What follows belongs to an exercise in optimizing a design on an open flow for a short achievable clock period and few clock cycles; a production flow would make more cautious choices.
RTL that was checked went through simulation tests only; none was proved equivalent to the original.
The series may have gaps, and a smaller design here may also do less where the tests do not look.
Function not checked in runs 2 and 4: the RTL went through the layout flow alone.

Figure 1. Path with the least slack (run 1).
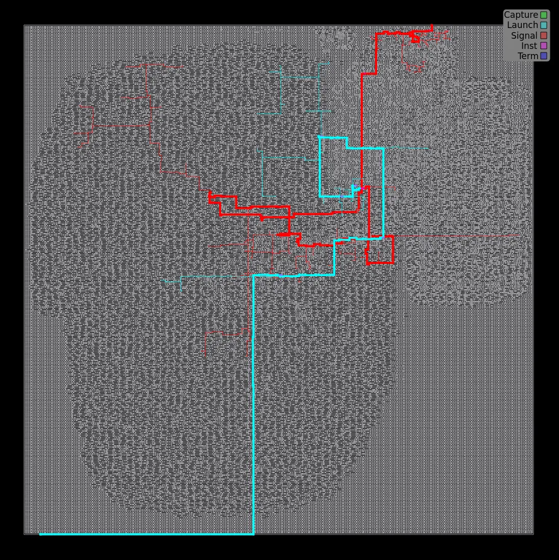
Figure 2. Register map, names as in the netlist (run 1).
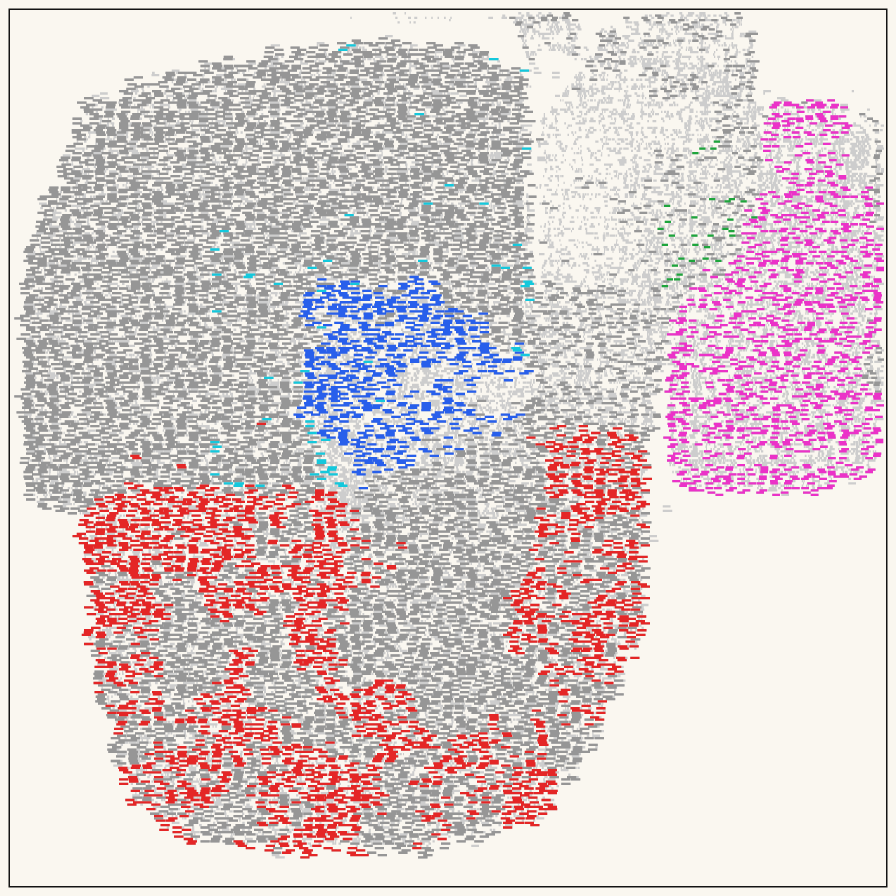
Figure 3. Routed metal, one color a layer (run 1).
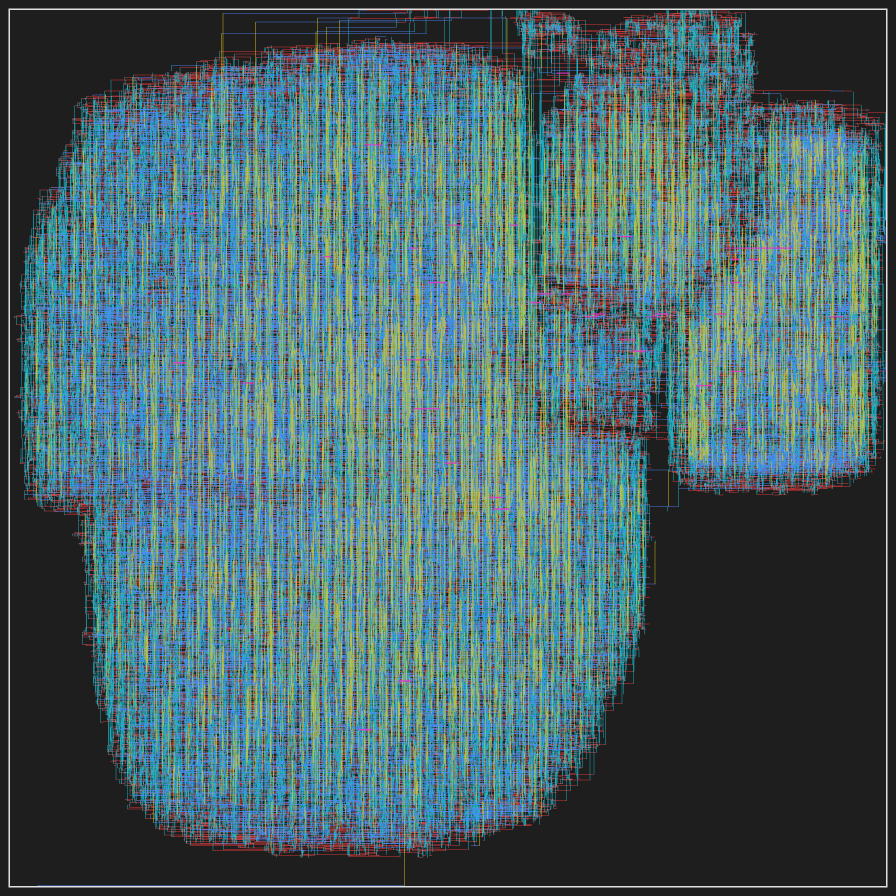
[design/flow/constraint.sdc]
create_clock -name core_clock -period 15.0 [get_ports {clk}]
set_input_delay 3.0000 -clock core_clock [delete_from_list [all_inputs] [get_ports {clk}]]
set_output_delay 3.0000 -clock core_clock [all_outputs]
set_load 0.01 [all_outputs]
[design/flow/config.mk]
export PLATFORM = sky130hd
export DESIGN_NAME = Mips
export DESIGN_NICKNAME = Mips
export VERILOG_FILES = /design/flow/design.v
export SDC_FILE = /design/flow/constraint.sdc
export NUM_CORES = 8
export LEC_CHECK = 0
export CAP_MARGIN = 20
export CORE_MARGIN = 2
export CORE_UTILIZATION = 40
export SLEW_MARGIN = 40
[design/flow/run.sh]
#!/bin/bash
# synth_recipe.tcl (not shown) runs the flow's synth.tcl, then flattens the netlist and writes it again
# the make line also repeats each setting of config.mk as NAME=value (left out here)
make -C /OpenROAD-flow-scripts/flow DESIGN_CONFIG=/design/flow/config.mk WORK_HOME=/design/flow/orfs CLKGATE_MAP_FILE= SYNTH_SCRIPT=/design/flow/synth_recipe.tcl finish
[design/flow/design.v]
module ALU(
  input[31:0] in1,
  input[31:0] in2,
  input[3:0] cmd,
  output reg[31:0] result
);
  parameter [3:0] NOP = 4'bxxxx,
                  ADD = 4'b0000,
                  SUB = 4'b0010,
                  AND = 4'b0100,
                  OR = 4'b0101,
                  NOR = 4'b0110,
                  XOR = 4'b0111,
                  SLA = 4'b1000,
                  SLL = 4'b1000,
                  SRA = 4'b1001,
                  SRL = 4'b1010,
                  ADDI = 4'b0000,
                  SUBI = 4'b0010,
                  LD = 4'b0000,
                  ST = 4'b0000,
                  BEZ = 4'bxxxx,
                  BNE = 4'bxxxx,
                  JMP = 4'bxxxx;
always @(*) begin
  case(cmd)
   ADD: result <= in1 + in2;
   SUB: result <= in1 - in2;
   AND: result <= in1 & in2;
   OR: result <= in1 | in2;
   NOR: result <= ~(in1 | in2);
   XOR: result <= in1 ^ in2;
   SLA: result <= in1 <<< in2;
   SLL: result <= in1 << in2;
   SRA: result <= $signed(in1) >>> in2;
   SRL: result <= in1 >> in2;
   default: result <= 32'b0;
  endcase
end
endmodule
module Addr_Map(
  input[31:0] ALU_result_in,
  output[31:0] mapped_addr
);
assign mapped_addr = ALU_result_in - 32'd1024;
endmodule
module CalcJumpDest (
  input[31:0] val2,
  input[31:0] PC,
  output[31:0] Br_Addr
  );
  assign Br_Addr = val2 * 4 + PC + 4;
endmodule
module ConditionCheck(
  	input[31:0] val1,
    input[31:0] val_src2,
    input[1:0] Br_type,
    output reg Br_taken
  );
parameter [1:0] BEZ = 2'b01,
                BNE = 2'b10,
                JMP = 2'b11,
                IDLE = 2'b00;
always @(val1, val_src2, Br_type) begin
	Br_taken <= 1'b0;
	case (Br_type)
		BEZ: if(val1 == 32'b0) Br_taken <= 1'b1;
		BNE: if(val1 != val_src2) Br_taken <= 1'b1;
		JMP: Br_taken <= 1'b1;
		IDLE: Br_taken <= 1'b0;
  endcase
end
endmodule
module Control_Unit(
	input[5:0] opcode,
	output reg[3:0] Exe_Cmd,
	output reg mem_read,
	output reg mem_write,
	output reg WB_Enable,
	output reg is_immediate,
	output reg [1:0] Branch_Type
);
parameter [5:0] NOP = 6'd0,
					 ADD = 6'd1,
					 SUB = 6'd3,
					 AND = 6'd5,
					 OR = 6'd6,
					 NOR = 6'd7,
					 XOR = 6'd8,
					 SLA = 6'd9,
					 SLL = 6'd10,
					 SRA = 6'd11,
					 SRL = 6'd12,
					 ADDI = 6'd32,
					 SUBI = 6'd33,
					 LD = 6'd36,
					 ST = 6'd37,
					 BEZ = 6'd40,
					 BNE = 6'd41,
					 JMP = 6'd42;
always @(opcode) begin
	{ Exe_Cmd, mem_read, mem_write, WB_Enable, is_immediate, Branch_Type } <= 10'b0;
	case(opcode)
		NOP:  { Exe_Cmd, mem_read, mem_write, WB_Enable, is_immediate, Branch_Type } <= 10'b0000000000;
		ADD:  { Exe_Cmd, mem_read, mem_write, WB_Enable, is_immediate, Branch_Type } <= 10'b0000001000;
		SUB:  { Exe_Cmd, mem_read, mem_write, WB_Enable, is_immediate, Branch_Type } <= 10'b0010001000;
		AND:  { Exe_Cmd, mem_read, mem_write, WB_Enable, is_immediate, Branch_Type } <= 10'b0100001000;
		OR:   { Exe_Cmd, mem_read, mem_write, WB_Enable, is_immediate, Branch_Type } <= 10'b0101001000;
		NOR:  { Exe_Cmd, mem_read, mem_write, WB_Enable, is_immediate, Branch_Type } <= 10'b0110001000;
		XOR:  { Exe_Cmd, mem_read, mem_write, WB_Enable, is_immediate, Branch_Type } <= 10'b0111001000;
		SLA:  { Exe_Cmd, mem_read, mem_write, WB_Enable, is_immediate, Branch_Type } <= 10'b1000001000;
		SLL:  { Exe_Cmd, mem_read, mem_write, WB_Enable, is_immediate, Branch_Type } <= 10'b1000001000;
		SRA:  { Exe_Cmd, mem_read, mem_write, WB_Enable, is_immediate, Branch_Type } <= 10'b1001001000;
		SRL:  { Exe_Cmd, mem_read, mem_write, WB_Enable, is_immediate, Branch_Type } <= 10'b1010001000;
		ADDI: { Exe_Cmd, mem_read, mem_write, WB_Enable, is_immediate, Branch_Type } <= 10'b0000001100;
		SUBI: { Exe_Cmd, mem_read, mem_write, WB_Enable, is_immediate, Branch_Type } <= 10'b0010001100;
		LD:   { Exe_Cmd, mem_read, mem_write, WB_Enable, is_immediate, Branch_Type } <= 10'b0000101100;
		ST:   { Exe_Cmd, mem_read, mem_write, WB_Enable, is_immediate, Branch_Type } <= 10'b0000010100;
		BEZ:  { Exe_Cmd, mem_read, mem_write, WB_Enable, is_immediate, Branch_Type } <= 10'b0000000101;
		BNE:  { Exe_Cmd, mem_read, mem_write, WB_Enable, is_immediate, Branch_Type } <= 10'b0000000110;
		JMP:  { Exe_Cmd, mem_read, mem_write, WB_Enable, is_immediate, Branch_Type } <= 10'b0000000111;
	endcase
end
endmodule
module EXE_Stage(
	input clk,
	input[3:0] EXE_CMD,
	input[31:0] val1,
	input[31:0] val2,
	input[31:0] val_src2,
	input[31:0] PC,
	input[1:0] Br_type,
	input[1:0] sel1,
	input[1:0] sel2,
  input[1:0] sel3,
	input[31:0] MEM_ALU_Result,
	input[31:0] Write_Value,
	output[31:0] ALU_result,
	output[31:0] ST_val,
	output[31:0] Br_Addr,
	output Br_taken
);
wire[31:0] Val1, Val2, Src2_Val;
assign Val1 = (sel1 == 2'b00) ? val1 :
							(sel1 == 2'b01) ? MEM_ALU_Result : Write_Value;
assign Val2 = (sel2 == 2'b00) ? val2 :
 							(sel2 == 2'b01) ? MEM_ALU_Result : Write_Value;
assign Src2_Val = (sel3 == 2'b00) ? val_src2 :
									(sel3 == 2'b01) ? MEM_ALU_Result : Write_Value;
assign ST_val = Src2_Val;
ALU alu( Val1, Val2, EXE_CMD, ALU_result);
ConditionCheck CC( Val1, Src2_Val, Br_type, Br_taken);
CalcJumpDest CJD( Val2, PC, Br_Addr);
endmodule
module EXE_Stage_reg(
	input clk,
	input rst,
	input WB_en_in,
	input MEM_R_EN_in,
	input MEM_W_EN_in,
	input[31:0] PC_in,
	input[31:0] ALU_result_in,
	input[31:0] ST_val_in,
	input[4:0] Dest_in,
	input Freeze,
	output reg WB_en,
	output reg MEM_R_EN,
	output reg MEM_W_EN,
	output reg[31:0] PC,
	output reg[31:0] ALU_result,
	output reg[31:0] ST_val,
	output reg[4:0] Dest
);
always @(posedge clk, posedge rst) begin
	if(rst) begin
		WB_en <= 0;
		MEM_R_EN <= 0;
		MEM_W_EN <= 0;
		PC <= 0;
		ALU_result <= 0;
		ST_val <= 0;
		Dest <= 0;
	end
	else if (Freeze == 0) begin
		WB_en <= WB_en_in;
		MEM_R_EN <= MEM_R_EN_in;
		MEM_W_EN <= MEM_W_EN_in;
		PC <= PC_in;
		ALU_result <= ALU_result_in;
		ST_val <= ST_val_in;
		Dest <= Dest_in;
	end
end
endmodule
module Forward_Unit(
  input [4:0] src1,
  input [4:0] src2,
  input [4:0] Exe_Dest,
  input [4:0] Mem_Dest,
  input Mem_WB_EN,
  input [4:0] WB_Dest,
  input WB_WB_EN,
  input forward_en,
  input is_immediate,
  input MEM_W_EN,
  input [1:0] Branch_Type,
  output reg[1:0] sel1,
  output reg[1:0] sel2,
  output reg[1:0] sel3
);
always @ ( * ) begin
  sel1 <= 2'b00;
  sel2 <= 2'b00;
  sel3 <= 2'b00;
  if(forward_en) begin
    if((src1 == Mem_Dest && Mem_WB_EN && Mem_Dest != 0))
      sel1 <= 2'b01;
    else if (src1 == WB_Dest && WB_WB_EN && WB_Dest != 0)
      sel1 <= 2'b10;
    if (is_immediate == 0) begin
      if ((src2 == Mem_Dest && Mem_WB_EN && Mem_Dest != 0))
        sel2 <= 2'b01;
      else if ((src2 == WB_Dest && WB_WB_EN && WB_Dest != 0))
        sel2 <= 2'b10;
    end
    if((Exe_Dest == Mem_Dest && Mem_WB_EN && Mem_Dest != 0))
      sel3 <= 2'b01;
    else if (Exe_Dest == WB_Dest && WB_WB_EN && WB_Dest != 0)
      sel3 <= 2'b10;
  end
end
endmodule
module Hazard_Detection_Unit(
  input [4:0]src1,
  input [4:0]src2,
  input [4:0]Exe_Dest,
  input Exe_WB_EN,
  input [4:0]Mem_Dest,
  input Mem_WB_EN,
  input is_immediate,
  input MEM_R_EN,
  input MEM_W_EN,
  input [1:0] Branch_Type,
  input forward_en,
  output reg hazard_detected
);
always @ ( * ) begin
  hazard_detected <= 1'b0;
  if(forward_en == 1'b0) begin
    if((src1 == Exe_Dest && Exe_WB_EN && Exe_Dest != 0) || (src1 == Mem_Dest && Mem_WB_EN && Mem_Dest != 0))
      hazard_detected <= 1'b1;
    else if ((src2 == Exe_Dest && (!is_immediate || (is_immediate && (MEM_W_EN || (Branch_Type == 2'b10)))) && Exe_WB_EN && Exe_Dest != 0) || (src2 == Mem_Dest && (!is_immediate || (is_immediate && (MEM_W_EN || (Branch_Type == 2'b10)))) && Mem_WB_EN && Mem_Dest != 0))
      hazard_detected <= 1'b1;
  end
  if (((src2 == Exe_Dest && MEM_R_EN) && Exe_WB_EN && Exe_Dest != 0) || ((src2 == Mem_Dest && MEM_R_EN) && Mem_WB_EN && Mem_Dest != 0))
    hazard_detected <= 1'b1;
  if (((src1 == Exe_Dest && MEM_R_EN) && Exe_WB_EN && Exe_Dest != 0) || ((src1 == Mem_Dest && MEM_R_EN) && Mem_WB_EN && Mem_Dest != 0))
    hazard_detected <= 1'b1;
end
endmodule
module ID_Stage(
	input clk,
	input rst,
	input[31:0] Instruction,
	input WB_Write_Enable,
	input[4:0] WB_Dest,
	input[31:0] WB_Data,
	input Freeze,
	output[4:0] Dest,
	output[31:0] Reg2,
	output[31:0] Val2,
	output[31:0] Val1,
	output[3:0] EXE_CMD,
	output MEM_R_EN,
	output MEM_W_EN,
	output WB_EN,
	output[1:0] Branch_Type,
	output Is_Immediate,
	output MEM_W_EN2,
	output[1:0] Branch_Type2,
	output[4:0] src1,
	output[4:0] src2
);
wire is_immediate;
wire[31:0] reg2;
wire[31:0] sign_extended_immediate;
wire[3:0] exe_cmd;
wire mem_r_en, mem_w_en, wb_en;
wire[1:0] branch_type;
assign Val2 = is_immediate ? sign_extended_immediate : reg2;
assign Dest = is_immediate ? Instruction[20:16] : Instruction[15:11];
assign Reg2 = reg2;
assign EXE_CMD = Freeze ? 0 : exe_cmd;
assign MEM_R_EN = Freeze ? 0 : mem_r_en;
assign MEM_W_EN = Freeze ? 0 : mem_w_en;
assign WB_EN = Freeze ? 0 : wb_en;
assign Branch_Type = Freeze ? 0 : branch_type;
assign Is_Immediate = is_immediate;
assign MEM_W_EN2 = mem_w_en;
assign Branch_Type2 = branch_type;
assign src1 = Instruction[25:21];
assign src2 = Instruction[20:16];
Control_Unit cu(Instruction[31:26], exe_cmd, mem_r_en, mem_w_en, wb_en, is_immediate, branch_type);
Registers_File rf(clk, rst, Instruction[25:21], Instruction[20:16], WB_Dest, WB_Data, WB_Write_Enable, Val1, reg2);
Sign_Extend se(Instruction[15:0], sign_extended_immediate);
endmodule
module ID_Stage_reg(
	input clk,
	input rst,
	input Flush,
	input[4:0] Dest_in,
	input[31:0] Reg2_in,
	input[31:0] Val2_in,
	input[31:0] Val1_in,
	input[31:0] PC_in,
	input[3:0] EXE_CMD_in,
	input MEM_R_EN_in,
	input MEM_W_EN_in,
	input WB_EN_in,
	input[1:0] Branch_Type_in,
	input is_imm_in,
	input[4:0] src1_in,
	input[4:0] src2_in,
	input Freeze,
	output reg[4:0] Dest,
	output reg[31:0] Reg2,
	output reg[31:0] Val2,
	output reg[31:0] Val1,
	output reg[31:0] PC_out,
	output reg[3:0] EXE_CMD,
	output reg MEM_R_EN,
	output reg MEM_W_EN,
	output reg WB_EN,
	output reg[1:0] Branch_Type,
	output reg is_imm,
	output reg[4:0] src1,
	output reg[4:0] src2
);
always @(posedge clk) begin
	if (rst || Flush) begin
		Dest <= 5'b0;
		Reg2 <= 32'b0;
		Val2 <= 32'b0;
		Val1 <= 32'b0;
		PC_out <= 32'b0;
		EXE_CMD <= 4'b0;
		MEM_R_EN <= 1'b0;
		MEM_W_EN <= 1'b0;
		WB_EN <= 1'b0;
		Branch_Type <= 2'b0;
		is_imm <= 1'b0;
		src1 <= 5'b0;
		src2 <= 5'b0;
	end
	else if (Freeze == 0) begin
		Dest <= Dest_in;
		Reg2 <= Reg2_in;
		Val2 <= Val2_in;
		Val1 <= Val1_in;
		PC_out <= PC_in;
		EXE_CMD <= EXE_CMD_in;
		MEM_R_EN <= MEM_R_EN_in;
		MEM_W_EN <= MEM_W_EN_in;
		WB_EN <= WB_EN_in;
		Branch_Type <= Branch_Type_in;
		is_imm <= is_imm_in;
		src1 <= src1_in;
		src2 <= src2_in;
	end
end
endmodule
module IF_Stage(
	input clk,
	input rst,
	input Br_taken,
	input[31:0] Br_Addr,
	input Freeze,
	output[31:0] PC,
	output[31:0] Instruction,
	output[31:0] imem_addr,
	input[31:0] imem_data
);
reg[31:0] pc;
wire[31:0] pc_next;
assign pc_next = rst ? 32'b0 :
                 (Freeze == 0) ? (Br_taken ? Br_Addr : pc + 32'd4) : pc;
always @(posedge clk)begin
	pc <= pc_next;
end
assign PC = pc;
assign imem_addr = pc_next;
assign Instruction = imem_data;
endmodule
module IF_Stage_reg(
	input clk,
	input rst,
	input Flush,
	input[31:0] PC_in,
	input[31:0] Instruction_in,
	input Freeze,
	output reg[31:0] PC,
	output reg[31:0] Instruction
);
always @(posedge clk) begin
	if (rst || Flush) begin
		PC <= 32'b0;
		Instruction <= 32'b0;
	end
	else if (Freeze == 0) begin
		PC <= PC_in;
		Instruction <= Instruction_in;
	end
end
endmodule
module MEM_Stage(
  input clk,
  input rst,
  input MEM_R_EN_in,
  input MEM_W_EN_in,
  input[31:0] ALU_result_in,
  input[31:0] ST_val,
  output[31:0] Mem_read_value,
  output ready,
  input[15:0] SRAM_RDATA,
  output[17:0] SRAM_ADDR,
  output[15:0] SRAM_WDATA,
  output SRAM_WE_N
);
wire[31:0] mapped_addr;
wire[31:0] sram_address;
wire[31:0] sram_wdata;
wire[63:0] sram_rdata;
wire sram_ready, cache_hit;
Addr_Map addr_map(.ALU_result_in(ALU_result_in), .mapped_addr(mapped_addr));
cache_controller cache_ctrl(.clk(clk), .rst(rst), .address(mapped_addr), .wdata(ST_val),
                       .MEM_R_EN(MEM_R_EN_in), .MEM_W_EN(MEM_W_EN_in), .rdata(Mem_read_value),
                       .ready(ready), .cache_hit(cache_hit), .sram_address(sram_address), .sram_wdata(sram_wdata), .sram_rdata(sram_rdata),
                       .sram_ready(sram_ready));
Sram_Controller sram_controller(.clk(clk), .rst(rst), .wr_en(MEM_W_EN_in), .rd_en(MEM_R_EN_in),
                       .address(sram_address), .writeData(sram_wdata), .cache_hit(cache_hit), .readData(sram_rdata),
                       .ready(sram_ready), .SRAM_RDATA(SRAM_RDATA), .SRAM_ADDR(SRAM_ADDR),
                       .SRAM_WDATA(SRAM_WDATA), .SRAM_WE_N(SRAM_WE_N));
endmodule
module MEM_Stage_reg(
	input clk,
	input rst,
	input WB_en_in,
	input MEM_R_EN_in,
	input[31:0] ALU_result_in,
	input[31:0] Mem_read_value_in,
	input[4:0] Dest_in,
	input Freeze,
	output reg WB_en,
	output reg MEM_R_EN,
	output reg[31:0] ALU_result,
	output reg[31:0] Mem_read_value,
	output reg[4:0] Dest
);
always @(posedge clk, posedge rst) begin
	if(rst) begin
		WB_en <= 0;
		MEM_R_EN <= 0;
		ALU_result <= 0;
		Mem_read_value <= 0;
		Dest <= 0;
	end
	else if (Freeze == 0) begin
		WB_en <= WB_en_in;
		MEM_R_EN <= MEM_R_EN_in;
		ALU_result <= ALU_result_in;
		Mem_read_value <= Mem_read_value_in;
		Dest <= Dest_in;
	end
end
endmodule
module Registers_File(
	input clk,
	input rst,
	input[4:0] src1,
	input[4:0] src2,
	input[4:0] dest,
	input[31:0] Write_Val,
	input Write_EN,
	output[31:0] reg1,
	output[31:0] reg2
);
reg[31:0] register[0:31];
integer i;
assign reg1 = register[src1];
assign reg2 = register[src2];
always @(negedge clk, posedge rst) begin
	if (rst)
		for(i = 0; i < 32; i = i + 1)
			register[i] <= 32'b0;
	else if ((Write_EN == 1) & (dest != 0))
		register[dest] <= Write_Val;
end
endmodule
module Sign_Extend(
  input[15:0] a,
  output[31:0] w
);
assign w = a[15] ? {16'b1111111111111111, a} : {16'b0, a};
endmodule
module Sram_Controller(
  input clk,
  input rst,
  input wr_en,
  input rd_en,
  input[31:0] address,
  input[31:0] writeData,
  input cache_hit,
  output[63:0] readData,
  output ready,
  input[15:0] SRAM_RDATA,
  output[17:0] SRAM_ADDR,
  output[15:0] SRAM_WDATA,
  output SRAM_WE_N
  );
reg[2:0] counter;
reg[15:0] DQ;
reg[17:0] ADDR;
reg WE_N;
reg[63:0] rdata;
reg[2:0] counter_d;
reg[15:0] DQ_d;
reg[17:0] ADDR_d;
reg WE_N_d;
assign ready = (counter == 5) ? 1'b1 : 1'b0;
assign readData = (rd_en == 1) ? rdata : 0;
assign SRAM_ADDR = ADDR_d;
assign SRAM_WDATA = DQ_d;
assign SRAM_WE_N = WE_N_d;
always @(*) begin
  counter_d = counter;
  DQ_d = DQ;
  ADDR_d = ADDR;
  WE_N_d = WE_N;
  if(rst) begin
    WE_N_d = 1'b1;
    DQ_d = 16'b0;
    ADDR_d = 18'b0;
    counter_d = 3'd0 ;
  end
  if(rd_en == 1'b1 && cache_hit == 0) begin  
    if(counter == 3'd0)begin
      WE_N_d = 1'b1;
      DQ_d = 16'b0;
      ADDR_d = {address[17:3], 2'b00};
      counter_d = counter + 1;
    end
    else if(counter == 3'd1)begin
      WE_N_d = 1'b1;
      ADDR_d = {address[17:3], 2'b01};
      counter_d = counter + 1;
    end
    else if(counter == 3'd2)begin
      WE_N_d = 1'b1;
      ADDR_d = {address[17:3], 2'b10};
      counter_d = counter + 1;
    end
    else if(counter == 3'd3)begin
      WE_N_d = 1'b1;
      ADDR_d = {address[17:3], 2'b11};
      counter_d = counter + 1;
    end
    else if(counter == 3'd4)begin
      WE_N_d = 1'b1;
      counter_d = counter + 1;
    end
    else if(counter == 3'd5)begin
      WE_N_d = 1'b1;
      counter_d = 0;
    end
  end
  else if(wr_en == 1'b1 && cache_hit == 0) begin  
    if(counter == 3'd0)begin
      WE_N_d = 1'b0;
      DQ_d = writeData[15:0];  
      ADDR_d = {address[17:2], 1'b0};  
      counter_d = counter + 1;
    end
    else if(counter == 3'd1)  begin
      WE_N_d = 1'b0;
      DQ_d = writeData[31:16];  
      ADDR_d = {address[17:2], 1'b1};  
      counter_d = counter + 1;
    end
    else if(counter == 3'd2 || counter == 3'd3 || counter == 3'd4)  begin
      WE_N_d = 1'b1;
      counter_d = counter + 1;
    end
    else if(counter == 3'd5) begin
      WE_N_d = 1'b1;
      counter_d = 0;
    end
  end
end
always@(posedge clk) begin
  counter <= counter_d;
  DQ <= DQ_d;
  ADDR <= ADDR_d;
  WE_N <= WE_N_d;
  if(rd_en == 1'b1 && cache_hit == 0) begin
    if(counter == 3'd1) rdata[15:0] <= SRAM_RDATA;
    else if(counter == 3'd2) rdata[31:16] <= SRAM_RDATA;
    else if(counter == 3'd3) rdata[47:32] <= SRAM_RDATA;
    else if(counter == 3'd4) rdata[63:48] <= SRAM_RDATA;
  end
end
endmodule
module WB_Stage(
  input clk,
  input WB_en_in,
  input MEM_R_EN,
  input[31:0] ALU_result,
  input[31:0] Mem_read_value,
  input[4:0] Dest_in,
  output WB_en,
  output[31:0] Write_value,
  output[4:0] Dest
);
assign WB_en = WB_en_in;
assign Write_value = MEM_R_EN ? Mem_read_value : ALU_result;
assign Dest = Dest_in;
endmodule
module cache_controller(
  input clk,
  input rst,
  input [31:0] address,
  input [31:0] wdata,
  input MEM_R_EN,
  input MEM_W_EN,
  output [31:0] rdata,
  output ready,
  output cache_hit,
  output [31:0] sram_address,
  output [31:0] sram_wdata,
  input [63:0] sram_rdata,
  input sram_ready
);
reg[31:0] data_1h[0:63];
reg[31:0] data_1l[0:63];
reg[63:0] v_1;
reg[8:0] tag_1[0:63];
reg[31:0] data_0h[0:63];
reg[31:0] data_0l[0:63];
reg[63:0] v_0;
reg[8:0] tag_0[0:63];
reg[63:0] LRU;
wire hit, hit0, hit1;
assign hit0 = (address[17:9] == tag_0[address[8:3]]) && v_0[address[8:3]] && MEM_W_EN == 0;
assign hit1 = (address[17:9]  == tag_1[address[8:3]]) && v_1[address[8:3]]  && MEM_W_EN == 0;
assign hit = hit0 || hit1 || (MEM_R_EN == 0 && MEM_W_EN == 0);
assign ready = sram_ready || hit;
assign rdata = (hit0 && address[2] == 1) ? data_0h[address[8:3]] :
               (hit0 && address[2] == 0) ? data_0l[address[8:3]] :
               (hit1 && address[2] == 1) ? data_1h[address[8:3]] :
               (hit1 && address[2] == 0) ? data_1l[address[8:3]] :
               (address[2] == 1) ? sram_rdata[63:32] :
               sram_rdata[31:0];
assign sram_address = address;
assign sram_wdata = wdata;
assign cache_hit = hit;
integer i;
always @(posedge clk, posedge rst) begin
  if (rst) begin
  	 v_0 <= 0;
	 v_1 <= 0;
	 LRU <= 0;
  end
  else begin
    if (MEM_W_EN) begin
      if (tag_0[address[8:3]] == address[17:9] && v_0[address[8:3]] == 1)
        v_0[address[8:3]] <= 0;
      else if (tag_1[address[8:3]] == address[17:9] && v_1[address[8:3]] == 1)
        v_1[address[8:3]] <= 0;
    end
    else if (sram_ready) begin
      if (LRU[address[8:3]] == 0) begin
        v_0[address[8:3]] <= 1;
        tag_0[address[8:3]] <= address[17:9];
        data_0l[address[8:3]] <= sram_rdata[31:0];
        data_0h[address[8:3]] <= sram_rdata[63:32];
      end
      else if (LRU[address[8:3]] == 1) begin
        v_1[address[8:3]] <= 1;
        tag_1[address[8:3]] <= address[17:9];
        data_1l[address[8:3]] <= sram_rdata[31:0];
        data_1h[address[8:3]] <= sram_rdata[63:32];
      end
      LRU[address[8:3]] <= LRU[address[8:3]] + 1;
    end
  end
end
endmodule
module Mips(
	input clk,
	input rst,
	output[31:0] imem_addr,
	input[31:0] imem_data,
	output[17:0] SRAM_ADDR,
	output[15:0] SRAM_WDATA,
	input[15:0] SRAM_RDATA,
	output SRAM_WE_N
);
wire forward_en = 1'b1;
wire[31:0] pc_IF, pc_ID, pc_EXE, pc_MEM;
wire[31:0] pc_EXE1;
wire[31:0] pc_EXE2;
wire[31:0] pc_MEM1;
wire[31:0] pc_MEM2;
wire[31:0] pc_WB1;
wire[31:0] pc_WB2;
wire[31:0] instruction;
wire[31:0] instruction_out;
wire ID_WB_Write_Enable;
wire[4:0] ID_WB_Dest;
wire[31:0] ID_WB_Data;
wire[4:0] ID_Dest, EXE_Dest, MEM_Dest, WB_Dest;
wire[31:0] ID_Reg2, EXE_Reg2;
wire[31:0] ID_Val2, EXE_Val2;
wire[31:0] ID_Val1, EXE_Val1;
wire[3:0] ID_EXE_CMD, EXE_EXE_CMD;
wire ID_MEM_R_EN, EXE_MEM_R_EN, MEM_MEM_R_EN, WB_MEM_R_EN;
wire ID_MEM_W_EN, EXE_MEM_W_EN, MEM_MEM_W_EN;
wire ID_WB_EN, EXE_WB_EN, MEM_WB_EN, WB_WB_en;
wire[1:0] ID_Branch_Type, EXE_Branch_Type;
wire[31:0] EXE_ALU_result, MEM_ALU_result, WB_ALU_result;
wire[31:0] EXE_Br_Addr;
wire EXE_Br_taken;
wire[31:0] ST_val, EXE_ST_val;
wire[31:0] MEM_Mem_read_value, WB_Mem_read_value;
wire Freeze, is_immediate, is_immediate2, mem_w_en, ready;
wire[1:0] branch_type;
wire[1:0] sel1, sel2, sel3;
wire[4:0] ID_src1, ID_src2, EXE_src1, EXE_src2;
IF_Stage IF(.clk(clk), .rst(rst), .Br_taken(EXE_Br_taken) , .Br_Addr(EXE_Br_Addr), .Freeze(Freeze || ~ready),.PC(pc_IF), .Instruction(instruction),
				.imem_addr(imem_addr), .imem_data(imem_data));
IF_Stage_reg IF_reg(.clk(clk), .rst(rst), .Flush(EXE_Br_taken && ready), .PC_in(pc_IF), .Instruction_in(instruction), .Freeze(Freeze || ~ready), .PC(pc_ID), .Instruction(instruction_out));
Hazard_Detection_Unit hazard_detection(.src1(instruction_out[25:21]), .src2(instruction_out[20:16]), .Exe_Dest(EXE_Dest),
																		.Exe_WB_EN(EXE_WB_EN), .Mem_Dest(MEM_Dest), .Mem_WB_EN(MEM_WB_EN),
																		.is_immediate(is_immediate), .MEM_R_EN(EXE_MEM_R_EN), .MEM_W_EN(mem_w_en),
																		.Branch_Type(branch_type), .forward_en(forward_en), .hazard_detected(Freeze));
Forward_Unit forward_unit(.src1(EXE_src1), .src2(EXE_src2), .Exe_Dest(EXE_Dest), .Mem_Dest(MEM_Dest), .Mem_WB_EN(MEM_WB_EN),
													.WB_Dest(WB_Dest), .WB_WB_EN(WB_WB_en), .forward_en(forward_en), .is_immediate(is_immediate2),
													.MEM_W_EN(EXE_MEM_W_EN), .Branch_Type(EXE_Branch_Type),
													.sel1(sel1), .sel2(sel2), .sel3(sel3));
ID_Stage ID(.clk(clk), .rst(rst), .Instruction(instruction_out), .WB_Write_Enable(ID_WB_Write_Enable), .WB_Dest(ID_WB_Dest), .WB_Data(ID_WB_Data), .Freeze(Freeze),
				.Dest(ID_Dest), .Reg2(ID_Reg2), .Val2(ID_Val2), .Val1(ID_Val1), .EXE_CMD(ID_EXE_CMD), .MEM_R_EN(ID_MEM_R_EN), .MEM_W_EN(ID_MEM_W_EN),
				.WB_EN(ID_WB_EN), .Branch_Type(ID_Branch_Type), .Is_Immediate(is_immediate), .MEM_W_EN2(mem_w_en), .Branch_Type2(branch_type),
				.src1(ID_src1), .src2(ID_src2));
ID_Stage_reg ID_reg(.clk(clk), .rst(rst), .Flush(EXE_Br_taken && ready), .Dest_in(ID_Dest), .Reg2_in(ID_Reg2), .Val2_in(ID_Val2), .Val1_in(ID_Val1),
										.PC_in(pc_ID), .EXE_CMD_in(ID_EXE_CMD), .MEM_R_EN_in(ID_MEM_R_EN), .MEM_W_EN_in(ID_MEM_W_EN),
										.WB_EN_in(ID_WB_EN), .Branch_Type_in(ID_Branch_Type), .is_imm_in(is_immediate),
										.src1_in(ID_src1), .src2_in(ID_src2), .Freeze(~ready),
										.Dest(EXE_Dest), .Reg2(EXE_Reg2), .Val2(EXE_Val2), .Val1(EXE_Val1),
										.PC_out(pc_EXE), .EXE_CMD(EXE_EXE_CMD), .MEM_R_EN(EXE_MEM_R_EN), .MEM_W_EN(EXE_MEM_W_EN),
										.WB_EN(EXE_WB_EN), .Branch_Type(EXE_Branch_Type), .is_imm(is_immediate2), .src1(EXE_src1), .src2(EXE_src2));
EXE_Stage EXE(.clk(clk), .EXE_CMD(EXE_EXE_CMD), .val1(EXE_Val1), .val2(EXE_Val2), .val_src2(EXE_Reg2), .PC(pc_EXE),
				.Br_type(EXE_Branch_Type), .sel1(sel1), .sel2(sel2), .sel3(sel3), .MEM_ALU_Result(MEM_ALU_result), .Write_Value(ID_WB_Data),
				.ALU_result(EXE_ALU_result), .ST_val(EXE_ST_val), .Br_Addr(EXE_Br_Addr), .Br_taken(EXE_Br_taken));
EXE_Stage_reg EXE_reg(.clk(clk), .rst(rst), .WB_en_in(EXE_WB_EN),
											.MEM_R_EN_in(EXE_MEM_R_EN), .MEM_W_EN_in(EXE_MEM_W_EN),
											.PC_in(pc_EXE), .ALU_result_in(EXE_ALU_result),
											.ST_val_in(EXE_ST_val), .Dest_in(EXE_Dest), .Freeze(~ready),
											.WB_en(MEM_WB_EN),
											.MEM_R_EN(MEM_MEM_R_EN), .MEM_W_EN(MEM_MEM_W_EN), .PC(pc_MEM),
											.ALU_result(MEM_ALU_result), .ST_val(ST_val), .Dest(MEM_Dest));
MEM_Stage MEM(.clk(clk), .rst(rst), .MEM_R_EN_in(MEM_MEM_R_EN),
							.MEM_W_EN_in(MEM_MEM_W_EN), .ALU_result_in(MEM_ALU_result),
							.ST_val(ST_val), .Mem_read_value(MEM_Mem_read_value),
							.ready(ready), .SRAM_RDATA(SRAM_RDATA), .SRAM_ADDR(SRAM_ADDR),
							.SRAM_WDATA(SRAM_WDATA), .SRAM_WE_N(SRAM_WE_N));
MEM_Stage_reg MEM_reg(.clk(clk), .rst(rst), .WB_en_in(MEM_WB_EN),
										  .MEM_R_EN_in(MEM_MEM_R_EN), .ALU_result_in(MEM_ALU_result),
											.Mem_read_value_in(MEM_Mem_read_value), .Dest_in(MEM_Dest), .Freeze(~ready),
											.WB_en(WB_WB_en), .MEM_R_EN(WB_MEM_R_EN),
											.ALU_result(WB_ALU_result), .Mem_read_value(WB_Mem_read_value),
											.Dest(WB_Dest));
WB_Stage WB(.clk(clk), .WB_en_in(WB_WB_en), .MEM_R_EN(WB_MEM_R_EN),
						.ALU_result(WB_ALU_result), .Mem_read_value(WB_Mem_read_value),
						.Dest_in(WB_Dest), .WB_en(ID_WB_Write_Enable),
						.Write_value(ID_WB_Data), .Dest(ID_WB_Dest));
endmodule
==> impl_metrics.csv, run 1 <==
group,metric,value,unit
sta,clock_skew,0.186,ns
min_path,min_path_cells,0,
sta,setup_slack,1.48,ns
floorplan,dieHeight,1040,um
critical_path,cpMostUsedCell,"buf_4",
placed_design,pre_cts_ws,2.35,ns
critical_path,worstPathCellList,"inv_1 > ha_2 > buf_4 > nand3b_1 > nor2_4 > buf_4 > buf_4 > a22oi_1 > and4_1 > a41oi_1 > xnor2_1 > nand4_1 > or4b_1 > buf_6 > a31o_4 > buf_4 > or4_1 > a41oi_1 > clkdlybuf4s50_1",
sta,holdWs,0.350,ns
placed_design,io_buffers,116,
layout,syn2layout_area_growth,15.6,%
synthesis,synth-compound-area-share,13.8,%
synthesis,synth_fa_ha_area_share,0.500,%
synthesis,avgSynthCellArea,15.2,sq um
critical_path,timing_worst_setup_path_type,"reg2out",
sta,rsz0062_at_grt,"no",
critical_path,start_kind,"register",
layout,drive_gt1_share,13.1,%
status,status,"no timing/DRC/antenna violations",
routing,drt-initial-drc-count,73471,
critical_path,r2r_slack,3.91,ns
synthesis,synth_top_family_by_area,"compound AO/OA/AOI/OAI gates",
critical_path,r2r_cells,7,
layout,fin_nets,28849,
critical_path,crit_required,12.00,ns
critical_path,r2r-start,"MEM_reg.Dest[4]",
critical_path,worstPathMaxFanout,46,
sta,finalHoldViolCount,0,
synthesis,syn_area,428000,sq um
clock_network,cts_setup_buffers,0,
synthesis,yosys_warnings,20,
floorplan,core-area,1070000,sq um
synthesis,synth_fp_nets,28341,
sta,maxSlewViolCount,0,
clock_network,clk_pin_slew_worst_paths,0.06,ns
min_path,hold_path.class,"reg2reg",
sta,slew_headroom,26.1,%
clock_network,clock_path_buffers,5,
min_path,hold_path_end,"ID.rf.register[0][2]",
layout,fill_cells,91184,
floorplan,top_level_ports,117,
synthesis,async_reset_ff_share,12.3,%
grt,antenna_found_initial,170,
grt,grt_pass1_wl,2710000,um
Testbench counts for the RTL of run 1, summed over its fixed seeds: cycles 117,590.
About Figure 1:
fin crit period: 13.52 ns
Final Non-Filler Cells: 43881

About Figure 2:
color	signal	flops
cyan	MEM.sram_controller.rdata	64
magenta	ID.rf.register	1024
green	ID_reg.Reg2	32
blue	MEM.cache_ctrl.tag_0	576
red	MEM.cache_ctrl.data_1h	2048
register area: 322000 sq um
sequential share of cell area: 65.1%
Final Util: 46.3%

About Figure 3:
color	layer	wire length
yellow	met4	197 mm
red	met1	661 mm
blue	met3	360 mm
magenta	met5	593 um
cyan	met2	854 mm
Routed WL per cell: 47.2 um
routed via count: 320537
GRT Overall Usage: 37.1%

[run 1: through the flow]
stage                     TNS, ns  instance area [sq um]  std cells
after floorplan           -208.82                 428000      28121
after global placement          0                 453000      41428
after detailed placement        0                 457000      41578
after CTS                       0                 494000      43638
after global routing            0                 495000      43737
final                           0                 495000      43881
[run 1: sequential cells by signal (all words and copies together), names as in the netlist, 64 cells and up, named ones only]
| name | cells |
|---|---|
| MEM.cache_ctrl.data_0h | 2048 |
| MEM.cache_ctrl.data_0l | 2048 |
| MEM.cache_ctrl.data_1h | 2048 |
| MEM.cache_ctrl.data_1l | 2048 |
| ID.rf.register | 1024 |
| MEM.cache_ctrl.tag_0 | 576 |
| MEM.cache_ctrl.tag_1 | 576 |
| MEM.cache_ctrl.LRU | 64 |
| MEM.sram_controller.rdata | 64 |
[run 1: worst max-delay path, delay by kind of cell, from the launching register on]
kind | cells | cell delay, ns
AND/OR/NAND/NOR | 6 | 2.50
adder cells (fa/ha/maj) | 1 | 0.67
buffers and inverters | 7 | 3.48
flip-flops | 1 | 0.71
XOR/XNOR | 1 | 0.22
AO/OA/AOI/OAI | 4 | 1.50
[run 1: cell usage after synthesis (95+ instances only)]
cell type / number / area [sq um]
inv_1: 110 / 413
dfxtp_1: 287 / 5750
a22o_1: 464 / 4060
o21ai_0: 861 / 4310
nand2_1: 1608 / 6040
and3_1: 230 / 1440
mux4_2: 95 / 2140
nor2_1: 1318 / 4950
mux2i_1: 297 / 2970
a211oi_1: 155 / 1160
a21oi_1: 1055 / 5280
mux2_2: 183 / 2060
a31oi_1: 134 / 838
xnor2_1: 140 / 1230
nand4_1: 859 / 5370
edfxtp_1: 9408 / 283000
buf_1: 480 / 1800
dfrtn_1: 1024 / 25600
nand3_1: 551 / 2760
a221oi_1: 463 / 4060
a22oi_1: 4323 / 32500
a222oi_1: 118 / 1180
clkbuf_1: 1443 / 5420
nor3_1: 465 / 2330
buf_2: 148 / 741
nor4_1: 222 / 1390
ha_1: 168 / 2100
dfrtp_1: 335 / 8380
[run 1: layer usage]
| metal | vias up | global-route usage (%) | routed length, um |
|---|---|---|---|
| li1 | 114715 | - | - |
| met1 | 160120 | 46.2 | 661000 |
| met2 | 36303 | 52.9 | 854000 |
| met3 | 9323 | 13.8 | 360000 |
| met4 | 76 | 27.0 | 197000 |
| met5 | - | 0.0526 | 592 |
[run 1: layout make-up]
cell class,instances,area share [%]
tap,14134,3.57
clock inverter,615,1.35
timing repair buffer,1455,3.24
clock buffer,1445,6.15
inverter,116,0.0975
multi-input combinational,14852,20.4
antenna,210,0.106
sequential,11054,65.1
[run 1: worst max path at each step]
stage,startpoint,endpoint,slack (ns)
6_report,EXE_reg.ALU_result[3],imem_addr[24],1.48
5_1_grt,EXE_reg.ALU_result[3],imem_addr[24],1.63
4_1_cts,EXE_reg.ALU_result[3],imem_addr[24],1.72
3_5_place_dp,rst,ID.rf.register[16][13],2.35
3_3_place_gp,rst,ID.rf.register[21][13],2.90
2_1_floorplan,rst,ID.rf.register[0][0],-0.20
[run 1: kinds of logic after synthesis]
group,count (synthesis)
AO/OA/AOI/OAI,8225
adder cells (fa/ha/maj),170
XOR/XNOR,190
flip-flops,11054
buffers and inverters,2215
multiplexers,576
AND/OR/NAND/NOR,5691
Figure 4. Wire density map (run 1).
The die is cut into 26 by 26 equal tiles; dark purple is low, yellow is high, scaled to the fullest tile. Values are wire area over tile area, all layers added.
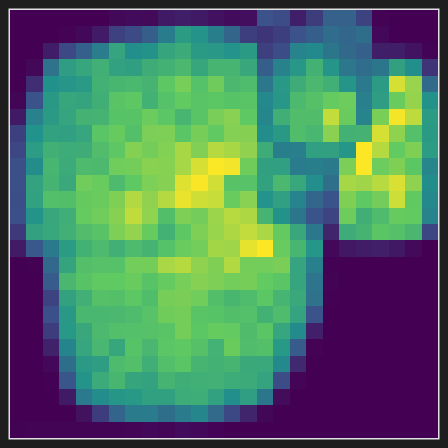

==> run 2: a larger rewrite; changed files in full <==
removed: design/flow/run.sh
==> design/flow/design.v <==
module Mips(
	input clk,
	input rst,
	output[31:0] imem_addr,
	input[31:0] imem_data,
	output[17:0] SRAM_ADDR,
	output[15:0] SRAM_WDATA,
	input[15:0] SRAM_RDATA,
	output SRAM_WE_N
);
localparam CIB = 6;               
localparam NCS = 1 << CIB;        
localparam CTB = 16 - CIB;        
localparam SBB = 2;               
localparam SBD = 1 << SBB;        
localparam [2:0] S_IDLE = 3'd0, S_DRAIN = 3'd1, S_ISSHI = 3'd2, S_CAPLO = 3'd3, S_CAPHI = 3'd4;
reg [31:0] pcf;
reg [15:0] btb_v;
reg [25:0] btb_tag [0:15];
reg [29:0] btb_tgt [0:15];
reg [1:0]  btb_ctr [0:15];
reg        v2;
reg [31:0] pc2, seq2;
reg        bh2, pt2;
reg [1:0]  bc2;
reg        vS;
reg [31:0] irS, pcS, seqS;
reg        bhS, ptS;
reg [1:0]  bcS;
reg        vD;
reg [31:0] irD, pcD, seqD;
reg        bhD, ptD;
reg [1:0]  bcD;
reg [31:0] rf [1:31];
reg        vE;
reg [31:0] A_E, B_E, T_E;
reg        aW_E, bW_E, tW_E;
reg [15:0] wE;
reg [4:0]  destE;
reg        weE, ldE, stE, bezE, bneE, jmpE, subE, specE;
reg        cAdd_E, cAnd_E, cOr_E, cNor_E, cXor_E, cSll_E, cSra_E, cSrl_E;
reg        guessE, nzE;
reg [31:0] tgtE, seqE, pcE;
reg        bhE;
reg [1:0]  bcE;
reg [2:0]  mst;
reg [15:0] lo_cap;
reg        bu_v, bu_w;
reg [3:0]  bu_i;
reg [25:0] bu_tag;
reg [29:0] bu_tgt;
reg [1:0]  bu_ctr;
reg        vW;
reg [31:0] dataW;
reg [4:0]  destW;
reg        weW, fillW;
reg [15:0] waW;
reg [NCS-1:0] cval;
reg [CTB-1:0] ctag [0:NCS-1];
reg [31:0]    cdat [0:NCS-1];
reg [15:0] sb_a [0:SBD-1];
reg [31:0] sb_d [0:SBD-1];
reg [SBB-1:0] sb_h, sb_t;
reg [SBB:0]   sb_n;
reg        sb_ph;
reg [17:0] sa;
reg [15:0] sw;
reg        swe_n;
assign imem_addr = pcf;
assign SRAM_ADDR = sa;
assign SRAM_WDATA = sw;
assign SRAM_WE_N = swe_n;
wire [3:0]  fi = pcf[5:2];
wire        bhit = btb_v[fi] && (btb_tag[fi] == pcf[31:6]);
wire [1:0]  bctr = btb_ctr[fi];
wire        bpt = bhit && bctr[1];
wire [31:0] pcf4 = pcf + 32'd4;
wire [31:0] npc = bpt ? {btb_tgt[fi], 2'b00} : pcf4;
wire [5:0] opD = irD[31:26];
wire [4:0] rsD = irD[25:21];
wire [4:0] rtD = irD[20:16];
wire [4:0] rdD = irD[15:11];
wire [31:0] sxD = {{16{irD[15]}}, irD[15:0]};
wire isRD   = (opD == 6'd1) || (opD == 6'd3) || (opD == 6'd5) || (opD == 6'd6) || (opD == 6'd7) ||
              (opD == 6'd8) || (opD == 6'd9) || (opD == 6'd10) || (opD == 6'd11) || (opD == 6'd12);
wire isAddiD = (opD == 6'd32);
wire isSubiD = (opD == 6'd33);
wire isLdD  = (opD == 6'd36);
wire isStD  = (opD == 6'd37);
wire isBezD = (opD == 6'd40);
wire isBneD = (opD == 6'd41);
wire isJmpD = (opD == 6'd42);
wire useB_D = isRD | isBneD;
wire [4:0] destD = isRD ? rdD : rtD;
wire weD = (isRD | isAddiD | isSubiD | isLdD) && (destD != 5'd0);
wire [31:0] tgtD = seqD + {sxD[29:0], 2'b00};
wire [31:0] rfA = (rsD == 5'd0) ? 32'd0 : (vW && weW && destW == rsD) ? dataW : rf[rsD];
wire [31:0] rfB = (rtD == 5'd0) ? 32'd0 : (vW && weW && destW == rtD) ? dataW : rf[rtD];
wire [17:0] ofsD = sxD[17:0] - 18'd1024;
wire [17:0] eaD = rfA[17:0] + ofsD;
wire [15:0] wD = eaD[17:2];
wire hazD = vE && weE && (isLdD || isStD) && rsD == destE;
wire rdD_fire = vD && !ptD && (isJmpD || ((isBezD || isBneD) && irD[15] && !bhD));
wire fAW = vE && weE && destE == rsD;
wire fBW = vE && weE && destE == rtD;
wire [31:0] Af = aW_E ? dataW : A_E;
wire [31:0] Bf = bW_E ? dataW : B_E;
wire [31:0] Tf = tW_E ? dataW : T_E;
wire [31:0] sumE = Af + (subE ? ~Bf : Bf) + {31'd0, subE};
wire big = |Bf[31:5];
wire [4:0] sh = Bf[4:0];
wire [31:0] sllE = big ? 32'd0 : (Af << sh);
wire [31:0] srE = $signed({cSra_E & Af[31], Af}) >>> (big ? 6'd32 : {1'b0, sh});
wire [31:0] aluE = ({32{cAdd_E}} & sumE) |
                   ({32{cAnd_E}} & (Af & Bf)) |
                   ({32{cOr_E}}  & (Af | Bf)) |
                   ({32{cNor_E}} & ~(Af | Bf)) |
                   ({32{cXor_E}} & (Af ^ Bf)) |
                   ({32{cSll_E}} & sllE) |
                   ({32{cSra_E | cSrl_E}} & srE);
wire takenE = jmpE | (bezE & (Af == 32'd0)) | (bneE & (Af != Bf));
wire mispE = vE && (bezE || bneE) && nzE && (takenE != guessE);
wire [31:0] redirE = takenE ? tgtE : seqE;
wire ldEv = vE && ldE;
wire stEv = vE && stE;
wire [CIB-1:0] ciE = wE[CIB-1:0];
wire [CTB-1:0] ctE = wE[15:CIB];
wire chit = cval[ciE] && (ctag[ciE] == ctE);
wire [31:0] cdE = cdat[ciE];
wire sb_full = (sb_n == SBD);
wire sb_empty = (sb_n == 0);
reg sbmatch;
integer k;
always @(*) begin
	sbmatch = 1'b0;
	for (k = 0; k < SBD; k = k + 1)
		if (((k - sb_h) & (SBD - 1)) < sb_n && sb_a[k] == wE) sbmatch = 1'b1;
end
wire ld_done = (mst == S_IDLE && chit) || (mst == S_CAPHI);
wire stallE = (ldEv && !ld_done) || (stEv && sb_full);
wire advE = !stallE;
reg [2:0] mst_n;
reg p_lo, p_hi;
always @(*) begin
	mst_n = mst;
	p_lo = 1'b0;
	p_hi = 1'b0;
	case (mst)
		S_IDLE: if (ldEv && !chit) begin
			if (sbmatch) mst_n = S_DRAIN;
			else if (specE) begin p_hi = 1'b1; mst_n = S_CAPLO; end
			else begin p_lo = 1'b1; mst_n = S_ISSHI; end
		end
		S_DRAIN: if (sb_empty) begin p_lo = 1'b1; mst_n = S_ISSHI; end
		S_ISSHI: begin p_hi = 1'b1; mst_n = S_CAPLO; end
		S_CAPLO: mst_n = S_CAPHI;
		S_CAPHI: mst_n = S_IDLE;
		default: mst_n = S_IDLE;
	endcase
end
wire accD = !vD || (advE && !hazD);
wire fetch_ok = accD || (!vS && !v2);
wire goD = vD && advE && !hazD && !mispE;    
wire spec_go = vD && isLdD && advE && !hazD;
wire sb_go = !(p_lo || p_hi || spec_go) && !sb_empty;
wire sb_deq = sb_go && sb_ph;
wire sb_enq = stEv && !sb_full;
integer i;
always @(posedge clk or posedge rst) begin
	if (rst) begin
		pcf <= 32'd0;
		v2 <= 1'b0;
		vS <= 1'b0;
		vD <= 1'b0;
		ptD <= 1'b0;
	end else begin
		if (mispE) begin
			pcf <= redirE;
			v2 <= 1'b0;
		end else if (rdD_fire) begin
			pcf <= tgtD;
			v2 <= 1'b0;
		end else if (fetch_ok) begin
			pcf <= npc;
			v2 <= 1'b1;
		end else
			v2 <= 1'b0;
		if (mispE || rdD_fire)
			vS <= 1'b0;
		else if (accD)
			vS <= vS & v2;
		else if (v2)
			vS <= 1'b1;
		if (mispE)
			vD <= 1'b0;
		else if (accD) begin
			if (rdD_fire)
				vD <= 1'b0;
			else if (vS) begin
				vD <= 1'b1;
				ptD <= ptS;
			end else begin
				vD <= v2;
				ptD <= pt2;
			end
		end else if (rdD_fire)
			ptD <= 1'b1;
	end
end
always @(posedge clk) begin
	if (fetch_ok) begin
		pc2 <= pcf;
		seq2 <= pcf4;
		bh2 <= bhit;
		bc2 <= bctr;
		pt2 <= bpt;
	end
	if (accD) begin
		if (vS) begin
			irS <= imem_data; pcS <= pc2; seqS <= seq2; bhS <= bh2; bcS <= bc2; ptS <= pt2;
		end
	end else if (v2) begin
		irS <= imem_data; pcS <= pc2; seqS <= seq2; bhS <= bh2; bcS <= bc2; ptS <= pt2;
	end
	if (accD) begin
		if (vS) begin
			irD <= irS; pcD <= pcS; seqD <= seqS; bhD <= bhS; bcD <= bcS;
		end else begin
			irD <= imem_data; pcD <= pc2; seqD <= seq2; bhD <= bh2; bcD <= bc2;
		end
	end
end
always @(posedge clk or posedge rst) begin
	if (rst)
		btb_v <= 16'd0;
	else if (bu_v && bu_w)
		btb_v[bu_i] <= 1'b1;
end
always @(posedge clk) begin
	if (bu_v && bu_w) begin
		btb_tag[bu_i] <= bu_tag;
		btb_tgt[bu_i] <= bu_tgt;
		btb_ctr[bu_i] <= bu_ctr;
	end
end
always @(posedge clk or posedge rst) begin
	if (rst)
		bu_v <= 1'b0;
	else
		bu_v <= vE && (bezE || bneE || jmpE) && advE;
end
always @(posedge clk) begin
	bu_i <= pcE[5:2];
	bu_tag <= pcE[31:6];
	bu_tgt <= tgtE[31:2];
	bu_w <= bhE || takenE;
	bu_ctr <= !bhE ? 2'd2 :
	          takenE ? ((bcE == 2'd3) ? 2'd3 : bcE + 2'd1) :
	                   ((bcE == 2'd0) ? 2'd0 : bcE - 2'd1);
end
always @(posedge clk or posedge rst) begin
	if (rst) begin
		for (i = 1; i < 32; i = i + 1)
			rf[i] <= 32'd0;
	end else if (vW && weW)
		rf[destW] <= dataW;
end
always @(posedge clk or posedge rst) begin
	if (rst) begin
		vE <= 1'b0;
		mst <= S_IDLE;
	end else begin
		if (advE) vE <= goD;
		mst <= mst_n;
	end
end
always @(posedge clk) begin
	if (advE) begin
		A_E <= rfA;
		B_E <= useB_D ? rfB : sxD;
		T_E <= rfB;
		aW_E <= fAW;
		bW_E <= useB_D && fBW;
		tW_E <= fBW;
		wE <= wD;
		destE <= destD;
		weE <= weD;
		ldE <= isLdD;
		stE <= isStD;
		specE <= spec_go;
		bezE <= isBezD;
		bneE <= isBneD;
		jmpE <= isJmpD;
		subE <= (opD == 6'd3) || isSubiD;
		cAdd_E <= (opD == 6'd1) || (opD == 6'd3) || isAddiD || isSubiD;
		cAnd_E <= (opD == 6'd5);
		cOr_E <= (opD == 6'd6);
		cNor_E <= (opD == 6'd7);
		cXor_E <= (opD == 6'd8);
		cSll_E <= (opD == 6'd9) || (opD == 6'd10);
		cSra_E <= (opD == 6'd11);
		cSrl_E <= (opD == 6'd12);
		guessE <= ptD || rdD_fire;
		nzE <= (irD[15:0] != 16'd0);
		tgtE <= tgtD;
		seqE <= seqD;
		pcE <= pcD;
		bhE <= bhD;
		bcE <= bcD;
	end else begin
		A_E <= Af; aW_E <= 1'b0;
		B_E <= Bf; bW_E <= 1'b0;
		T_E <= Tf; tW_E <= 1'b0;
		if (mispE) guessE <= takenE;
	end
	if (mst == S_CAPLO) lo_cap <= SRAM_RDATA;
end
always @(posedge clk or posedge rst) begin
	if (rst)
		vW <= 1'b0;
	else
		vW <= vE && advE;
end
always @(posedge clk) begin
	dataW <= (mst == S_CAPHI) ? {SRAM_RDATA, lo_cap} : ldE ? cdE : aluE;
	destW <= destE;
	weW <= weE;
	fillW <= ldEv && (mst == S_CAPHI);
	waW <= wE;
end
always @(posedge clk or posedge rst) begin
	if (rst)
		cval <= {NCS{1'b0}};
	else begin
		if (fillW) cval[waW[CIB-1:0]] <= 1'b1;
		if (sb_enq) cval[ciE] <= 1'b1;
	end
end
always @(posedge clk) begin
	if (fillW) begin
		ctag[waW[CIB-1:0]] <= waW[15:CIB];
		cdat[waW[CIB-1:0]] <= dataW;
	end
	if (sb_enq) begin
		ctag[ciE] <= ctE;
		cdat[ciE] <= Tf;
	end
end
always @(posedge clk or posedge rst) begin
	if (rst) begin
		sb_h <= {SBB{1'b0}};
		sb_t <= {SBB{1'b0}};
		sb_n <= {(SBB+1){1'b0}};
		sb_ph <= 1'b0;
		swe_n <= 1'b1;
		sa <= 18'd0;
	end else begin
		if (sb_enq) sb_t <= sb_t + 1'b1;
		if (sb_deq) sb_h <= sb_h + 1'b1;
		sb_n <= sb_n + {{SBB{1'b0}}, sb_enq} - {{SBB{1'b0}}, sb_deq};
		if (sb_go) sb_ph <= ~sb_ph;
		swe_n <= !sb_go;
		if (p_lo) sa <= {1'b0, wE, 1'b0};
		else if (p_hi) sa <= {1'b0, wE, 1'b1};
		else if (spec_go) sa <= {1'b0, wD, 1'b0};
		else if (sb_go) sa <= {1'b0, sb_a[sb_h], sb_ph};
	end
end
always @(posedge clk) begin
	if (sb_enq) begin
		sb_a[sb_t] <= wE;
		sb_d[sb_t] <= Tf;
	end
	if (sb_go) sw <= sb_ph ? sb_d[sb_h][31:16] : sb_d[sb_h][15:0];
end
endmodule
==> design/flow/flow/run.sh <==
#!/bin/bash
# Standard ORFS layout, with timing repair aimed well below the 15 ns clock:
# repair_timing keeps working until setup slack reaches SETUP_SLACK_MARGIN.
export SETUP_SLACK_MARGIN=10
bash standard.sh > standard.log 2>&1
==> design/flow/standard.sh <==
#!/bin/bash
# synth_recipe.tcl (not shown) runs the flow's synth.tcl, then flattens the netlist and writes it again
# the make line also repeats each setting of config.mk as NAME=value (left out here)
make -C /OpenROAD-flow-scripts/flow DESIGN_CONFIG=/design/flow/config.mk WORK_HOME=/design/flow/orfs CLKGATE_MAP_FILE= SYNTH_SCRIPT=/design/flow/synth_recipe.tcl "${@:-finish}"
==> design/flow/config.mk <==
export PLATFORM = sky130hd
export DESIGN_NAME = Mips
export DESIGN_NICKNAME = Mips
export VERILOG_FILES = /design/flow/design.v
export SDC_FILE = /design/flow/constraint.sdc
export NUM_CORES = 8
export LEC_CHECK = 0
export ABC_CLOCK_PERIOD_IN_PS = 4500
export CAP_MARGIN = 20
export CORE_MARGIN = 2
export CORE_UTILIZATION = 40
export SLEW_MARGIN = 40
Figure 5. Wire density map (run 2).
(0.5 px per um) The die is cut into 20 by 20 equal tiles; dark purple is low, yellow is high, scaled to the fullest tile. Values are wire area over tile area, all layers added.
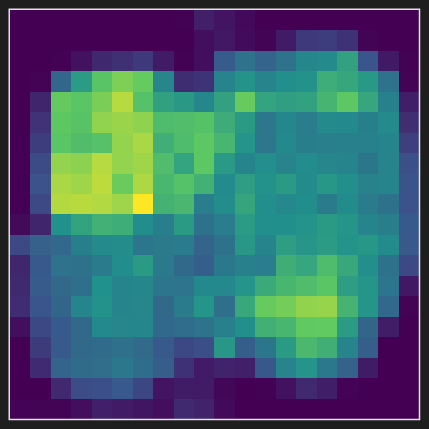
fullest tile	0.74
tiles over half the peak	30%
mean over tiles	0.27
nearly empty tiles	18%
routed via count: 185751
Routed WL per cell: 35.5 um
GRT Overall Usage: 29.2%
final WL: 1010000 um

Figure 6. Path with the least slack (run 2).
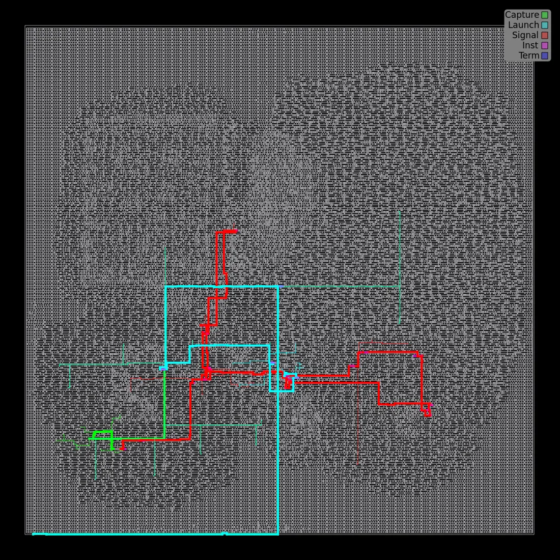
worst setup margin: 9.65 ns
Fin Setup TNS: 0 ns

==> run 2 against run 1 <==
Still clean. Register-to-register slack improved by 5.7 ns. Routed wire length fell by 51%. Fmax rose to 2.5 times the previous value. Global-route usage fell by 7.9 points. Core utilization rose by 0.13 points. Count of clock-buffer cells in the layout fell by 633. Clock skew fell by 0.10 ns. First-iteration DRC count fell by 57%. Critical endpoint is now pcE[21]. Largest cell class unchanged.
==> impl_metrics.csv, run 2 <==
group,metric,value,unit
critical_path,path_depth,22,
layout,syn2layout_area_growth,15.7,%
synthesis,ys_top_cells_by_area,"edfxtp_1, dfrtp_1, mux4_2",
synthesis,avgSynthCellArea,13.5,sq um
min_path,min_path_cells,0,
layout,largest_reg_flops,2048,
critical_path,timing_worst_setup_path_type,"reg2reg",
layout,fin_cells,28564,
sta,clock_skew,0.0851,ns
critical_path,start_kind,"register",
sta,rsz0062_at_grt,"yes",
grt,grt_pass1_wl,1400000,um
critical_path,cpMostUsedCell,"buf_12",
synthesis,yosys_warnings,2,
grt,antenna_found_initial,47,
min_path,hold_path.class,"reg2reg",
floorplan,top_level_ports,117,
synthesis,async_reset_ff_share,20.4,%
critical_path,crit_buf_inv,13,
clock_network,clock_path_buffers,4,
layout,largestRegisters,"cdat (2048), rf (992), ctag (640)",
synthesis,syn_area,265000,sq um
grt,top_usage_layer,"met2",
critical_path,worstPathCellList,"buf_16 > buf_6 > mux4_2 > mux4_2 > or4_1 > nand4_1 > nor3b_2 > or4b_4 > nor4_4 > buf_12 > nand3_4 > a21oi_4 > buf_12 > buf_16 > buf_12 > buf_4 > buf_8 > buf_8 > buf_16 > buf_12 > buf_12 > buf_16",
grt,grt_use_met2,44.7,%
placed_design,io_buffers,115,
sta,finalHoldViolCount,0,
synthesis,yosys.cell_count.top_type,"edfxtp_1",
synthesis,yosysTopAreaCell,"edfxtp_1",
critical_path,r2r_cells,22,
layout,regMostFlops,"cdat",
critical_path,endpoint,"pcE[21]",
sta,slew_headroom,31.2,%
layout,fin_util,46.5,%
sta,fin_crit,5.35,ns
synthesis,synth_top_cells_by_count,"edfxtp_1, nor2_1, mux2_2",
critical_path,r2r_slack,9.65,ns
sta,maxSlewViolCount,0,
floorplan,dieHeight,817,um
layout,drive_gt1_share,28.3,%
status,status,"no timing/DRC/antenna violations",
layout,fill_cells,56672,
Figure 7. Register map, names as in the netlist (run 2).
(1 px per um)
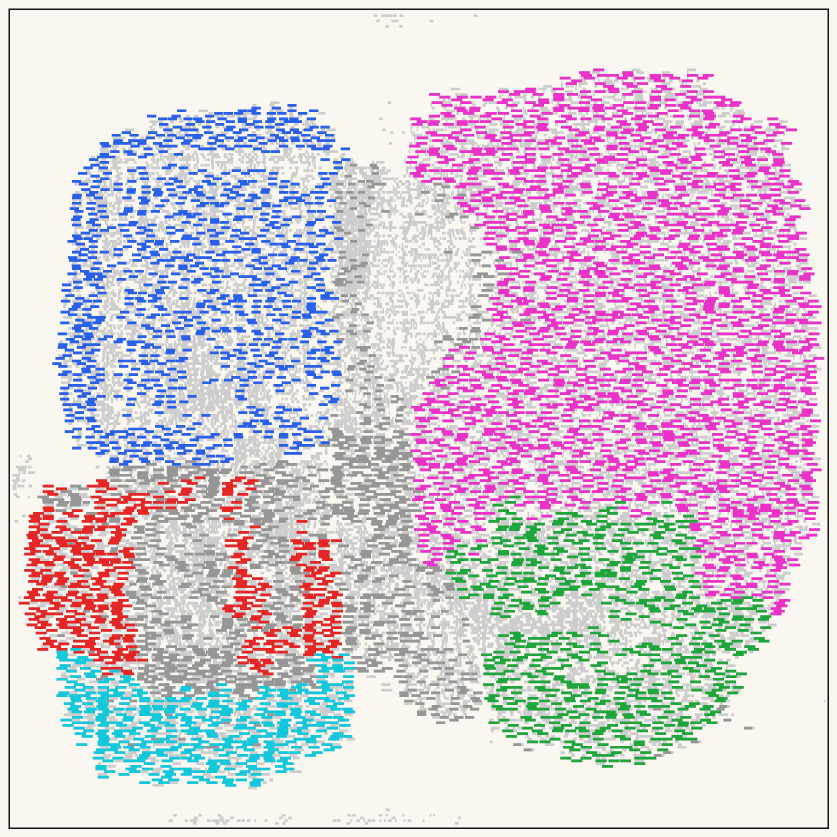
color	signal	flops
blue	rf	992
red	btb_tgt	480
green	ctag	640
cyan	btb_tag	416
magenta	cdat	2048
not colored	1022
sequential share of cell area: 52.4%

## run 2: worst reg2reg max path, cell delays in order (launching register included)
cell	delay, ns
dfxtp_4	0.44
buf_16	0.19
buf_6	0.11
mux4_2	0.55
mux4_2	0.49
or4_1	0.41
nand4_1	0.23
nor3b_2	0.08
or4b_4	0.51
nor4_4	0.21
buf_12	0.19
nand3_4	0.09
a21oi_4	0.17
buf_12	0.15
buf_16	0.14
buf_12	0.11
buf_4	0.11
buf_8	0.12
buf_8	0.16
buf_16	0.16
buf_12	0.18
buf_12	0.14
buf_16	0.12
## run 2: layout make-up
class / instances / area [sq um] / share of cell area (%)
diodes: 30 / 75.1 / 0.0245
clock buffers: 812 / 16500 / 5.38
clock inverters: 259 / 2550 / 0.833
inverters: 203 / 826 / 0.270
multi-input cells: 11773 / 100000 / 32.8
flip-flops and latches: 5598 / 160000 / 52.4
well taps: 8700 / 10900 / 3.56
repair buffers: 1186 / 14600 / 4.78
repair inverters: 3 / 23.8 / 0.00777
## run 2: per-stage QoR
step	instance area (sq um)	TNS (ns)	hold WS, ns	setup slack (ns)
after floorplan	265000	-4254.93	0.323	-3.74
after global placement	276000	0	0.327	6.63
after detailed placement	278000	0	0.327	6.56
after CTS	302000	0	0.337	9.66
after global routing	306000	0	0.338	9.60
final	306000	0	0.331	9.65
## run 2: worst min path at each step
stage,slack [ns],endpoint
5_1_grt,0.34,bu_tag[22]
4_1_cts,0.34,bu_tag[1]
3_5_place_dp,0.33,bu_i[1]
3_3_place_gp,0.33,bu_i[2]
6_report,0.33,bu_tag[22]
2_1_floorplan,0.32,bu_i[0]
## run 2: metal layers
| layer | wire length (um) | up-vias |
|---|---|---|
| li1 | - | 74448 |
| met1 | 374000 | 94406 |
| met2 | 451000 | 13730 |
| met3 | 129000 | 3133 |
| met4 | 61400 | 34 |
| met5 | 230 | - |
## run 2: cell families after synthesis
kind of cell               after synthesis  synth area share, %
DFF                                   5598                 60.5
AOI/OAI and AO/OA                     4169                 9.53
and+or+nand+nor                       3916                 6.26
muxes                                 3253                 18.7
buffers and inverters                 2293                 3.35
xor gates and xnor gates               259                0.857
adders and majority gates              170                0.811
other                                    1              0.00142
## run 2: repair_timing
item | 4_1_cts | 5_1_grt
pin swaps | 65 | 103
gates resized for setup | 653 | 375
buffers inserted | 190 | 98
cloned | 69 | 39
setup endpoints to repair | 896 | 981
Figure 8. Routed metal, one color a layer (run 2).
(1 px per um)
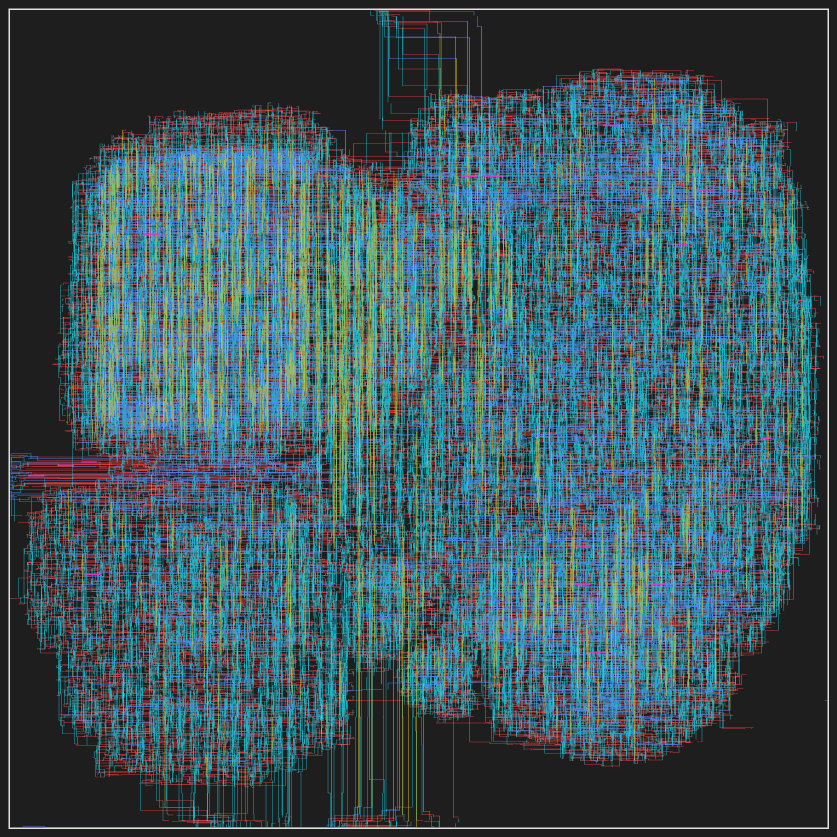

--- run 3 (changed files replaced; the others as in run 2) ---
==> design/flow/design.v <==
module Mips(
	input clk,
	input rst,
	output[31:0] imem_addr,
	input[31:0] imem_data,
	output[17:0] SRAM_ADDR,
	output[15:0] SRAM_WDATA,
	input[15:0] SRAM_RDATA,
	output SRAM_WE_N
);
localparam CIB = 6;               
localparam NCS = 1 << CIB;        
localparam CTB = 16 - CIB;        
localparam SBB = 2;               
localparam SBD = 1 << SBB;        
localparam [1:0] S_IDLE = 2'd0, S_ISSHI = 2'd1, S_CAPLO = 2'd2, S_CAPHI = 2'd3;
reg [31:0] pcf;
reg [31:0] ia_q;          
reg [15:0] btb_v;
reg [25:0] btb_tag [0:15];
reg [29:0] btb_tgt [0:15];
reg [1:0]  btb_ctr [0:15];
reg        v2;
reg [31:0] pc2, seq2;
reg        bh2, pt2;
reg [1:0]  bc2;
reg        vS;
reg [31:0] irS, pcS, seqS;
reg [31:0] opA_S, opB_S;
reg        bWA_S, bWB_S;
reg        bhS, ptS;
reg [1:0]  bcS;
reg        vD;
reg [31:0] irD, pcD, seqD;
reg        bhD, ptD;
reg [1:0]  bcD;
reg [31:0] opA_D, opB_D;
reg        bWA_D, bWB_D;   
reg [31:0] rf [1:31];
reg [31:1] rfv;           
reg        vE;
reg [31:0] A_E, B_E, T_E;
reg        aW_E, bW_E, tW_E;
reg [4:0]  rsE, rtE;
reg        uA_E, uB_E, uT_E;
reg [15:0] wE;
reg        cvE, heldMiss, specE;
reg [CTB-1:0] ctgE;
reg [31:0] cdE;
reg [4:0]  destE;
reg        weE, ldE, stE, bezE, bneE, jmpE, subE;
reg        cAdd_E, cAnd_E, cOr_E, cNor_E, cXor_E, cSll_E, cSra_E, cSrl_E;
reg        guessE, nzE;
reg [31:0] tgtE, seqE, pcE;
reg        bhE;
reg [1:0]  bcE;
reg [1:0]  mst;
reg        lbV, lbWe, lbFill, lbRdy;
reg [4:0]  lbDest;
reg [15:0] lbW;
reg [15:0] lo_cap;
reg [31:0] dataL;
reg        bu_v, bu_w;
reg [3:0]  bu_i;
reg [25:0] bu_tag;
reg [29:0] bu_tgt;
reg [1:0]  bu_ctr;
reg        weW, fillW;
reg [31:0] dataW;
reg [4:0]  destW;
reg [15:0] waW;
reg [NCS-1:0]     cval;
reg [NCS*CTB-1:0] ctagF;
reg [NCS*32-1:0]  cdatF;
reg [15:0] sb_a [0:SBD-1];
reg [31:0] sb_d [0:SBD-1];
reg [SBB-1:0] sb_h, sb_t;
reg [SBB:0]   sb_n;
reg        sb_ph;
reg [17:0] sa;
reg [15:0] sw;
reg        swe_n;
assign imem_addr = ia_q;
assign SRAM_ADDR = sa;
assign SRAM_WDATA = sw;
assign SRAM_WE_N = swe_n;
wire [3:0]  fi = pcf[5:2];
wire        bhit = btb_v[fi] && (btb_tag[fi] == pcf[31:6]);
wire [1:0]  bctr = btb_ctr[fi];
wire        bpt = bhit && bctr[1];
wire [31:0] pcf4 = pcf + 32'd4;
wire [31:0] npc = bpt ? {btb_tgt[fi], 2'b00} : pcf4;
wire [4:0] rsN = imem_data[25:21];
wire [4:0] rtN = imem_data[20:16];
wire [4:0] rsS = irS[25:21];
wire [4:0] rtS = irS[20:16];
wire [31:0] rfA_S = bWA_S ? dataW : opA_S;
wire [31:0] rfB_S = bWB_S ? dataW : opB_S;
wire [31:0] rdA_N = (rsN == 5'd0) ? 32'd0 : (weW && destW == rsN) ? dataW : rfv[rsN] ? rf[rsN] : 32'd0;
wire [31:0] rdB_N = (rtN == 5'd0) ? 32'd0 : (weW && destW == rtN) ? dataW : rfv[rtN] ? rf[rtN] : 32'd0;
wire [5:0] opF = imem_data[31:26];
wire isBezF = (opF == 6'd40);
wire isBneF = (opF == 6'd41);
wire stTakenF = imem_data[15] || (isBezF && rsN == 5'd0) || (isBneF && rsN != rtN);
wire rdF_fire = v2 && !pt2 && ((opF == 6'd42) ||
                ((isBezF || isBneF) && stTakenF && !bh2 && imem_data[15:0] != 16'd0));
wire [31:0] tgtF = seq2 + {{14{imem_data[15]}}, imem_data[15:0], 2'b00};
wire ptF = pt2 || rdF_fire;
wire [5:0] opD = irD[31:26];
wire [4:0] rsD = irD[25:21];
wire [4:0] rtD = irD[20:16];
wire [4:0] rdD = irD[15:11];
wire [31:0] sxD = {{16{irD[15]}}, irD[15:0]};
wire isRD   = (opD == 6'd1) || (opD == 6'd3) || (opD == 6'd5) || (opD == 6'd6) || (opD == 6'd7) ||
              (opD == 6'd8) || (opD == 6'd9) || (opD == 6'd10) || (opD == 6'd11) || (opD == 6'd12);
wire isAddiD = (opD == 6'd32);
wire isSubiD = (opD == 6'd33);
wire isLdD  = (opD == 6'd36);
wire isStD  = (opD == 6'd37);
wire isBezD = (opD == 6'd40);
wire isBneD = (opD == 6'd41);
wire isJmpD = (opD == 6'd42);
wire useA_D = isRD | isAddiD | isSubiD | isBezD | isBneD;    
wire useB_D = isRD | isBneD;                                 
wire [4:0] destD = isRD ? rdD : rtD;
wire weD = (isRD | isAddiD | isSubiD | isLdD) && (destD != 5'd0);
wire [31:0] tgtD = seqD + {sxD[29:0], 2'b00};
wire [31:0] rfA = bWA_D ? dataW : opA_D;
wire [31:0] rfB = bWB_D ? dataW : opB_D;
wire [17:0] ofsD = sxD[17:0] - 18'd1024;
wire [17:0] eaD = rfA[17:0] + ofsD;
wire [15:0] wD = eaD[17:2];
wire [CIB-1:0] ciD = wD[CIB-1:0];
wire hazD = (isLdD || isStD) &&
            ((vE && weE && rsD == destE) || (lbV && lbWe && rsD == lbDest));
wire [31:0] Af = aW_E ? dataW : A_E;
wire [31:0] Bf = bW_E ? dataW : B_E;
wire [31:0] Tf = tW_E ? dataW : T_E;
wire [31:0] sumE = Af + (subE ? ~Bf : Bf) + {31'd0, subE};
wire big = |Bf[31:5];
wire [4:0] sh = Bf[4:0];
wire [31:0] sllE = big ? 32'd0 : (Af << sh);
wire [31:0] srE = $signed({cSra_E & Af[31], Af}) >>> (big ? 6'd32 : {1'b0, sh});
wire [31:0] aluE = ({32{cAdd_E}} & sumE) |
                   ({32{cAnd_E}} & (Af & Bf)) |
                   ({32{cOr_E}}  & (Af | Bf)) |
                   ({32{cNor_E}} & ~(Af | Bf)) |
                   ({32{cXor_E}} & (Af ^ Bf)) |
                   ({32{cSll_E}} & sllE) |
                   ({32{cSra_E | cSrl_E}} & srE);
wire sboard = vE && lbV && lbWe &&
              ((uA_E && rsE == lbDest) || ((uB_E || uT_E) && rtE == lbDest));
wire takenE = jmpE | (bezE & (Af == 32'd0)) | (bneE & (Af != Bf));
wire mispE = vE && (bezE || bneE) && nzE && !sboard && (takenE != guessE);
wire [31:0] redirE = takenE ? tgtE : seqE;
wire ldEv = vE && ldE;
wire stEv = vE && stE;
wire [CIB-1:0] ciE = wE[CIB-1:0];
wire [CTB-1:0] ctE = wE[15:CIB];
wire chit = cvE && !heldMiss && (ctgE == ctE);
wire sb_full = (sb_n == SBD);
wire sb_empty = (sb_n == 0);
reg sbmatch;
integer k;
always @(*) begin
	sbmatch = 1'b0;
	for (k = 0; k < SBD; k = k + 1)
		if (((k - sb_h) & (SBD - 1)) < sb_n && sb_a[k] == wE) sbmatch = 1'b1;
end
wire ldMiss = ldEv && !chit;
wire ldAlloc = ldMiss && !sbmatch && (!lbV || lbRdy || mst == S_CAPHI);
wire st_wr = stEv && !sb_full && !sboard;
wire stallE = (ldMiss && !ldAlloc) || (stEv && sb_full) || sboard;
wire advE = !stallE;
wire e2w = vE && advE && weE && !ldMiss;
wire capNow = (mst == S_CAPHI);
wire lbToW = lbV && (lbRdy || capNow) && !e2w;
wire wn_we = e2w || (lbToW && lbWe);
wire [4:0] wn_dest = e2w ? destE : lbDest;
wire cbyS = st_wr && ciE == ciD;
wire cbyF = fillW && waW[CIB-1:0] == ciD;
reg           crvR;
reg [CTB-1:0] crtR;
reg [31:0]    crdR;
integer j;
always @(*) begin
	crvR = 1'b0;
	crtR = {CTB{1'b0}};
	crdR = 32'd0;
	for (j = 0; j < NCS; j = j + 1) begin
		crvR = crvR | ((ciD == j) & cval[j]);
		crtR = crtR | ({CTB{ciD == j}} & ctagF[j*CTB +: CTB]);
		crdR = crdR | ({32{ciD == j}} & cdatF[j*32 +: 32]);
	end
end
wire          crvD = cbyS | cbyF | crvR;
wire [CTB-1:0] crtD = cbyS ? ctE : cbyF ? waW[15:CIB] : crtR;
wire [31:0]   crdD = cbyS ? Tf : cbyF ? dataW : crdR;
wire p_hi = (mst == S_ISSHI);
wire p_new = ldAlloc;
wire spec_go;
wire sb_go = !(p_hi || p_new || spec_go) && !sb_empty;
wire sb_deq = sb_go && sb_ph;
wire sb_enq = st_wr;
reg [1:0] mst_n;
always @(*) begin
	mst_n = mst;
	case (mst)
		S_ISSHI: mst_n = S_CAPLO;
		S_CAPLO: mst_n = S_CAPHI;
		default: mst_n = S_IDLE;
	endcase
	if (ldAlloc) mst_n = specE ? S_CAPLO : S_ISSHI;
end
wire accD = !vD || (advE && !hazD);
wire fetch_ok = accD || (!vS && !v2);
wire goD = vD && advE && !hazD && !mispE;    
assign spec_go = vD && isLdD && !hazD && advE && !p_hi && !p_new;
wire [31:0] pcf_n = mispE ? redirE : rdF_fire ? tgtF : fetch_ok ? npc : pcf;
integer i;
always @(posedge clk) begin
	if (rst)
		ia_q <= 32'd0;
	else
		ia_q <= pcf_n;
end
always @(posedge clk or posedge rst) begin
	if (rst) begin
		pcf <= 32'd0;
		v2 <= 1'b0;
		vS <= 1'b0;
		vD <= 1'b0;
		ptD <= 1'b0;
	end else begin
		pcf <= pcf_n;
		v2 <= !mispE && !rdF_fire && fetch_ok;
		if (mispE)
			vS <= 1'b0;
		else if (accD)
			vS <= vS & v2;
		else if (v2)
			vS <= 1'b1;
		if (mispE)
			vD <= 1'b0;
		else if (accD) begin
			if (vS) begin
				vD <= 1'b1;
				ptD <= ptS;
			end else begin
				vD <= v2;
				ptD <= ptF;
			end
		end
	end
end
always @(posedge clk) begin
	if (fetch_ok) begin
		pc2 <= pcf;
		seq2 <= pcf4;
		bh2 <= bhit;
		bc2 <= bctr;
		pt2 <= bpt;
	end
	if ((accD && vS) || (!accD && v2)) begin
		irS <= imem_data; pcS <= pc2; seqS <= seq2; bhS <= bh2; bcS <= bc2; ptS <= ptF;
		opA_S <= rdA_N;
		opB_S <= rdB_N;
		bWA_S <= wn_we && wn_dest == rsN;
		bWB_S <= wn_we && wn_dest == rtN;
	end else begin
		opA_S <= rfA_S;
		opB_S <= rfB_S;
		bWA_S <= wn_we && wn_dest == rsS;
		bWB_S <= wn_we && wn_dest == rtS;
	end
	if (accD && vS) begin
		opA_D <= rfA_S;
		opB_D <= rfB_S;
		bWA_D <= wn_we && wn_dest == rsS;
		bWB_D <= wn_we && wn_dest == rtS;
	end else if (accD) begin
		opA_D <= rdA_N;
		opB_D <= rdB_N;
		bWA_D <= wn_we && wn_dest == rsN;
		bWB_D <= wn_we && wn_dest == rtN;
	end else begin
		opA_D <= rfA;
		opB_D <= rfB;
		bWA_D <= wn_we && wn_dest == rsD;
		bWB_D <= wn_we && wn_dest == rtD;
	end
	if (accD) begin
		if (vS) begin
			irD <= irS; pcD <= pcS; seqD <= seqS; bhD <= bhS; bcD <= bcS;
		end else begin
			irD <= imem_data; pcD <= pc2; seqD <= seq2; bhD <= bh2; bcD <= bc2;
		end
	end
end
always @(posedge clk or posedge rst) begin
	if (rst)
		btb_v <= 16'd0;
	else if (bu_v && bu_w)
		btb_v[bu_i] <= 1'b1;
end
always @(posedge clk) begin
	if (bu_v && bu_w) begin
		btb_tag[bu_i] <= bu_tag;
		btb_tgt[bu_i] <= bu_tgt;
		btb_ctr[bu_i] <= bu_ctr;
	end
end
always @(posedge clk or posedge rst) begin
	if (rst)
		bu_v <= 1'b0;
	else
		bu_v <= vE && (bezE || bneE || jmpE) && advE;
end
always @(posedge clk) begin
	bu_i <= pcE[5:2];
	bu_tag <= pcE[31:6];
	bu_tgt <= tgtE[31:2];
	bu_w <= bhE || takenE;
	bu_ctr <= !bhE ? 2'd2 :
	          takenE ? ((bcE == 2'd3) ? 2'd3 : bcE + 2'd1) :
	                   ((bcE == 2'd0) ? 2'd0 : bcE - 2'd1);
end
always @(posedge clk or posedge rst) begin
	if (rst)
		rfv <= 31'd0;
	else if (weW)
		rfv[destW] <= 1'b1;
end
always @(posedge clk) begin
	if (weW)
		rf[destW] <= dataW;
end
always @(posedge clk or posedge rst) begin
	if (rst)
		vE <= 1'b0;
	else if (advE)
		vE <= goD;
end
always @(posedge clk) begin
	if (advE) begin
		A_E <= rfA;
		B_E <= useB_D ? rfB : sxD;
		T_E <= rfB;
		aW_E <= wn_we && wn_dest == rsD;
		bW_E <= useB_D && wn_we && wn_dest == rtD;
		tW_E <= wn_we && wn_dest == rtD;
		rsE <= rsD;
		rtE <= rtD;
		uA_E <= useA_D;
		uB_E <= useB_D;
		uT_E <= isStD;
		wE <= wD;
		specE <= spec_go;
		heldMiss <= 1'b0;
		destE <= destD;
		weE <= weD;
		ldE <= isLdD;
		stE <= isStD;
		bezE <= isBezD;
		bneE <= isBneD;
		jmpE <= isJmpD;
		subE <= (opD == 6'd3) || isSubiD;
		cAdd_E <= (opD == 6'd1) || (opD == 6'd3) || isAddiD || isSubiD;
		cAnd_E <= (opD == 6'd5);
		cOr_E <= (opD == 6'd6);
		cNor_E <= (opD == 6'd7);
		cXor_E <= (opD == 6'd8);
		cSll_E <= (opD == 6'd9) || (opD == 6'd10);
		cSra_E <= (opD == 6'd11);
		cSrl_E <= (opD == 6'd12);
		guessE <= ptD;
		nzE <= (irD[15:0] != 16'd0);
		tgtE <= tgtD;
		seqE <= seqD;
		pcE <= pcD;
		bhE <= bhD;
		bcE <= bcD;
	end else begin
		A_E <= Af;
		B_E <= Bf;
		T_E <= Tf;
		aW_E <= wn_we && wn_dest == rsE;
		bW_E <= uB_E && wn_we && wn_dest == rtE;
		tW_E <= wn_we && wn_dest == rtE;
		specE <= 1'b0;
		heldMiss <= ldMiss;
		if (mispE) guessE <= takenE;
	end
	cvE <= crvD;
	ctgE <= crtD;
	cdE <= crdD;
end
always @(posedge clk or posedge rst) begin
	if (rst) begin
		mst <= S_IDLE;
		lbV <= 1'b0;
		lbRdy <= 1'b0;
	end else begin
		mst <= mst_n;
		if (ldAlloc) begin
			lbV <= 1'b1;
			lbRdy <= 1'b0;
		end else if (lbToW) begin
			lbV <= 1'b0;
			lbRdy <= 1'b0;
		end else if (capNow)
			lbRdy <= 1'b1;
	end
end
always @(posedge clk) begin
	if (mst == S_CAPLO) lo_cap <= SRAM_RDATA;
	if (capNow) dataL <= {SRAM_RDATA, lo_cap};
	if (ldAlloc) begin
		lbDest <= destE;
		lbWe <= weE;
		lbW <= wE;
		lbFill <= 1'b1;
	end else begin
		if (e2w && destE == lbDest) lbWe <= 1'b0;
		if (st_wr && ciE == lbW[CIB-1:0]) lbFill <= 1'b0;
	end
end
always @(posedge clk or posedge rst) begin
	if (rst) begin
		weW <= 1'b0;
		fillW <= 1'b0;
	end else begin
		weW <= wn_we;
		fillW <= lbToW && lbFill && !(st_wr && ciE == lbW[CIB-1:0]);
	end
end
always @(posedge clk) begin
	dataW <= e2w ? (ldE ? cdE : aluE) : lbRdy ? dataL : {SRAM_RDATA, lo_cap};
	destW <= wn_dest;
	waW <= lbW;
end
always @(posedge clk or posedge rst) begin
	if (rst)
		cval <= {NCS{1'b0}};
	else begin
		if (fillW) cval[waW[CIB-1:0]] <= 1'b1;
		if (sb_enq) cval[ciE] <= 1'b1;
	end
end
always @(posedge clk) begin
	for (j = 0; j < NCS; j = j + 1) begin
		if (sb_enq && ciE == j) begin
			ctagF[j*CTB +: CTB] <= ctE;
			cdatF[j*32 +: 32] <= Tf;
		end else if (fillW && waW[CIB-1:0] == j) begin
			ctagF[j*CTB +: CTB] <= waW[15:CIB];
			cdatF[j*32 +: 32] <= dataW;
		end
	end
end
always @(posedge clk or posedge rst) begin
	if (rst) begin
		sb_h <= {SBB{1'b0}};
		sb_t <= {SBB{1'b0}};
		sb_n <= {(SBB+1){1'b0}};
		sb_ph <= 1'b0;
		swe_n <= 1'b1;
		sa <= 18'd0;
	end else begin
		if (sb_enq) sb_t <= sb_t + 1'b1;
		if (sb_deq) sb_h <= sb_h + 1'b1;
		sb_n <= sb_n + {{SBB{1'b0}}, sb_enq} - {{SBB{1'b0}}, sb_deq};
		if (sb_go) sb_ph <= ~sb_ph;
		swe_n <= !sb_go;
		if (p_hi) sa <= {1'b0, lbW, 1'b1};
		else if (p_new) sa <= {1'b0, wE, specE};
		else if (spec_go) sa <= {1'b0, wD, 1'b0};
		else if (sb_go) sa <= {1'b0, sb_a[sb_h], sb_ph};
	end
end
always @(posedge clk) begin
	if (sb_enq) begin
		sb_a[sb_t] <= wE;
		sb_d[sb_t] <= Tf;
	end
	sw <= sb_ph ? sb_d[sb_h][31:16] : sb_d[sb_h][15:0];    
end
endmodule
==> design/flow/flow/run.sh <==
#!/bin/bash
# Standard ORFS layout (standard.sh), with timing repair aimed well
# below the 15 ns clock: repair_timing keeps working until the setup slack
# reaches SETUP_SLACK_MARGIN (10.5 ns, i.e. a 4.5 ns clock).
export SETUP_SLACK_MARGIN=10.5
bash standard.sh > standard.log 2>&1
Figure 9. Routed metal, one color a layer (run 3).
(1 px per um)
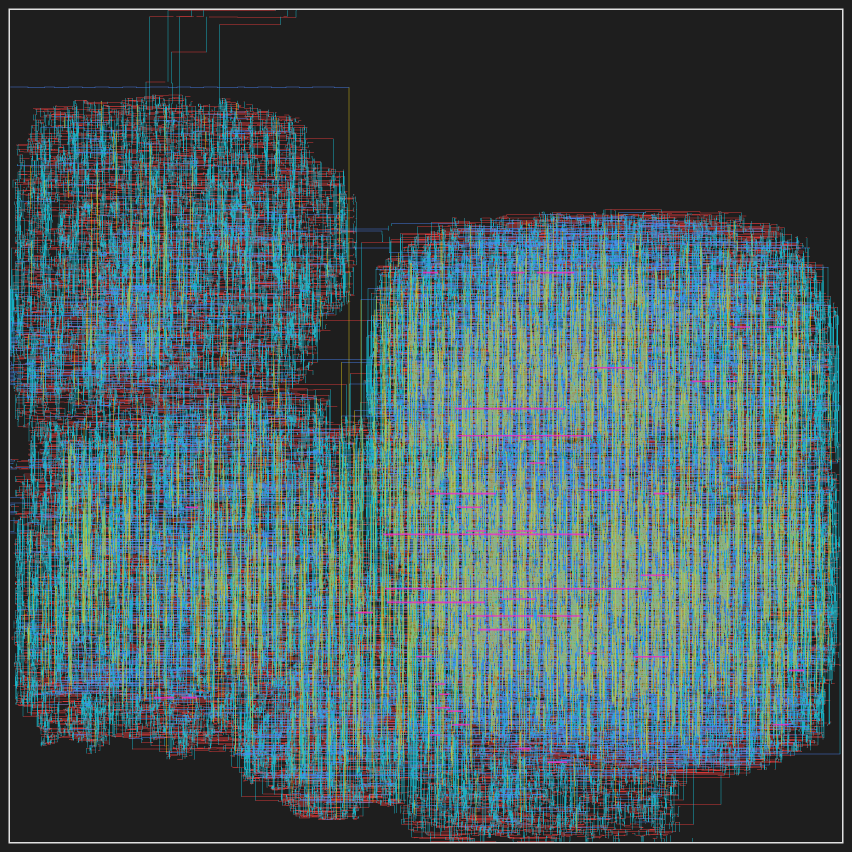
color	layer	wire length
blue	met3	227 mm
magenta	met5	1650 um
red	met1	433 mm
yellow	met4	131 mm
cyan	met2	519 mm
final WL: 1310000 um
GRT Overall Usage: 35.8%
Routed WL per cell: 42.1 um
routed via count: 219681

Figure 10. Path with the least slack (run 3).
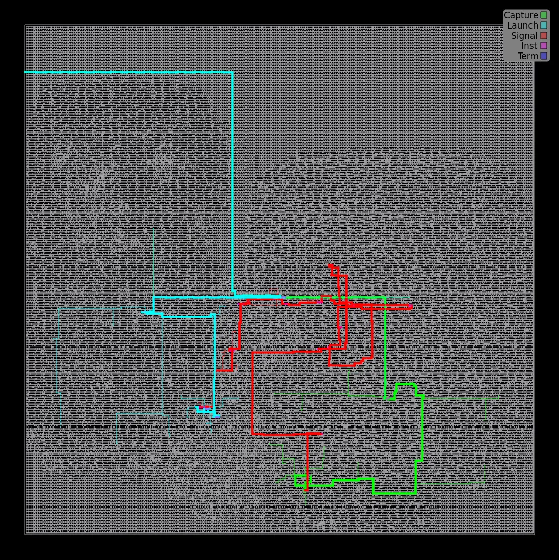
Final Util: 48.5%
fin crit period: 5.72 ns

==> run 3 against run 2 <==
Sequential cell count is 300 higher. Clock skew grew 0.046 ns. Via count increased by 18%. Hold slack worse by 0.0042 ns. Synthesized area is 3.6% higher. Count of clock-buffer cells in the layout rose by 14. Worst setup slack worse by 0.36 ns.
==> impl_metrics.csv, run 3 <==
group,metric,value,unit
layout,largest_reg_flops,2048,
sta,slew_headroom,27.7,%
routing,highest_layer,"met5",
synthesis,yosys_warnings,1,
synthesis,avgSynthCellArea,13.1,sq um
sta,rsz0062_at_grt,"yes",
placed_design,io_buffers,115,
layout,largestRegisters,"cdatF (2048), rf (992), ctagF (640)",
sta,finalSetupTns,0,ns
floorplan,dieHeight,832,um
critical_path,r2r_cells,18,
routing,dr_wl_met3,227000,um
layout,fin_cells,31178,
synthesis,ys_ff_latch,5898,
critical_path,cpMostUsedCell,"buf_12",
layout,fin_nets,21749,
layout,drive_gt1_share,26.1,%
synthesis,async_reset_ff_share,3.07,%
layout,fill_cells,58127,
status,status,"no timing/DRC/antenna violations",
layout,final_cell_mix,"edfxtp_1, nor2_1, a21oi_1, nand2_1, buf_4",
min_path,hold_path.class,"reg2reg",
critical_path,r2r_slack,9.28,ns
floorplan,top_level_ports,117,
placed_design,pre_cts_ws,7.64,ns
clock_network,cts_max_level,6,
synthesis,yosysTopAreaCell,"edfxtp_1",
min_path,min_path_cells,0,
synthesis,syn_area,274000,sq um
critical_path,worstPathMaxFanout,7,
sta,clock_skew,0.131,ns
routing,routed-wl-met2,519000,um
clock_network,clock_path_buffers,4,
routing,wl_met1,433000,um
sta,finalHoldViolCount,0,
critical_path,crit_buf_inv,7,
critical_path,start_kind,"register",
synthesis,synth_top_cells_by_count,"edfxtp_1, nor2_1, a21oi_1",
critical_path,timing_worst_setup_path_type,"reg2reg",
sta,maxSlewViolCount,0,
clock_network,insertion_delay,1.19,ns
critical_path,worstPathCellList,"buf_12 > mux2i_4 > inv_1 > ha_4 > inv_1 > nor4_1 > a211o_1 > o21ai_4 > buf_12 > buf_16 > a21boi_4 > buf_12 > buf_12 > a22oi_2 > nand4_1 > or4_4 > o31ai_4 > o21ai_4",
min_path,hold_path_end,"bu_i[0]",
layout,multiInputGateArea,103000,sq um
synthesis,yosys.cell_count.top_type,"edfxtp_1",
layout,ff_latch_area,172000,sq um
grt,grt_pass1_wl,1710000,um
grt,antenna_found_initial,120,
routing,drc,0,
placed_design,hpwl,709000,um
layout,syn2layout_area_growth,21.0,%
Testbench counts for the RTL of run 3, summed over its fixed seeds: cycles 66,883.
Figure 11. Wire density map (run 3).
(0.5 px per um) The die is cut into 21 by 21 equal tiles; dark purple is low, yellow is high, scaled to the fullest tile. Values are wire area over tile area, all layers added.
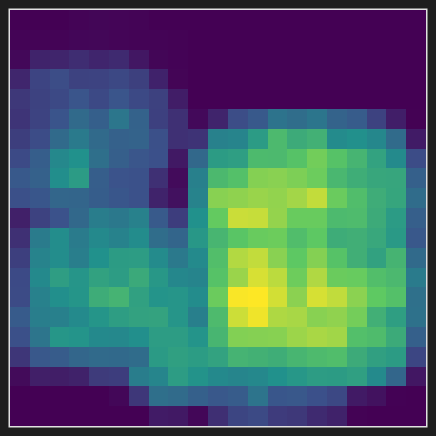
tiles over half the peak	35%
mean over tiles	0.36
fullest tile	1.0
densest ninth of the die	right middle
nearly empty tiles	23%

## run 3: kinds of logic (layout without fill, tap and decap cells)
kind of cell | Yosys count | count (layout) | synth area share [%]
buffers and inverters | 2335 | 3329 | 3.34
AND/OR/NAND/NOR | 4580 | 4603 | 7.27
AO/OA/AOI/OAI | 5242 | 5242 | 12.1
XOR/XNOR | 345 | 345 | 1.13
other | 1 | 154 | 0.00137
adder cells (fa/ha/maj) | 224 | 224 | 1.03
flip-flops | 5898 | 5898 | 62.6
multiplexers | 2356 | 2356 | 12.5
## run 3: repair_timing
item                        CTS  global route
resized for setup          1880           593
setup buffers               585           240
gates cloned                116            34
pin swaps                   397           359
setup endpoints to repair  3960          1427
## run 3: routing by layer
layer	up-vias	GRT usage (%)
met5	-	1.41
met1	108232	44.2
met4	86	26.8
li1	82037	-
met3	6330	16.2
met2	22996	48.8
## run 3: worst max path at each step
stage | from | end | cells past startpoint
floorplan | imem_data[16] | opB_D[13] | 17
global placement | bWA_D | cdE[23] | 16
detailed placement | bWA_D | cdE[23] | 16
CTS | imem_data[22] | opA_D[3] | 15
global route | bWA_D | cdE[13] | 18
finish | bWA_D | cdE[13] | 18
## run 3: through the flow
step | area (sq um) | hold WS, ns
2_1_floorplan | 275000 | 0.323
3_3_place_gp | 288000 | 0.324
3_5_place_dp | 290000 | 0.327
4_1_cts | 326000 | 0.333
5_1_grt | 332000 | 0.346
6_report | 332000 | 0.327
## run 3: final cells by class
type / count / area share (%)
clock inverters: 309 / 0.982
repair inverters: 3 / 0.00792
well taps: 9027 / 3.40
flip-flops and latches: 5898 / 51.8
diodes: 153 / 0.115
inverters: 250 / 0.319
multi-input cells: 12771 / 31.0
clock buffers: 826 / 5.11
repair buffers: 1941 / 7.26
## run 3: worst reg2reg max path, delay by kind of cell, from the launching register on
family | cells | cell delay, ns
compound gates | 6 | 1.88
fa+ha+maj | 1 | 0.26
buf+inv | 7 | 1.10
flops | 1 | 0.37
mux | 1 | 0.29
simple gates | 3 | 1.72
Figure 12. Register map, names as in the netlist (run 3).
(1 px per um)
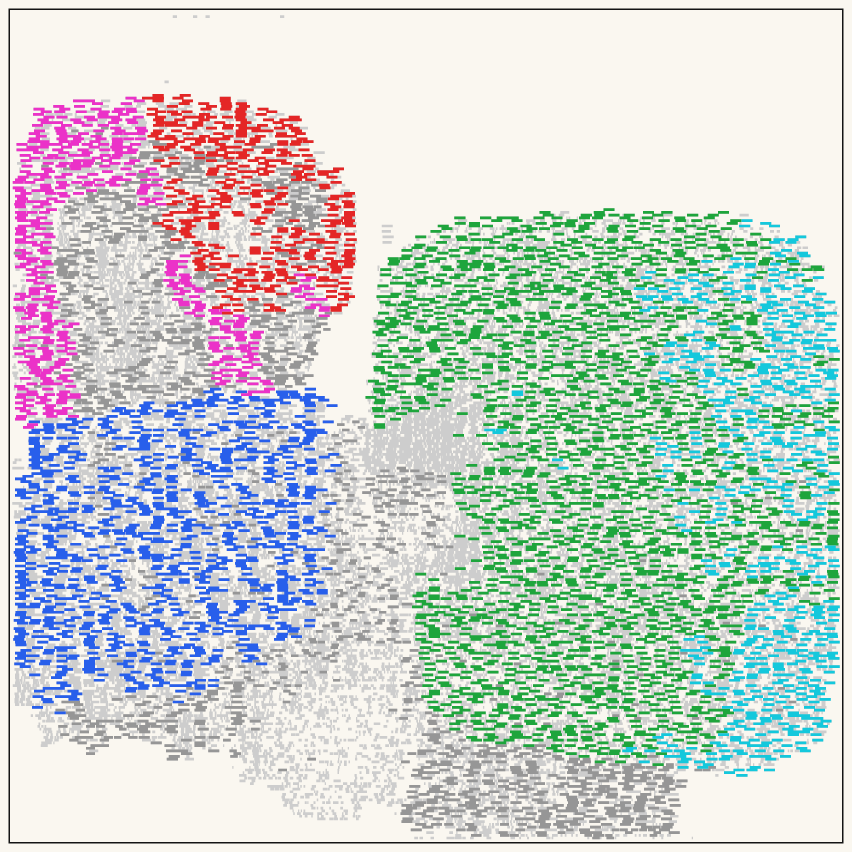

==> inputs of run 4 (changes only) <==
--- a/design/flow/design.v
+++ b/design/flow/design.v
@@ -8,7 +8,7 @@
 	input[15:0] SRAM_RDATA,
 	output SRAM_WE_N
 );
-localparam CIB = 6;               
+localparam CIB = 4;               
 localparam NCS = 1 << CIB;        
 localparam CTB = 16 - CIB;        
 localparam SBB = 2;               
@@ -26,16 +26,19 @@
 reg [1:0]  bc2;
 reg        vS;
 reg [31:0] irS, pcS, seqS;
+reg [9:0]  pdS;
 reg [31:0] opA_S, opB_S;
 reg        bWA_S, bWB_S;
 reg        bhS, ptS;
 reg [1:0]  bcS;
 reg        vD;
 reg [31:0] irD, pcD, seqD;
+reg [9:0]  pdD;
 reg        bhD, ptD;
 reg [1:0]  bcD;
 reg [31:0] opA_D, opB_D;
 reg        bWA_D, bWB_D;   
+reg        eA_r, eB_r;     
 reg [31:0] rf [1:31];
 reg [31:1] rfv;           
 reg        vE;
@@ -60,6 +63,13 @@
 reg [15:0] lbW;
 reg [15:0] lo_cap;
 reg [31:0] dataL;
+localparam PFK = 15;
+reg        pfV;
+reg [3:0]  pfCnt;
+reg [15:0] pfW, pfFA;
+reg        pf_s1, pf_s2, pf_s3, pfDataV, pfCancel;
+reg [15:0] pf_lo;
+reg [31:0] pfData;
 reg        bu_v, bu_w;
 reg [3:0]  bu_i;
 reg [25:0] bu_tag;
@@ -90,6 +100,24 @@
 wire        bpt = bhit && bctr[1];
 wire [31:0] pcf4 = pcf + 32'd4;
 wire [31:0] npc = bpt ? {btb_tgt[fi], 2'b00} : pcf4;
+function [9:0] predec(input [31:0] w);
+	reg [5:0] op;
+	begin
+		op = w[31:26];
+		predec[0] = (op == 6'd1) || (op == 6'd3) || (op == 6'd5) || (op == 6'd6) || (op == 6'd7) ||
+		            (op == 6'd8) || (op == 6'd9) || (op == 6'd10) || (op == 6'd11) || (op == 6'd12);
+		predec[1] = (op == 6'd32);
+		predec[2] = (op == 6'd33);
+		predec[3] = (op == 6'd36);
+		predec[4] = (op == 6'd37);
+		predec[5] = (op == 6'd40);
+		predec[6] = (op == 6'd41);
+		predec[7] = (op == 6'd42);
+		predec[8] = (w[15:0] != 16'd0);
+		predec[9] = (w[25:21] == w[20:16]);
+	end
+endfunction
+wire [9:0] pdN = predec(imem_data);
 wire [4:0] rsN = imem_data[25:21];
 wire [4:0] rtN = imem_data[20:16];
 wire [4:0] rsS = irS[25:21];
@@ -111,15 +139,16 @@
 wire [4:0] rtD = irD[20:16];
 wire [4:0] rdD = irD[15:11];
 wire [31:0] sxD = {{16{irD[15]}}, irD[15:0]};
-wire isRD   = (opD == 6'd1) || (opD == 6'd3) || (opD == 6'd5) || (opD == 6'd6) || (opD == 6'd7) ||
-              (opD == 6'd8) || (opD == 6'd9) || (opD == 6'd10) || (opD == 6'd11) || (opD == 6'd12);
-wire isAddiD = (opD == 6'd32);
-wire isSubiD = (opD == 6'd33);
-wire isLdD  = (opD == 6'd36);
-wire isStD  = (opD == 6'd37);
-wire isBezD = (opD == 6'd40);
-wire isBneD = (opD == 6'd41);
-wire isJmpD = (opD == 6'd42);
+wire isRD    = pdD[0];
+wire isAddiD = pdD[1];
+wire isSubiD = pdD[2];
+wire isLdD   = pdD[3];
+wire isStD   = pdD[4];
+wire isBezD  = pdD[5];
+wire isBneD  = pdD[6];
+wire isJmpD  = pdD[7];
+wire nzD     = pdD[8];      
+wire sameD   = pdD[9];      
 wire useA_D = isRD | isAddiD | isSubiD | isBezD | isBneD;    
 wire useB_D = isRD | isBneD;                                 
 wire [4:0] destD = isRD ? rdD : rtD;
@@ -178,7 +207,15 @@
 wire wn_we = e2w || (lbToW && lbWe);
 wire [4:0] wn_dest = e2w ? destE : lbDest;
 wire cbyS = st_wr && ciE == ciD;
-wire cbyF = fillW && waW[CIB-1:0] == ciD;
+wire fill_we = fillW || pfDataV;
+wire [15:0] fill_a = fillW ? waW : pfFA;
+wire [31:0] fill_d = fillW ? dataW : pfData;
+wire cbyF = fill_we && fill_a[CIB-1:0] == ciD;
+wire [CIB-1:0] pI = rfA[CIB+1:2] ^ sxD[CIB+1:2];
+wire [CIB-1:0] gI = rfA[CIB+1:2] & sxD[CIB+1:2];
+wire c2I = (rfA[1] & sxD[1]) | ((rfA[1] ^ sxD[1]) & rfA[0] & sxD[0]);
+reg [NCS-1:0] selD;
+reg [CIB-1:0] jv, cyI;
 reg           crvR;
 reg [CTB-1:0] crtR;
 reg [31:0]    crdR;
@@ -188,19 +225,35 @@
 	crtR = {CTB{1'b0}};
 	crdR = 32'd0;
 	for (j = 0; j < NCS; j = j + 1) begin
-		crvR = crvR | ((ciD == j) & cval[j]);
-		crtR = crtR | ({CTB{ciD == j}} & ctagF[j*CTB +: CTB]);
-		crdR = crdR | ({32{ciD == j}} & cdatF[j*32 +: 32]);
+		jv = j;
+		cyI = gI | (pI & ~jv);
+		selD[j] = ((pI ^ jv) == {cyI[CIB-2:0], c2I});
+		crvR = crvR | (selD[j] & cval[j]);
+		crtR = crtR | ({CTB{selD[j]}} & ctagF[j*CTB +: CTB]);
+		crdR = crdR | ({32{selD[j]}} & cdatF[j*32 +: 32]);
 	end
 end
 wire          crvD = cbyS | cbyF | crvR;
-wire [CTB-1:0] crtD = cbyS ? ctE : cbyF ? waW[15:CIB] : crtR;
-wire [31:0]   crdD = cbyS ? Tf : cbyF ? dataW : crdR;
+wire [CTB-1:0] crtD = cbyS ? ctE : cbyF ? fill_a[15:CIB] : crtR;
+wire [31:0]   crdD = cbyS ? Tf : cbyF ? fill_d : crdR;
 wire p_hi = (mst == S_ISSHI);
 wire p_new = ldAlloc;
 wire spec_go;
 wire sb_go = !(p_hi || p_new || spec_go) && !sb_empty;
 wire sb_deq = sb_go && sb_ph;
+wire pf_free = !(p_hi || p_new || spec_go || sb_go);
+reg pfSbMatch;
+always @(*) begin
+	pfSbMatch = 1'b0;
+	for (k = 0; k < SBD; k = k + 1)
+		if (((k - sb_h) & (SBD - 1)) < sb_n && sb_a[k] == pfW) pfSbMatch = 1'b1;
+end
+wire pf_idle = !pf_s1 && !pf_s2 && !pf_s3 && !pfDataV;
+wire pf_try = pfV && pfCnt != 4'd0 && pf_idle;
+wire pf_lo_go = pf_try && !pfSbMatch && pf_free;
+wire pf_skip = pf_try && pfSbMatch;
+wire pf_hi_go = pf_s1 && pf_free;
+wire pf_kill = st_wr && wE == pfFA;      
 wire sb_enq = st_wr;
 reg [1:0] mst_n;
 always @(*) begin
@@ -213,16 +266,48 @@
 	if (ldAlloc) mst_n = specE ? S_CAPLO : S_ISSHI;
 end
 wire accD = !vD || (advE && !hazD);
-wire fetch_ok = accD || (!vS && !v2);
+wire fetch_ok = !rst && (accD || (!vS && !v2));
 wire goD = vD && advE && !hazD && !mispE;    
+wire brD = (isBezD || isBneD) && nzD;
+wire bneSame = isBneD && sameD;                       
+wire eA = eA_r;                  
+wire eB = eB_r && isBneD;        
+wire useE = (eA || eB) && !bneSame;
+wire lbHazB = lbV && lbWe && (rsD == lbDest || (isBneD && rtD == lbDest));
+wire eAdd = cAdd_E;
+wire eLog = cAnd_E | cOr_E | cNor_E | cXor_E;
+wire eLd = ldE && chit;
+wire [31:0] xD = isBezD ? 32'd0 : (eA ? rfB : rfA);   
+wire [31:0] bxE = subE ? ~Bf : Bf;
+wire [31:0] ppE = Af ^ bxE;
+wire [31:0] ggE = Af & bxE;
+wire [31:0] cyE = ggE | (ppE & ~xD);
+wire eqAdd = ((ppE ^ xD) == {cyE[30:0], subE});
+wire [31:0] logE = ({32{cAnd_E}} & (Af & Bf)) | ({32{cOr_E}} & (Af | Bf)) |
+                   ({32{cNor_E}} & ~(Af | Bf)) | ({32{cXor_E}} & (Af ^ Bf));
+wire eqLog = (logE == xD);
+wire eqLd = (cdE == xD);
+wire eqE = eAdd ? eqAdd : eLog ? eqLog : eqLd;
+wire eqR = isBezD ? (rfA == 32'd0) : (rfA == rfB);
+wire eqD = bneSame | (useE ? eqE : eqR);
+wire takenD = isBezD ? eqD : !eqD;
+wire resD = brD && goD && !lbHazB && (!useE || eAdd || eLog || eLd);
+wire mispD = resD && (takenD != ptD);
 assign spec_go = vD && isLdD && !hazD && advE && !p_hi && !p_new;
-wire [31:0] pcf_n = mispE ? redirE : rdF_fire ? tgtF : fetch_ok ? npc : pcf;
+wire [31:0] pcf_n = mispE ? redirE : mispD ? (takenD ? tgtD : seqD) : rdF_fire ? tgtF : fetch_ok ? npc : pcf;
 integer i;
+always @(posedge clk)
+	ia_q <= pcf_n;
+wire [4:0] rsNew = vS ? rsS : rsN;
+wire [4:0] rtNew = vS ? rtS : rtN;
 always @(posedge clk) begin
-	if (rst)
-		ia_q <= 32'd0;
-	else
-		ia_q <= pcf_n;
+	if (advE) begin
+		eA_r <= goD && weD && destD == rsNew;
+		eB_r <= goD && weD && destD == rtNew;
+	end else if (accD) begin
+		eA_r <= vE && weE && destE == rsNew;
+		eB_r <= vE && weE && destE == rtNew;
+	end
 end
 always @(posedge clk or posedge rst) begin
 	if (rst) begin
@@ -233,8 +318,8 @@
 		ptD <= 1'b0;
 	end else begin
 		pcf <= pcf_n;
-		v2 <= !mispE && !rdF_fire && fetch_ok;
-		if (mispE)
+		v2 <= !mispE && !mispD && !rdF_fire && fetch_ok;
+		if (mispE || mispD)
 			vS <= 1'b0;
 		else if (accD)
 			vS <= vS & v2;
@@ -243,7 +328,9 @@
 		if (mispE)
 			vD <= 1'b0;
 		else if (accD) begin
-			if (vS) begin
+			if (mispD)
+				vD <= 1'b0;
+			else if (vS) begin
 				vD <= 1'b1;
 				ptD <= ptS;
 			end else begin
@@ -262,7 +349,7 @@
 		pt2 <= bpt;
 	end
 	if ((accD && vS) || (!accD && v2)) begin
-		irS <= imem_data; pcS <= pc2; seqS <= seq2; bhS <= bh2; bcS <= bc2; ptS <= ptF;
+		irS <= imem_data; pdS <= pdN; pcS <= pc2; seqS <= seq2; bhS <= bh2; bcS <= bc2; ptS <= ptF;
 		opA_S <= rdA_N;
 		opB_S <= rdB_N;
 		bWA_S <= wn_we && wn_dest == rsN;
@@ -291,9 +378,9 @@
 	end
 	if (accD) begin
 		if (vS) begin
-			irD <= irS; pcD <= pcS; seqD <= seqS; bhD <= bhS; bcD <= bcS;
+			irD <= irS; pdD <= pdS; pcD <= pcS; seqD <= seqS; bhD <= bhS; bcD <= bcS;
 		end else begin
-			irD <= imem_data; pcD <= pc2; seqD <= seq2; bhD <= bh2; bcD <= bc2;
+			irD <= imem_data; pdD <= pdN; pcD <= pc2; seqD <= seq2; bhD <= bh2; bcD <= bc2;
 		end
 	end
 end
@@ -373,8 +460,8 @@
 		cSll_E <= (opD == 6'd9) || (opD == 6'd10);
 		cSra_E <= (opD == 6'd11);
 		cSrl_E <= (opD == 6'd12);
-		guessE <= ptD;
-		nzE <= (irD[15:0] != 16'd0);
+		guessE <= resD ? takenD : ptD;
+		nzE <= nzD;
 		tgtE <= tgtD;
 		seqE <= seqD;
 		pcE <= pcD;
@@ -440,10 +527,44 @@
 	waW <= lbW;
 end
 always @(posedge clk or posedge rst) begin
+	if (rst) begin
+		pfV <= 1'b0;
+		pf_s1 <= 1'b0;
+		pf_s2 <= 1'b0;
+		pf_s3 <= 1'b0;
+		pfDataV <= 1'b0;
+	end else begin
+		if (ldAlloc) pfV <= 1'b1;
+		pf_s1 <= pf_lo_go;
+		pf_s2 <= pf_hi_go;
+		pf_s3 <= pf_s2;
+		if (pf_s3)
+			pfDataV <= !pfCancel && !pf_kill;
+		else if (!fillW || pf_kill)
+			pfDataV <= 1'b0;
+	end
+end
+always @(posedge clk) begin
+	if (ldAlloc) begin
+		pfW <= wE + 16'd1;
+		pfCnt <= PFK;
+	end else if (pf_hi_go || pf_skip) begin
+		pfW <= pfW + 16'd1;
+		pfCnt <= pfCnt - 4'd1;
+	end
+	if (pf_lo_go) begin
+		pfFA <= pfW;
+		pfCancel <= 1'b0;
+	end else if (pf_kill)
+		pfCancel <= 1'b1;
+	if (pf_s2) pf_lo <= SRAM_RDATA;
+	if (pf_s3) pfData <= {SRAM_RDATA, pf_lo};
+end
+always @(posedge clk or posedge rst) begin
 	if (rst)
 		cval <= {NCS{1'b0}};
 	else begin
-		if (fillW) cval[waW[CIB-1:0]] <= 1'b1;
+		if (fill_we) cval[fill_a[CIB-1:0]] <= 1'b1;
 		if (sb_enq) cval[ciE] <= 1'b1;
 	end
 end
@@ -452,9 +573,9 @@
 		if (sb_enq && ciE == j) begin
 			ctagF[j*CTB +: CTB] <= ctE;
 			cdatF[j*32 +: 32] <= Tf;
-		end else if (fillW && waW[CIB-1:0] == j) begin
-			ctagF[j*CTB +: CTB] <= waW[15:CIB];
-			cdatF[j*32 +: 32] <= dataW;
+		end else if (fill_we && fill_a[CIB-1:0] == j) begin
+			ctagF[j*CTB +: CTB] <= fill_a[15:CIB];
+			cdatF[j*32 +: 32] <= fill_d;
 		end
 	end
 end
@@ -476,6 +597,8 @@
 		else if (p_new) sa <= {1'b0, wE, specE};
 		else if (spec_go) sa <= {1'b0, wD, 1'b0};
 		else if (sb_go) sa <= {1'b0, sb_a[sb_h], sb_ph};
+		else if (pf_lo_go) sa <= {1'b0, pfW, 1'b0};
+		else if (pf_hi_go) sa <= {1'b0, pfFA, 1'b1};
 	end
 end
 always @(posedge clk) begin
==> design/flow/flow/run.sh (replaced) <==
#!/bin/bash
# Standard ORFS layout (standard.sh), with timing repair aimed well
# below the 15 ns clock: repair_timing keeps working until the setup slack
# reaches SETUP_SLACK_MARGIN (10.6 ns below the 15 ns clock).
export SETUP_SLACK_MARGIN=10.6
bash standard.sh > standard.log 2>&1
Figure 13. Register map, names as in the netlist (run 4).
(1 px per um)
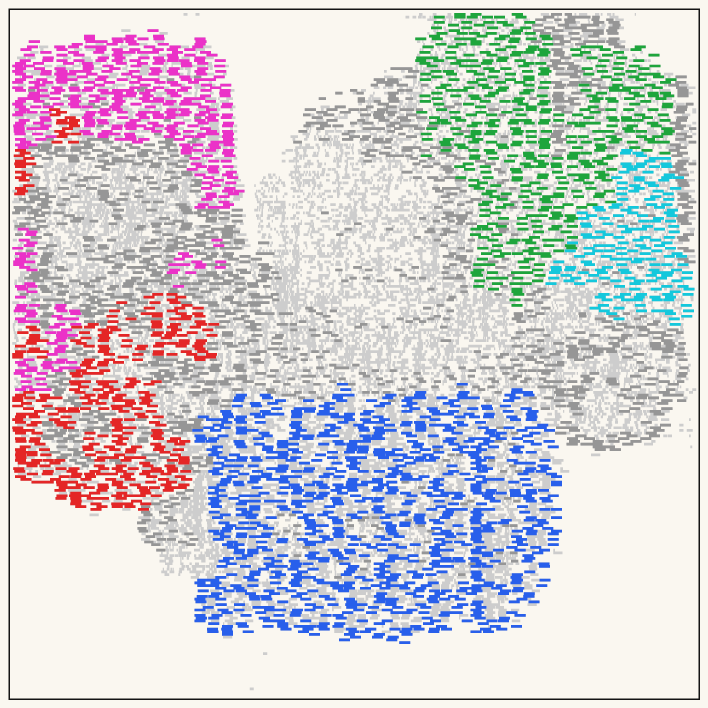
color	signal	flops
red	btb_tag	416
blue	rf	992
green	cdatF	512
magenta	btb_tgt	480
cyan	ctagF	192
not colored	1388
sequential share of cell area: 51.5%

Figure 14. Routed metal, one color a layer (run 4).
(1 px per um)
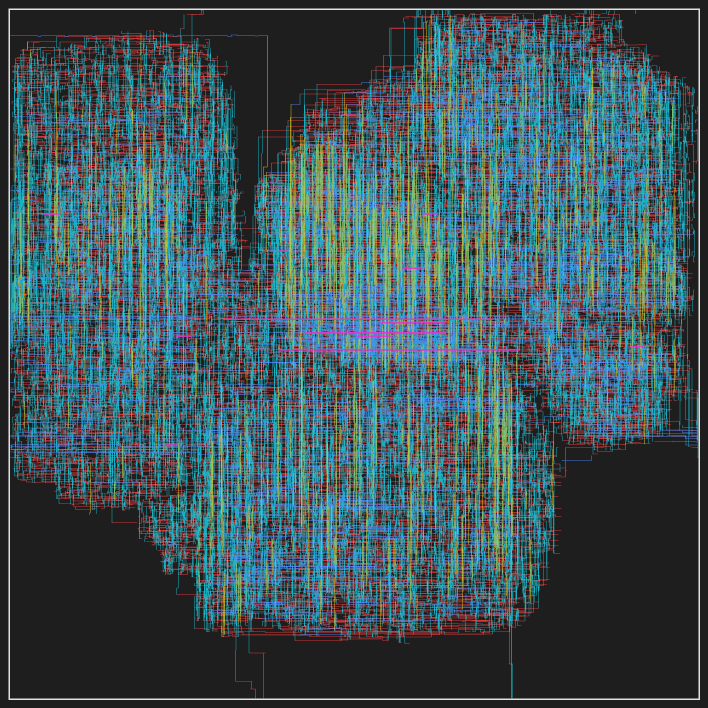
color	layer	wire length
yellow	met4	43.6 mm
blue	met3	78.6 mm
red	met1	262 mm
cyan	met2	313 mm
magenta	met5	863 um
Routed WL per cell: 34.2 um
routed via count: 129648
GRT Overall Usage: 28.6%
final WL: 699000 um

Figure 15. Wire density map (run 4).
(0.5 px per um) The die is cut into 34 by 34 equal tiles; dark purple is low, yellow is high, scaled to the fullest tile. Values are wire area over tile area, all layers added.
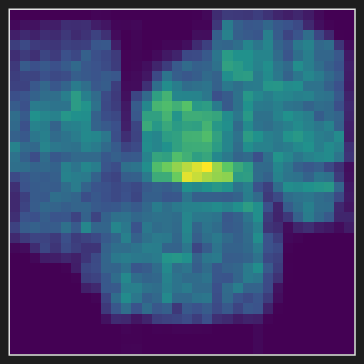
mean over tiles	0.26
densest ninth of the die	middle
nearly empty tiles	23%
tiles over half the peak	7.6%
fullest tile	1.0

==> run 4 against run 3 <==
Register-to-register slack better by 0.86 ns. Critical path type unchanged. Design area is 33% lower. Critical endpoint is now ia_q[29]. Non-clock buffer count is 1014 lower.
==> impl_metrics.csv, run 4 <==
group,metric,value,unit
synthesis,synth_mux_area_share,15.4,%
sta,fin_crit,4.85,ns
sta,rsz0062_at_grt,"yes",
layout,drive_gt1_share,24.1,%
grt,met1_usage,37.9,%
layout,final_cell_mix,"edfxtp_1, nor2_1, a21oi_1, mux4_2, mux2i_1",
grt,top_usage_layer,"met2",
clock_network,cts_max_level,5,
synthesis,ys_ff_latch,3980,
grt,antenna_found_initial,33,
routing,drc,0,
critical_path,crit_buf_inv,5,
layout,syn2layout_area_growth,18.7,%
critical_path,worstPathCellList,"buf_12 > mux2i_1 > buf_4 > clkinvlp_4 > ha_1 > a221oi_4 > a21oi_1 > nor3_2 > nand4_1 > nor4_2 > o21ai_4 > xor2_4 > buf_12 > nand3b_1 > inv_2 > a222oi_1 > o21ai_2",
critical_path,worstPathMaxFanout,11,
critical_path,start_kind,"register",
min_path,hold_path.class,"reg2reg",
synthesis,avgSynthCellArea,13.8,sq um
synthesis,synthXorXnorAreaFrac,2.82,%
sta,slew_headroom,33.5,%
grt,use_met3,6.55,%
placed_design,hpwl,403000,um
floorplan,top_level_ports,117,
synthesis,async_reset_ff_share,3.47,%
synthesis,synth-compound-area-share,9.40,%
clock_network,clock_path_buffers,4,
layout,fill_cells,39979,
synthesis,yosys.cell_count.top_type,"edfxtp_1",
grt,grt_pass1_wl,964000,um
synthesis,syn_area,187000,sq um
clock_network,insertion_delay,1.09,ns
synthesis,synth_simple_gate_area_share,6.60,%
synthesis,yosysTopAreaCell,"edfxtp_1",
grt,grt_use_met2,44.2,%
placed_design,io_buffers,115,
placed_design,pre_cts_ws,7.11,ns
critical_path,cpMostUsedCell,"buf_12",
sta,clock_skew,0.127,ns
status,status,"no timing/DRC/antenna violations",
layout,largestRegisters,"rf (992), cdatF (512), btb_tgt (480)",
sta,finalSetupTns,0,ns
synthesis,yosys_warnings,1,
layout,largest_reg_flops,992,
layout,fin_util,47.6,%
synthesis,synth_top_cells_by_count,"edfxtp_1, nor2_1, a21oi_1",
synthesis,synth_fa_ha_area_share,1.89,%
floorplan,dieHeight,688,um
## run 4: changes by cell type in the layout (fill, tap and decap cells not counted), sizes merged, moves of 118 or more
cell	before	now
edfxtp	5276	3394
buf	1821	852
a21oi	2129	1184
nor2	2170	1352
nand2	1230	534
mux2	843	194
o21ai	854	372
a22oi	763	324
clkbuf	856	573
xnor2	180	324
a222oi	144	2
diode	153	21
xor2	159	277
## run 4: worst paths after layout
kind | startpoint | endpoint | slack, ns | depth (start not counted)
min in group asynchronous | rst | pcf[30] | 2.75 | 2
hold / removal | pcE[27] | bu_tag[21] | 0.33 | 0
hold reg to reg | pcE[27] | bu_tag[21] | 0.33 | 0
setup reg to reg | aW_E | ia_q[29] | 10.15 | 17
max in group asynchronous | rst | swe_n | 10.96 | 4
setup / recovery | aW_E | ia_q[29] | 10.15 | 17
## run 4: stage by stage
stage / cells / hold WS [ns] / area [sq um]
after detailed placement: 19236 / 0.327 / 198000
after global placement: 19227 / 0.325 / 197000
after floorplan: 13536 / 0.323 / 188000
final: 20432 / 0.327 / 222000
after CTS: 20336 / 0.327 / 220000
after global routing: 20414 / 0.341 / 222000
## run 4: final cells by class
| type | count | area [sq um] | share of cell area (%) |
|---|---|---|---|
| clock buffer | 557 | 11500 | 5.15 |
| antenna | 21 | 52.6 | 0.0236 |
| clock inverter | 230 | 2640 | 1.19 |
| sequential | 3980 | 115000 | 51.5 |
| multi-input combinational | 8208 | 72800 | 32.7 |
| tap | 6198 | 7750 | 3.49 |
| inverter | 311 | 1300 | 0.584 |
| timing repair buffer | 927 | 11800 | 5.31 |
## run 4: cells by family (layout without fill, tap and decap cells)
group | count (synthesis) | in the layout
mux | 1785 | 1788
simple gates | 2779 | 2785
buf+inv | 1357 | 2025
fa+ha+maj | 260 | 260
xor+xnor | 602 | 602
flops | 3980 | 3980
compound gates | 2772 | 2772
other cells | 1 | 22
## run 4: layer usage
layer | share of wire (%) | vias to the layer above
met1 | 38 | 66253
met4 | 6.2 | 28
met5 | 0.12 | -
met2 | 45 | 8492
li1 | - | 53049
met3 | 11 | 1826
## run 4: repair_timing
item                                    in CTS  in global routing
endpoints found under the hold margin        0                  0
gates resized for setup                   1324                238
gates cloned                                92                 10
setup buffers                              221                 61
endpoints found under the setup margin     937                606
pin swaps                                  164                 72
## run 4: worst register-to-register path, stage by stage (launching register included)
cell and delay [ns]:
dfxtp_4 0.45, buf_12 0.21, mux2i_1 0.22, buf_4 0.30, clkinvlp_4 0.28, ha_1 0.28, a221oi_4 0.36, a21oi_1 0.13
nor3_2 0.37, nand4_1 0.19, nor4_2 0.38, o21ai_4 0.21, xor2_4 0.24, buf_12 0.17, nand3b_1 0.19, inv_2 0.08
a222oi_1 0.44, o21ai_2 0.18

port drivers added, routing unchanged:
How much do the figures lean on ideal ports? The routed layouts below were timed once more, with nothing changed but the port constraints. Step 1 (the two cells are an assumption about what drives the block):
set clk [get_ports {clk}]
set_driving_cell -lib_cell sky130_fd_sc_hd__clkbuf_16 $clk
set_driving_cell -lib_cell sky130_fd_sc_hd__buf_2 [delete_from_list [all_inputs] $clk]
Step 2 adds t to the input delays and takes it off the output delays; t is the mean of the earliest and latest rising clock arrival at the registers after step 1. Input paths then give back, and output paths get back, about the clock's delay inside the block. a / b / c = ideal ports / drivers / drivers and shift; a / b = the first two.
run | shift t [ns] | setup slack, ns | clock arrival spread, ns | pins driven straight from the clock port
run 2 | 1.223 | 9.646 / 9.646 / 9.265 | 0.086 / 0.087 | 1
run 3 | 1.242 | 9.283 / 9.283 / 8.655 | 0.161 / 0.161 | 1
run 4 | 1.141 | 10.147 / 9.965 / 8.824 | 0.128 / 0.129 | 1
After both steps setup and hold are still met in every run listed. For run 4, which loses most, drivers alone change the setup slack by -0.182 ns; drivers and shift together by -1.323 ns. Setup slack includes reset recovery checks.
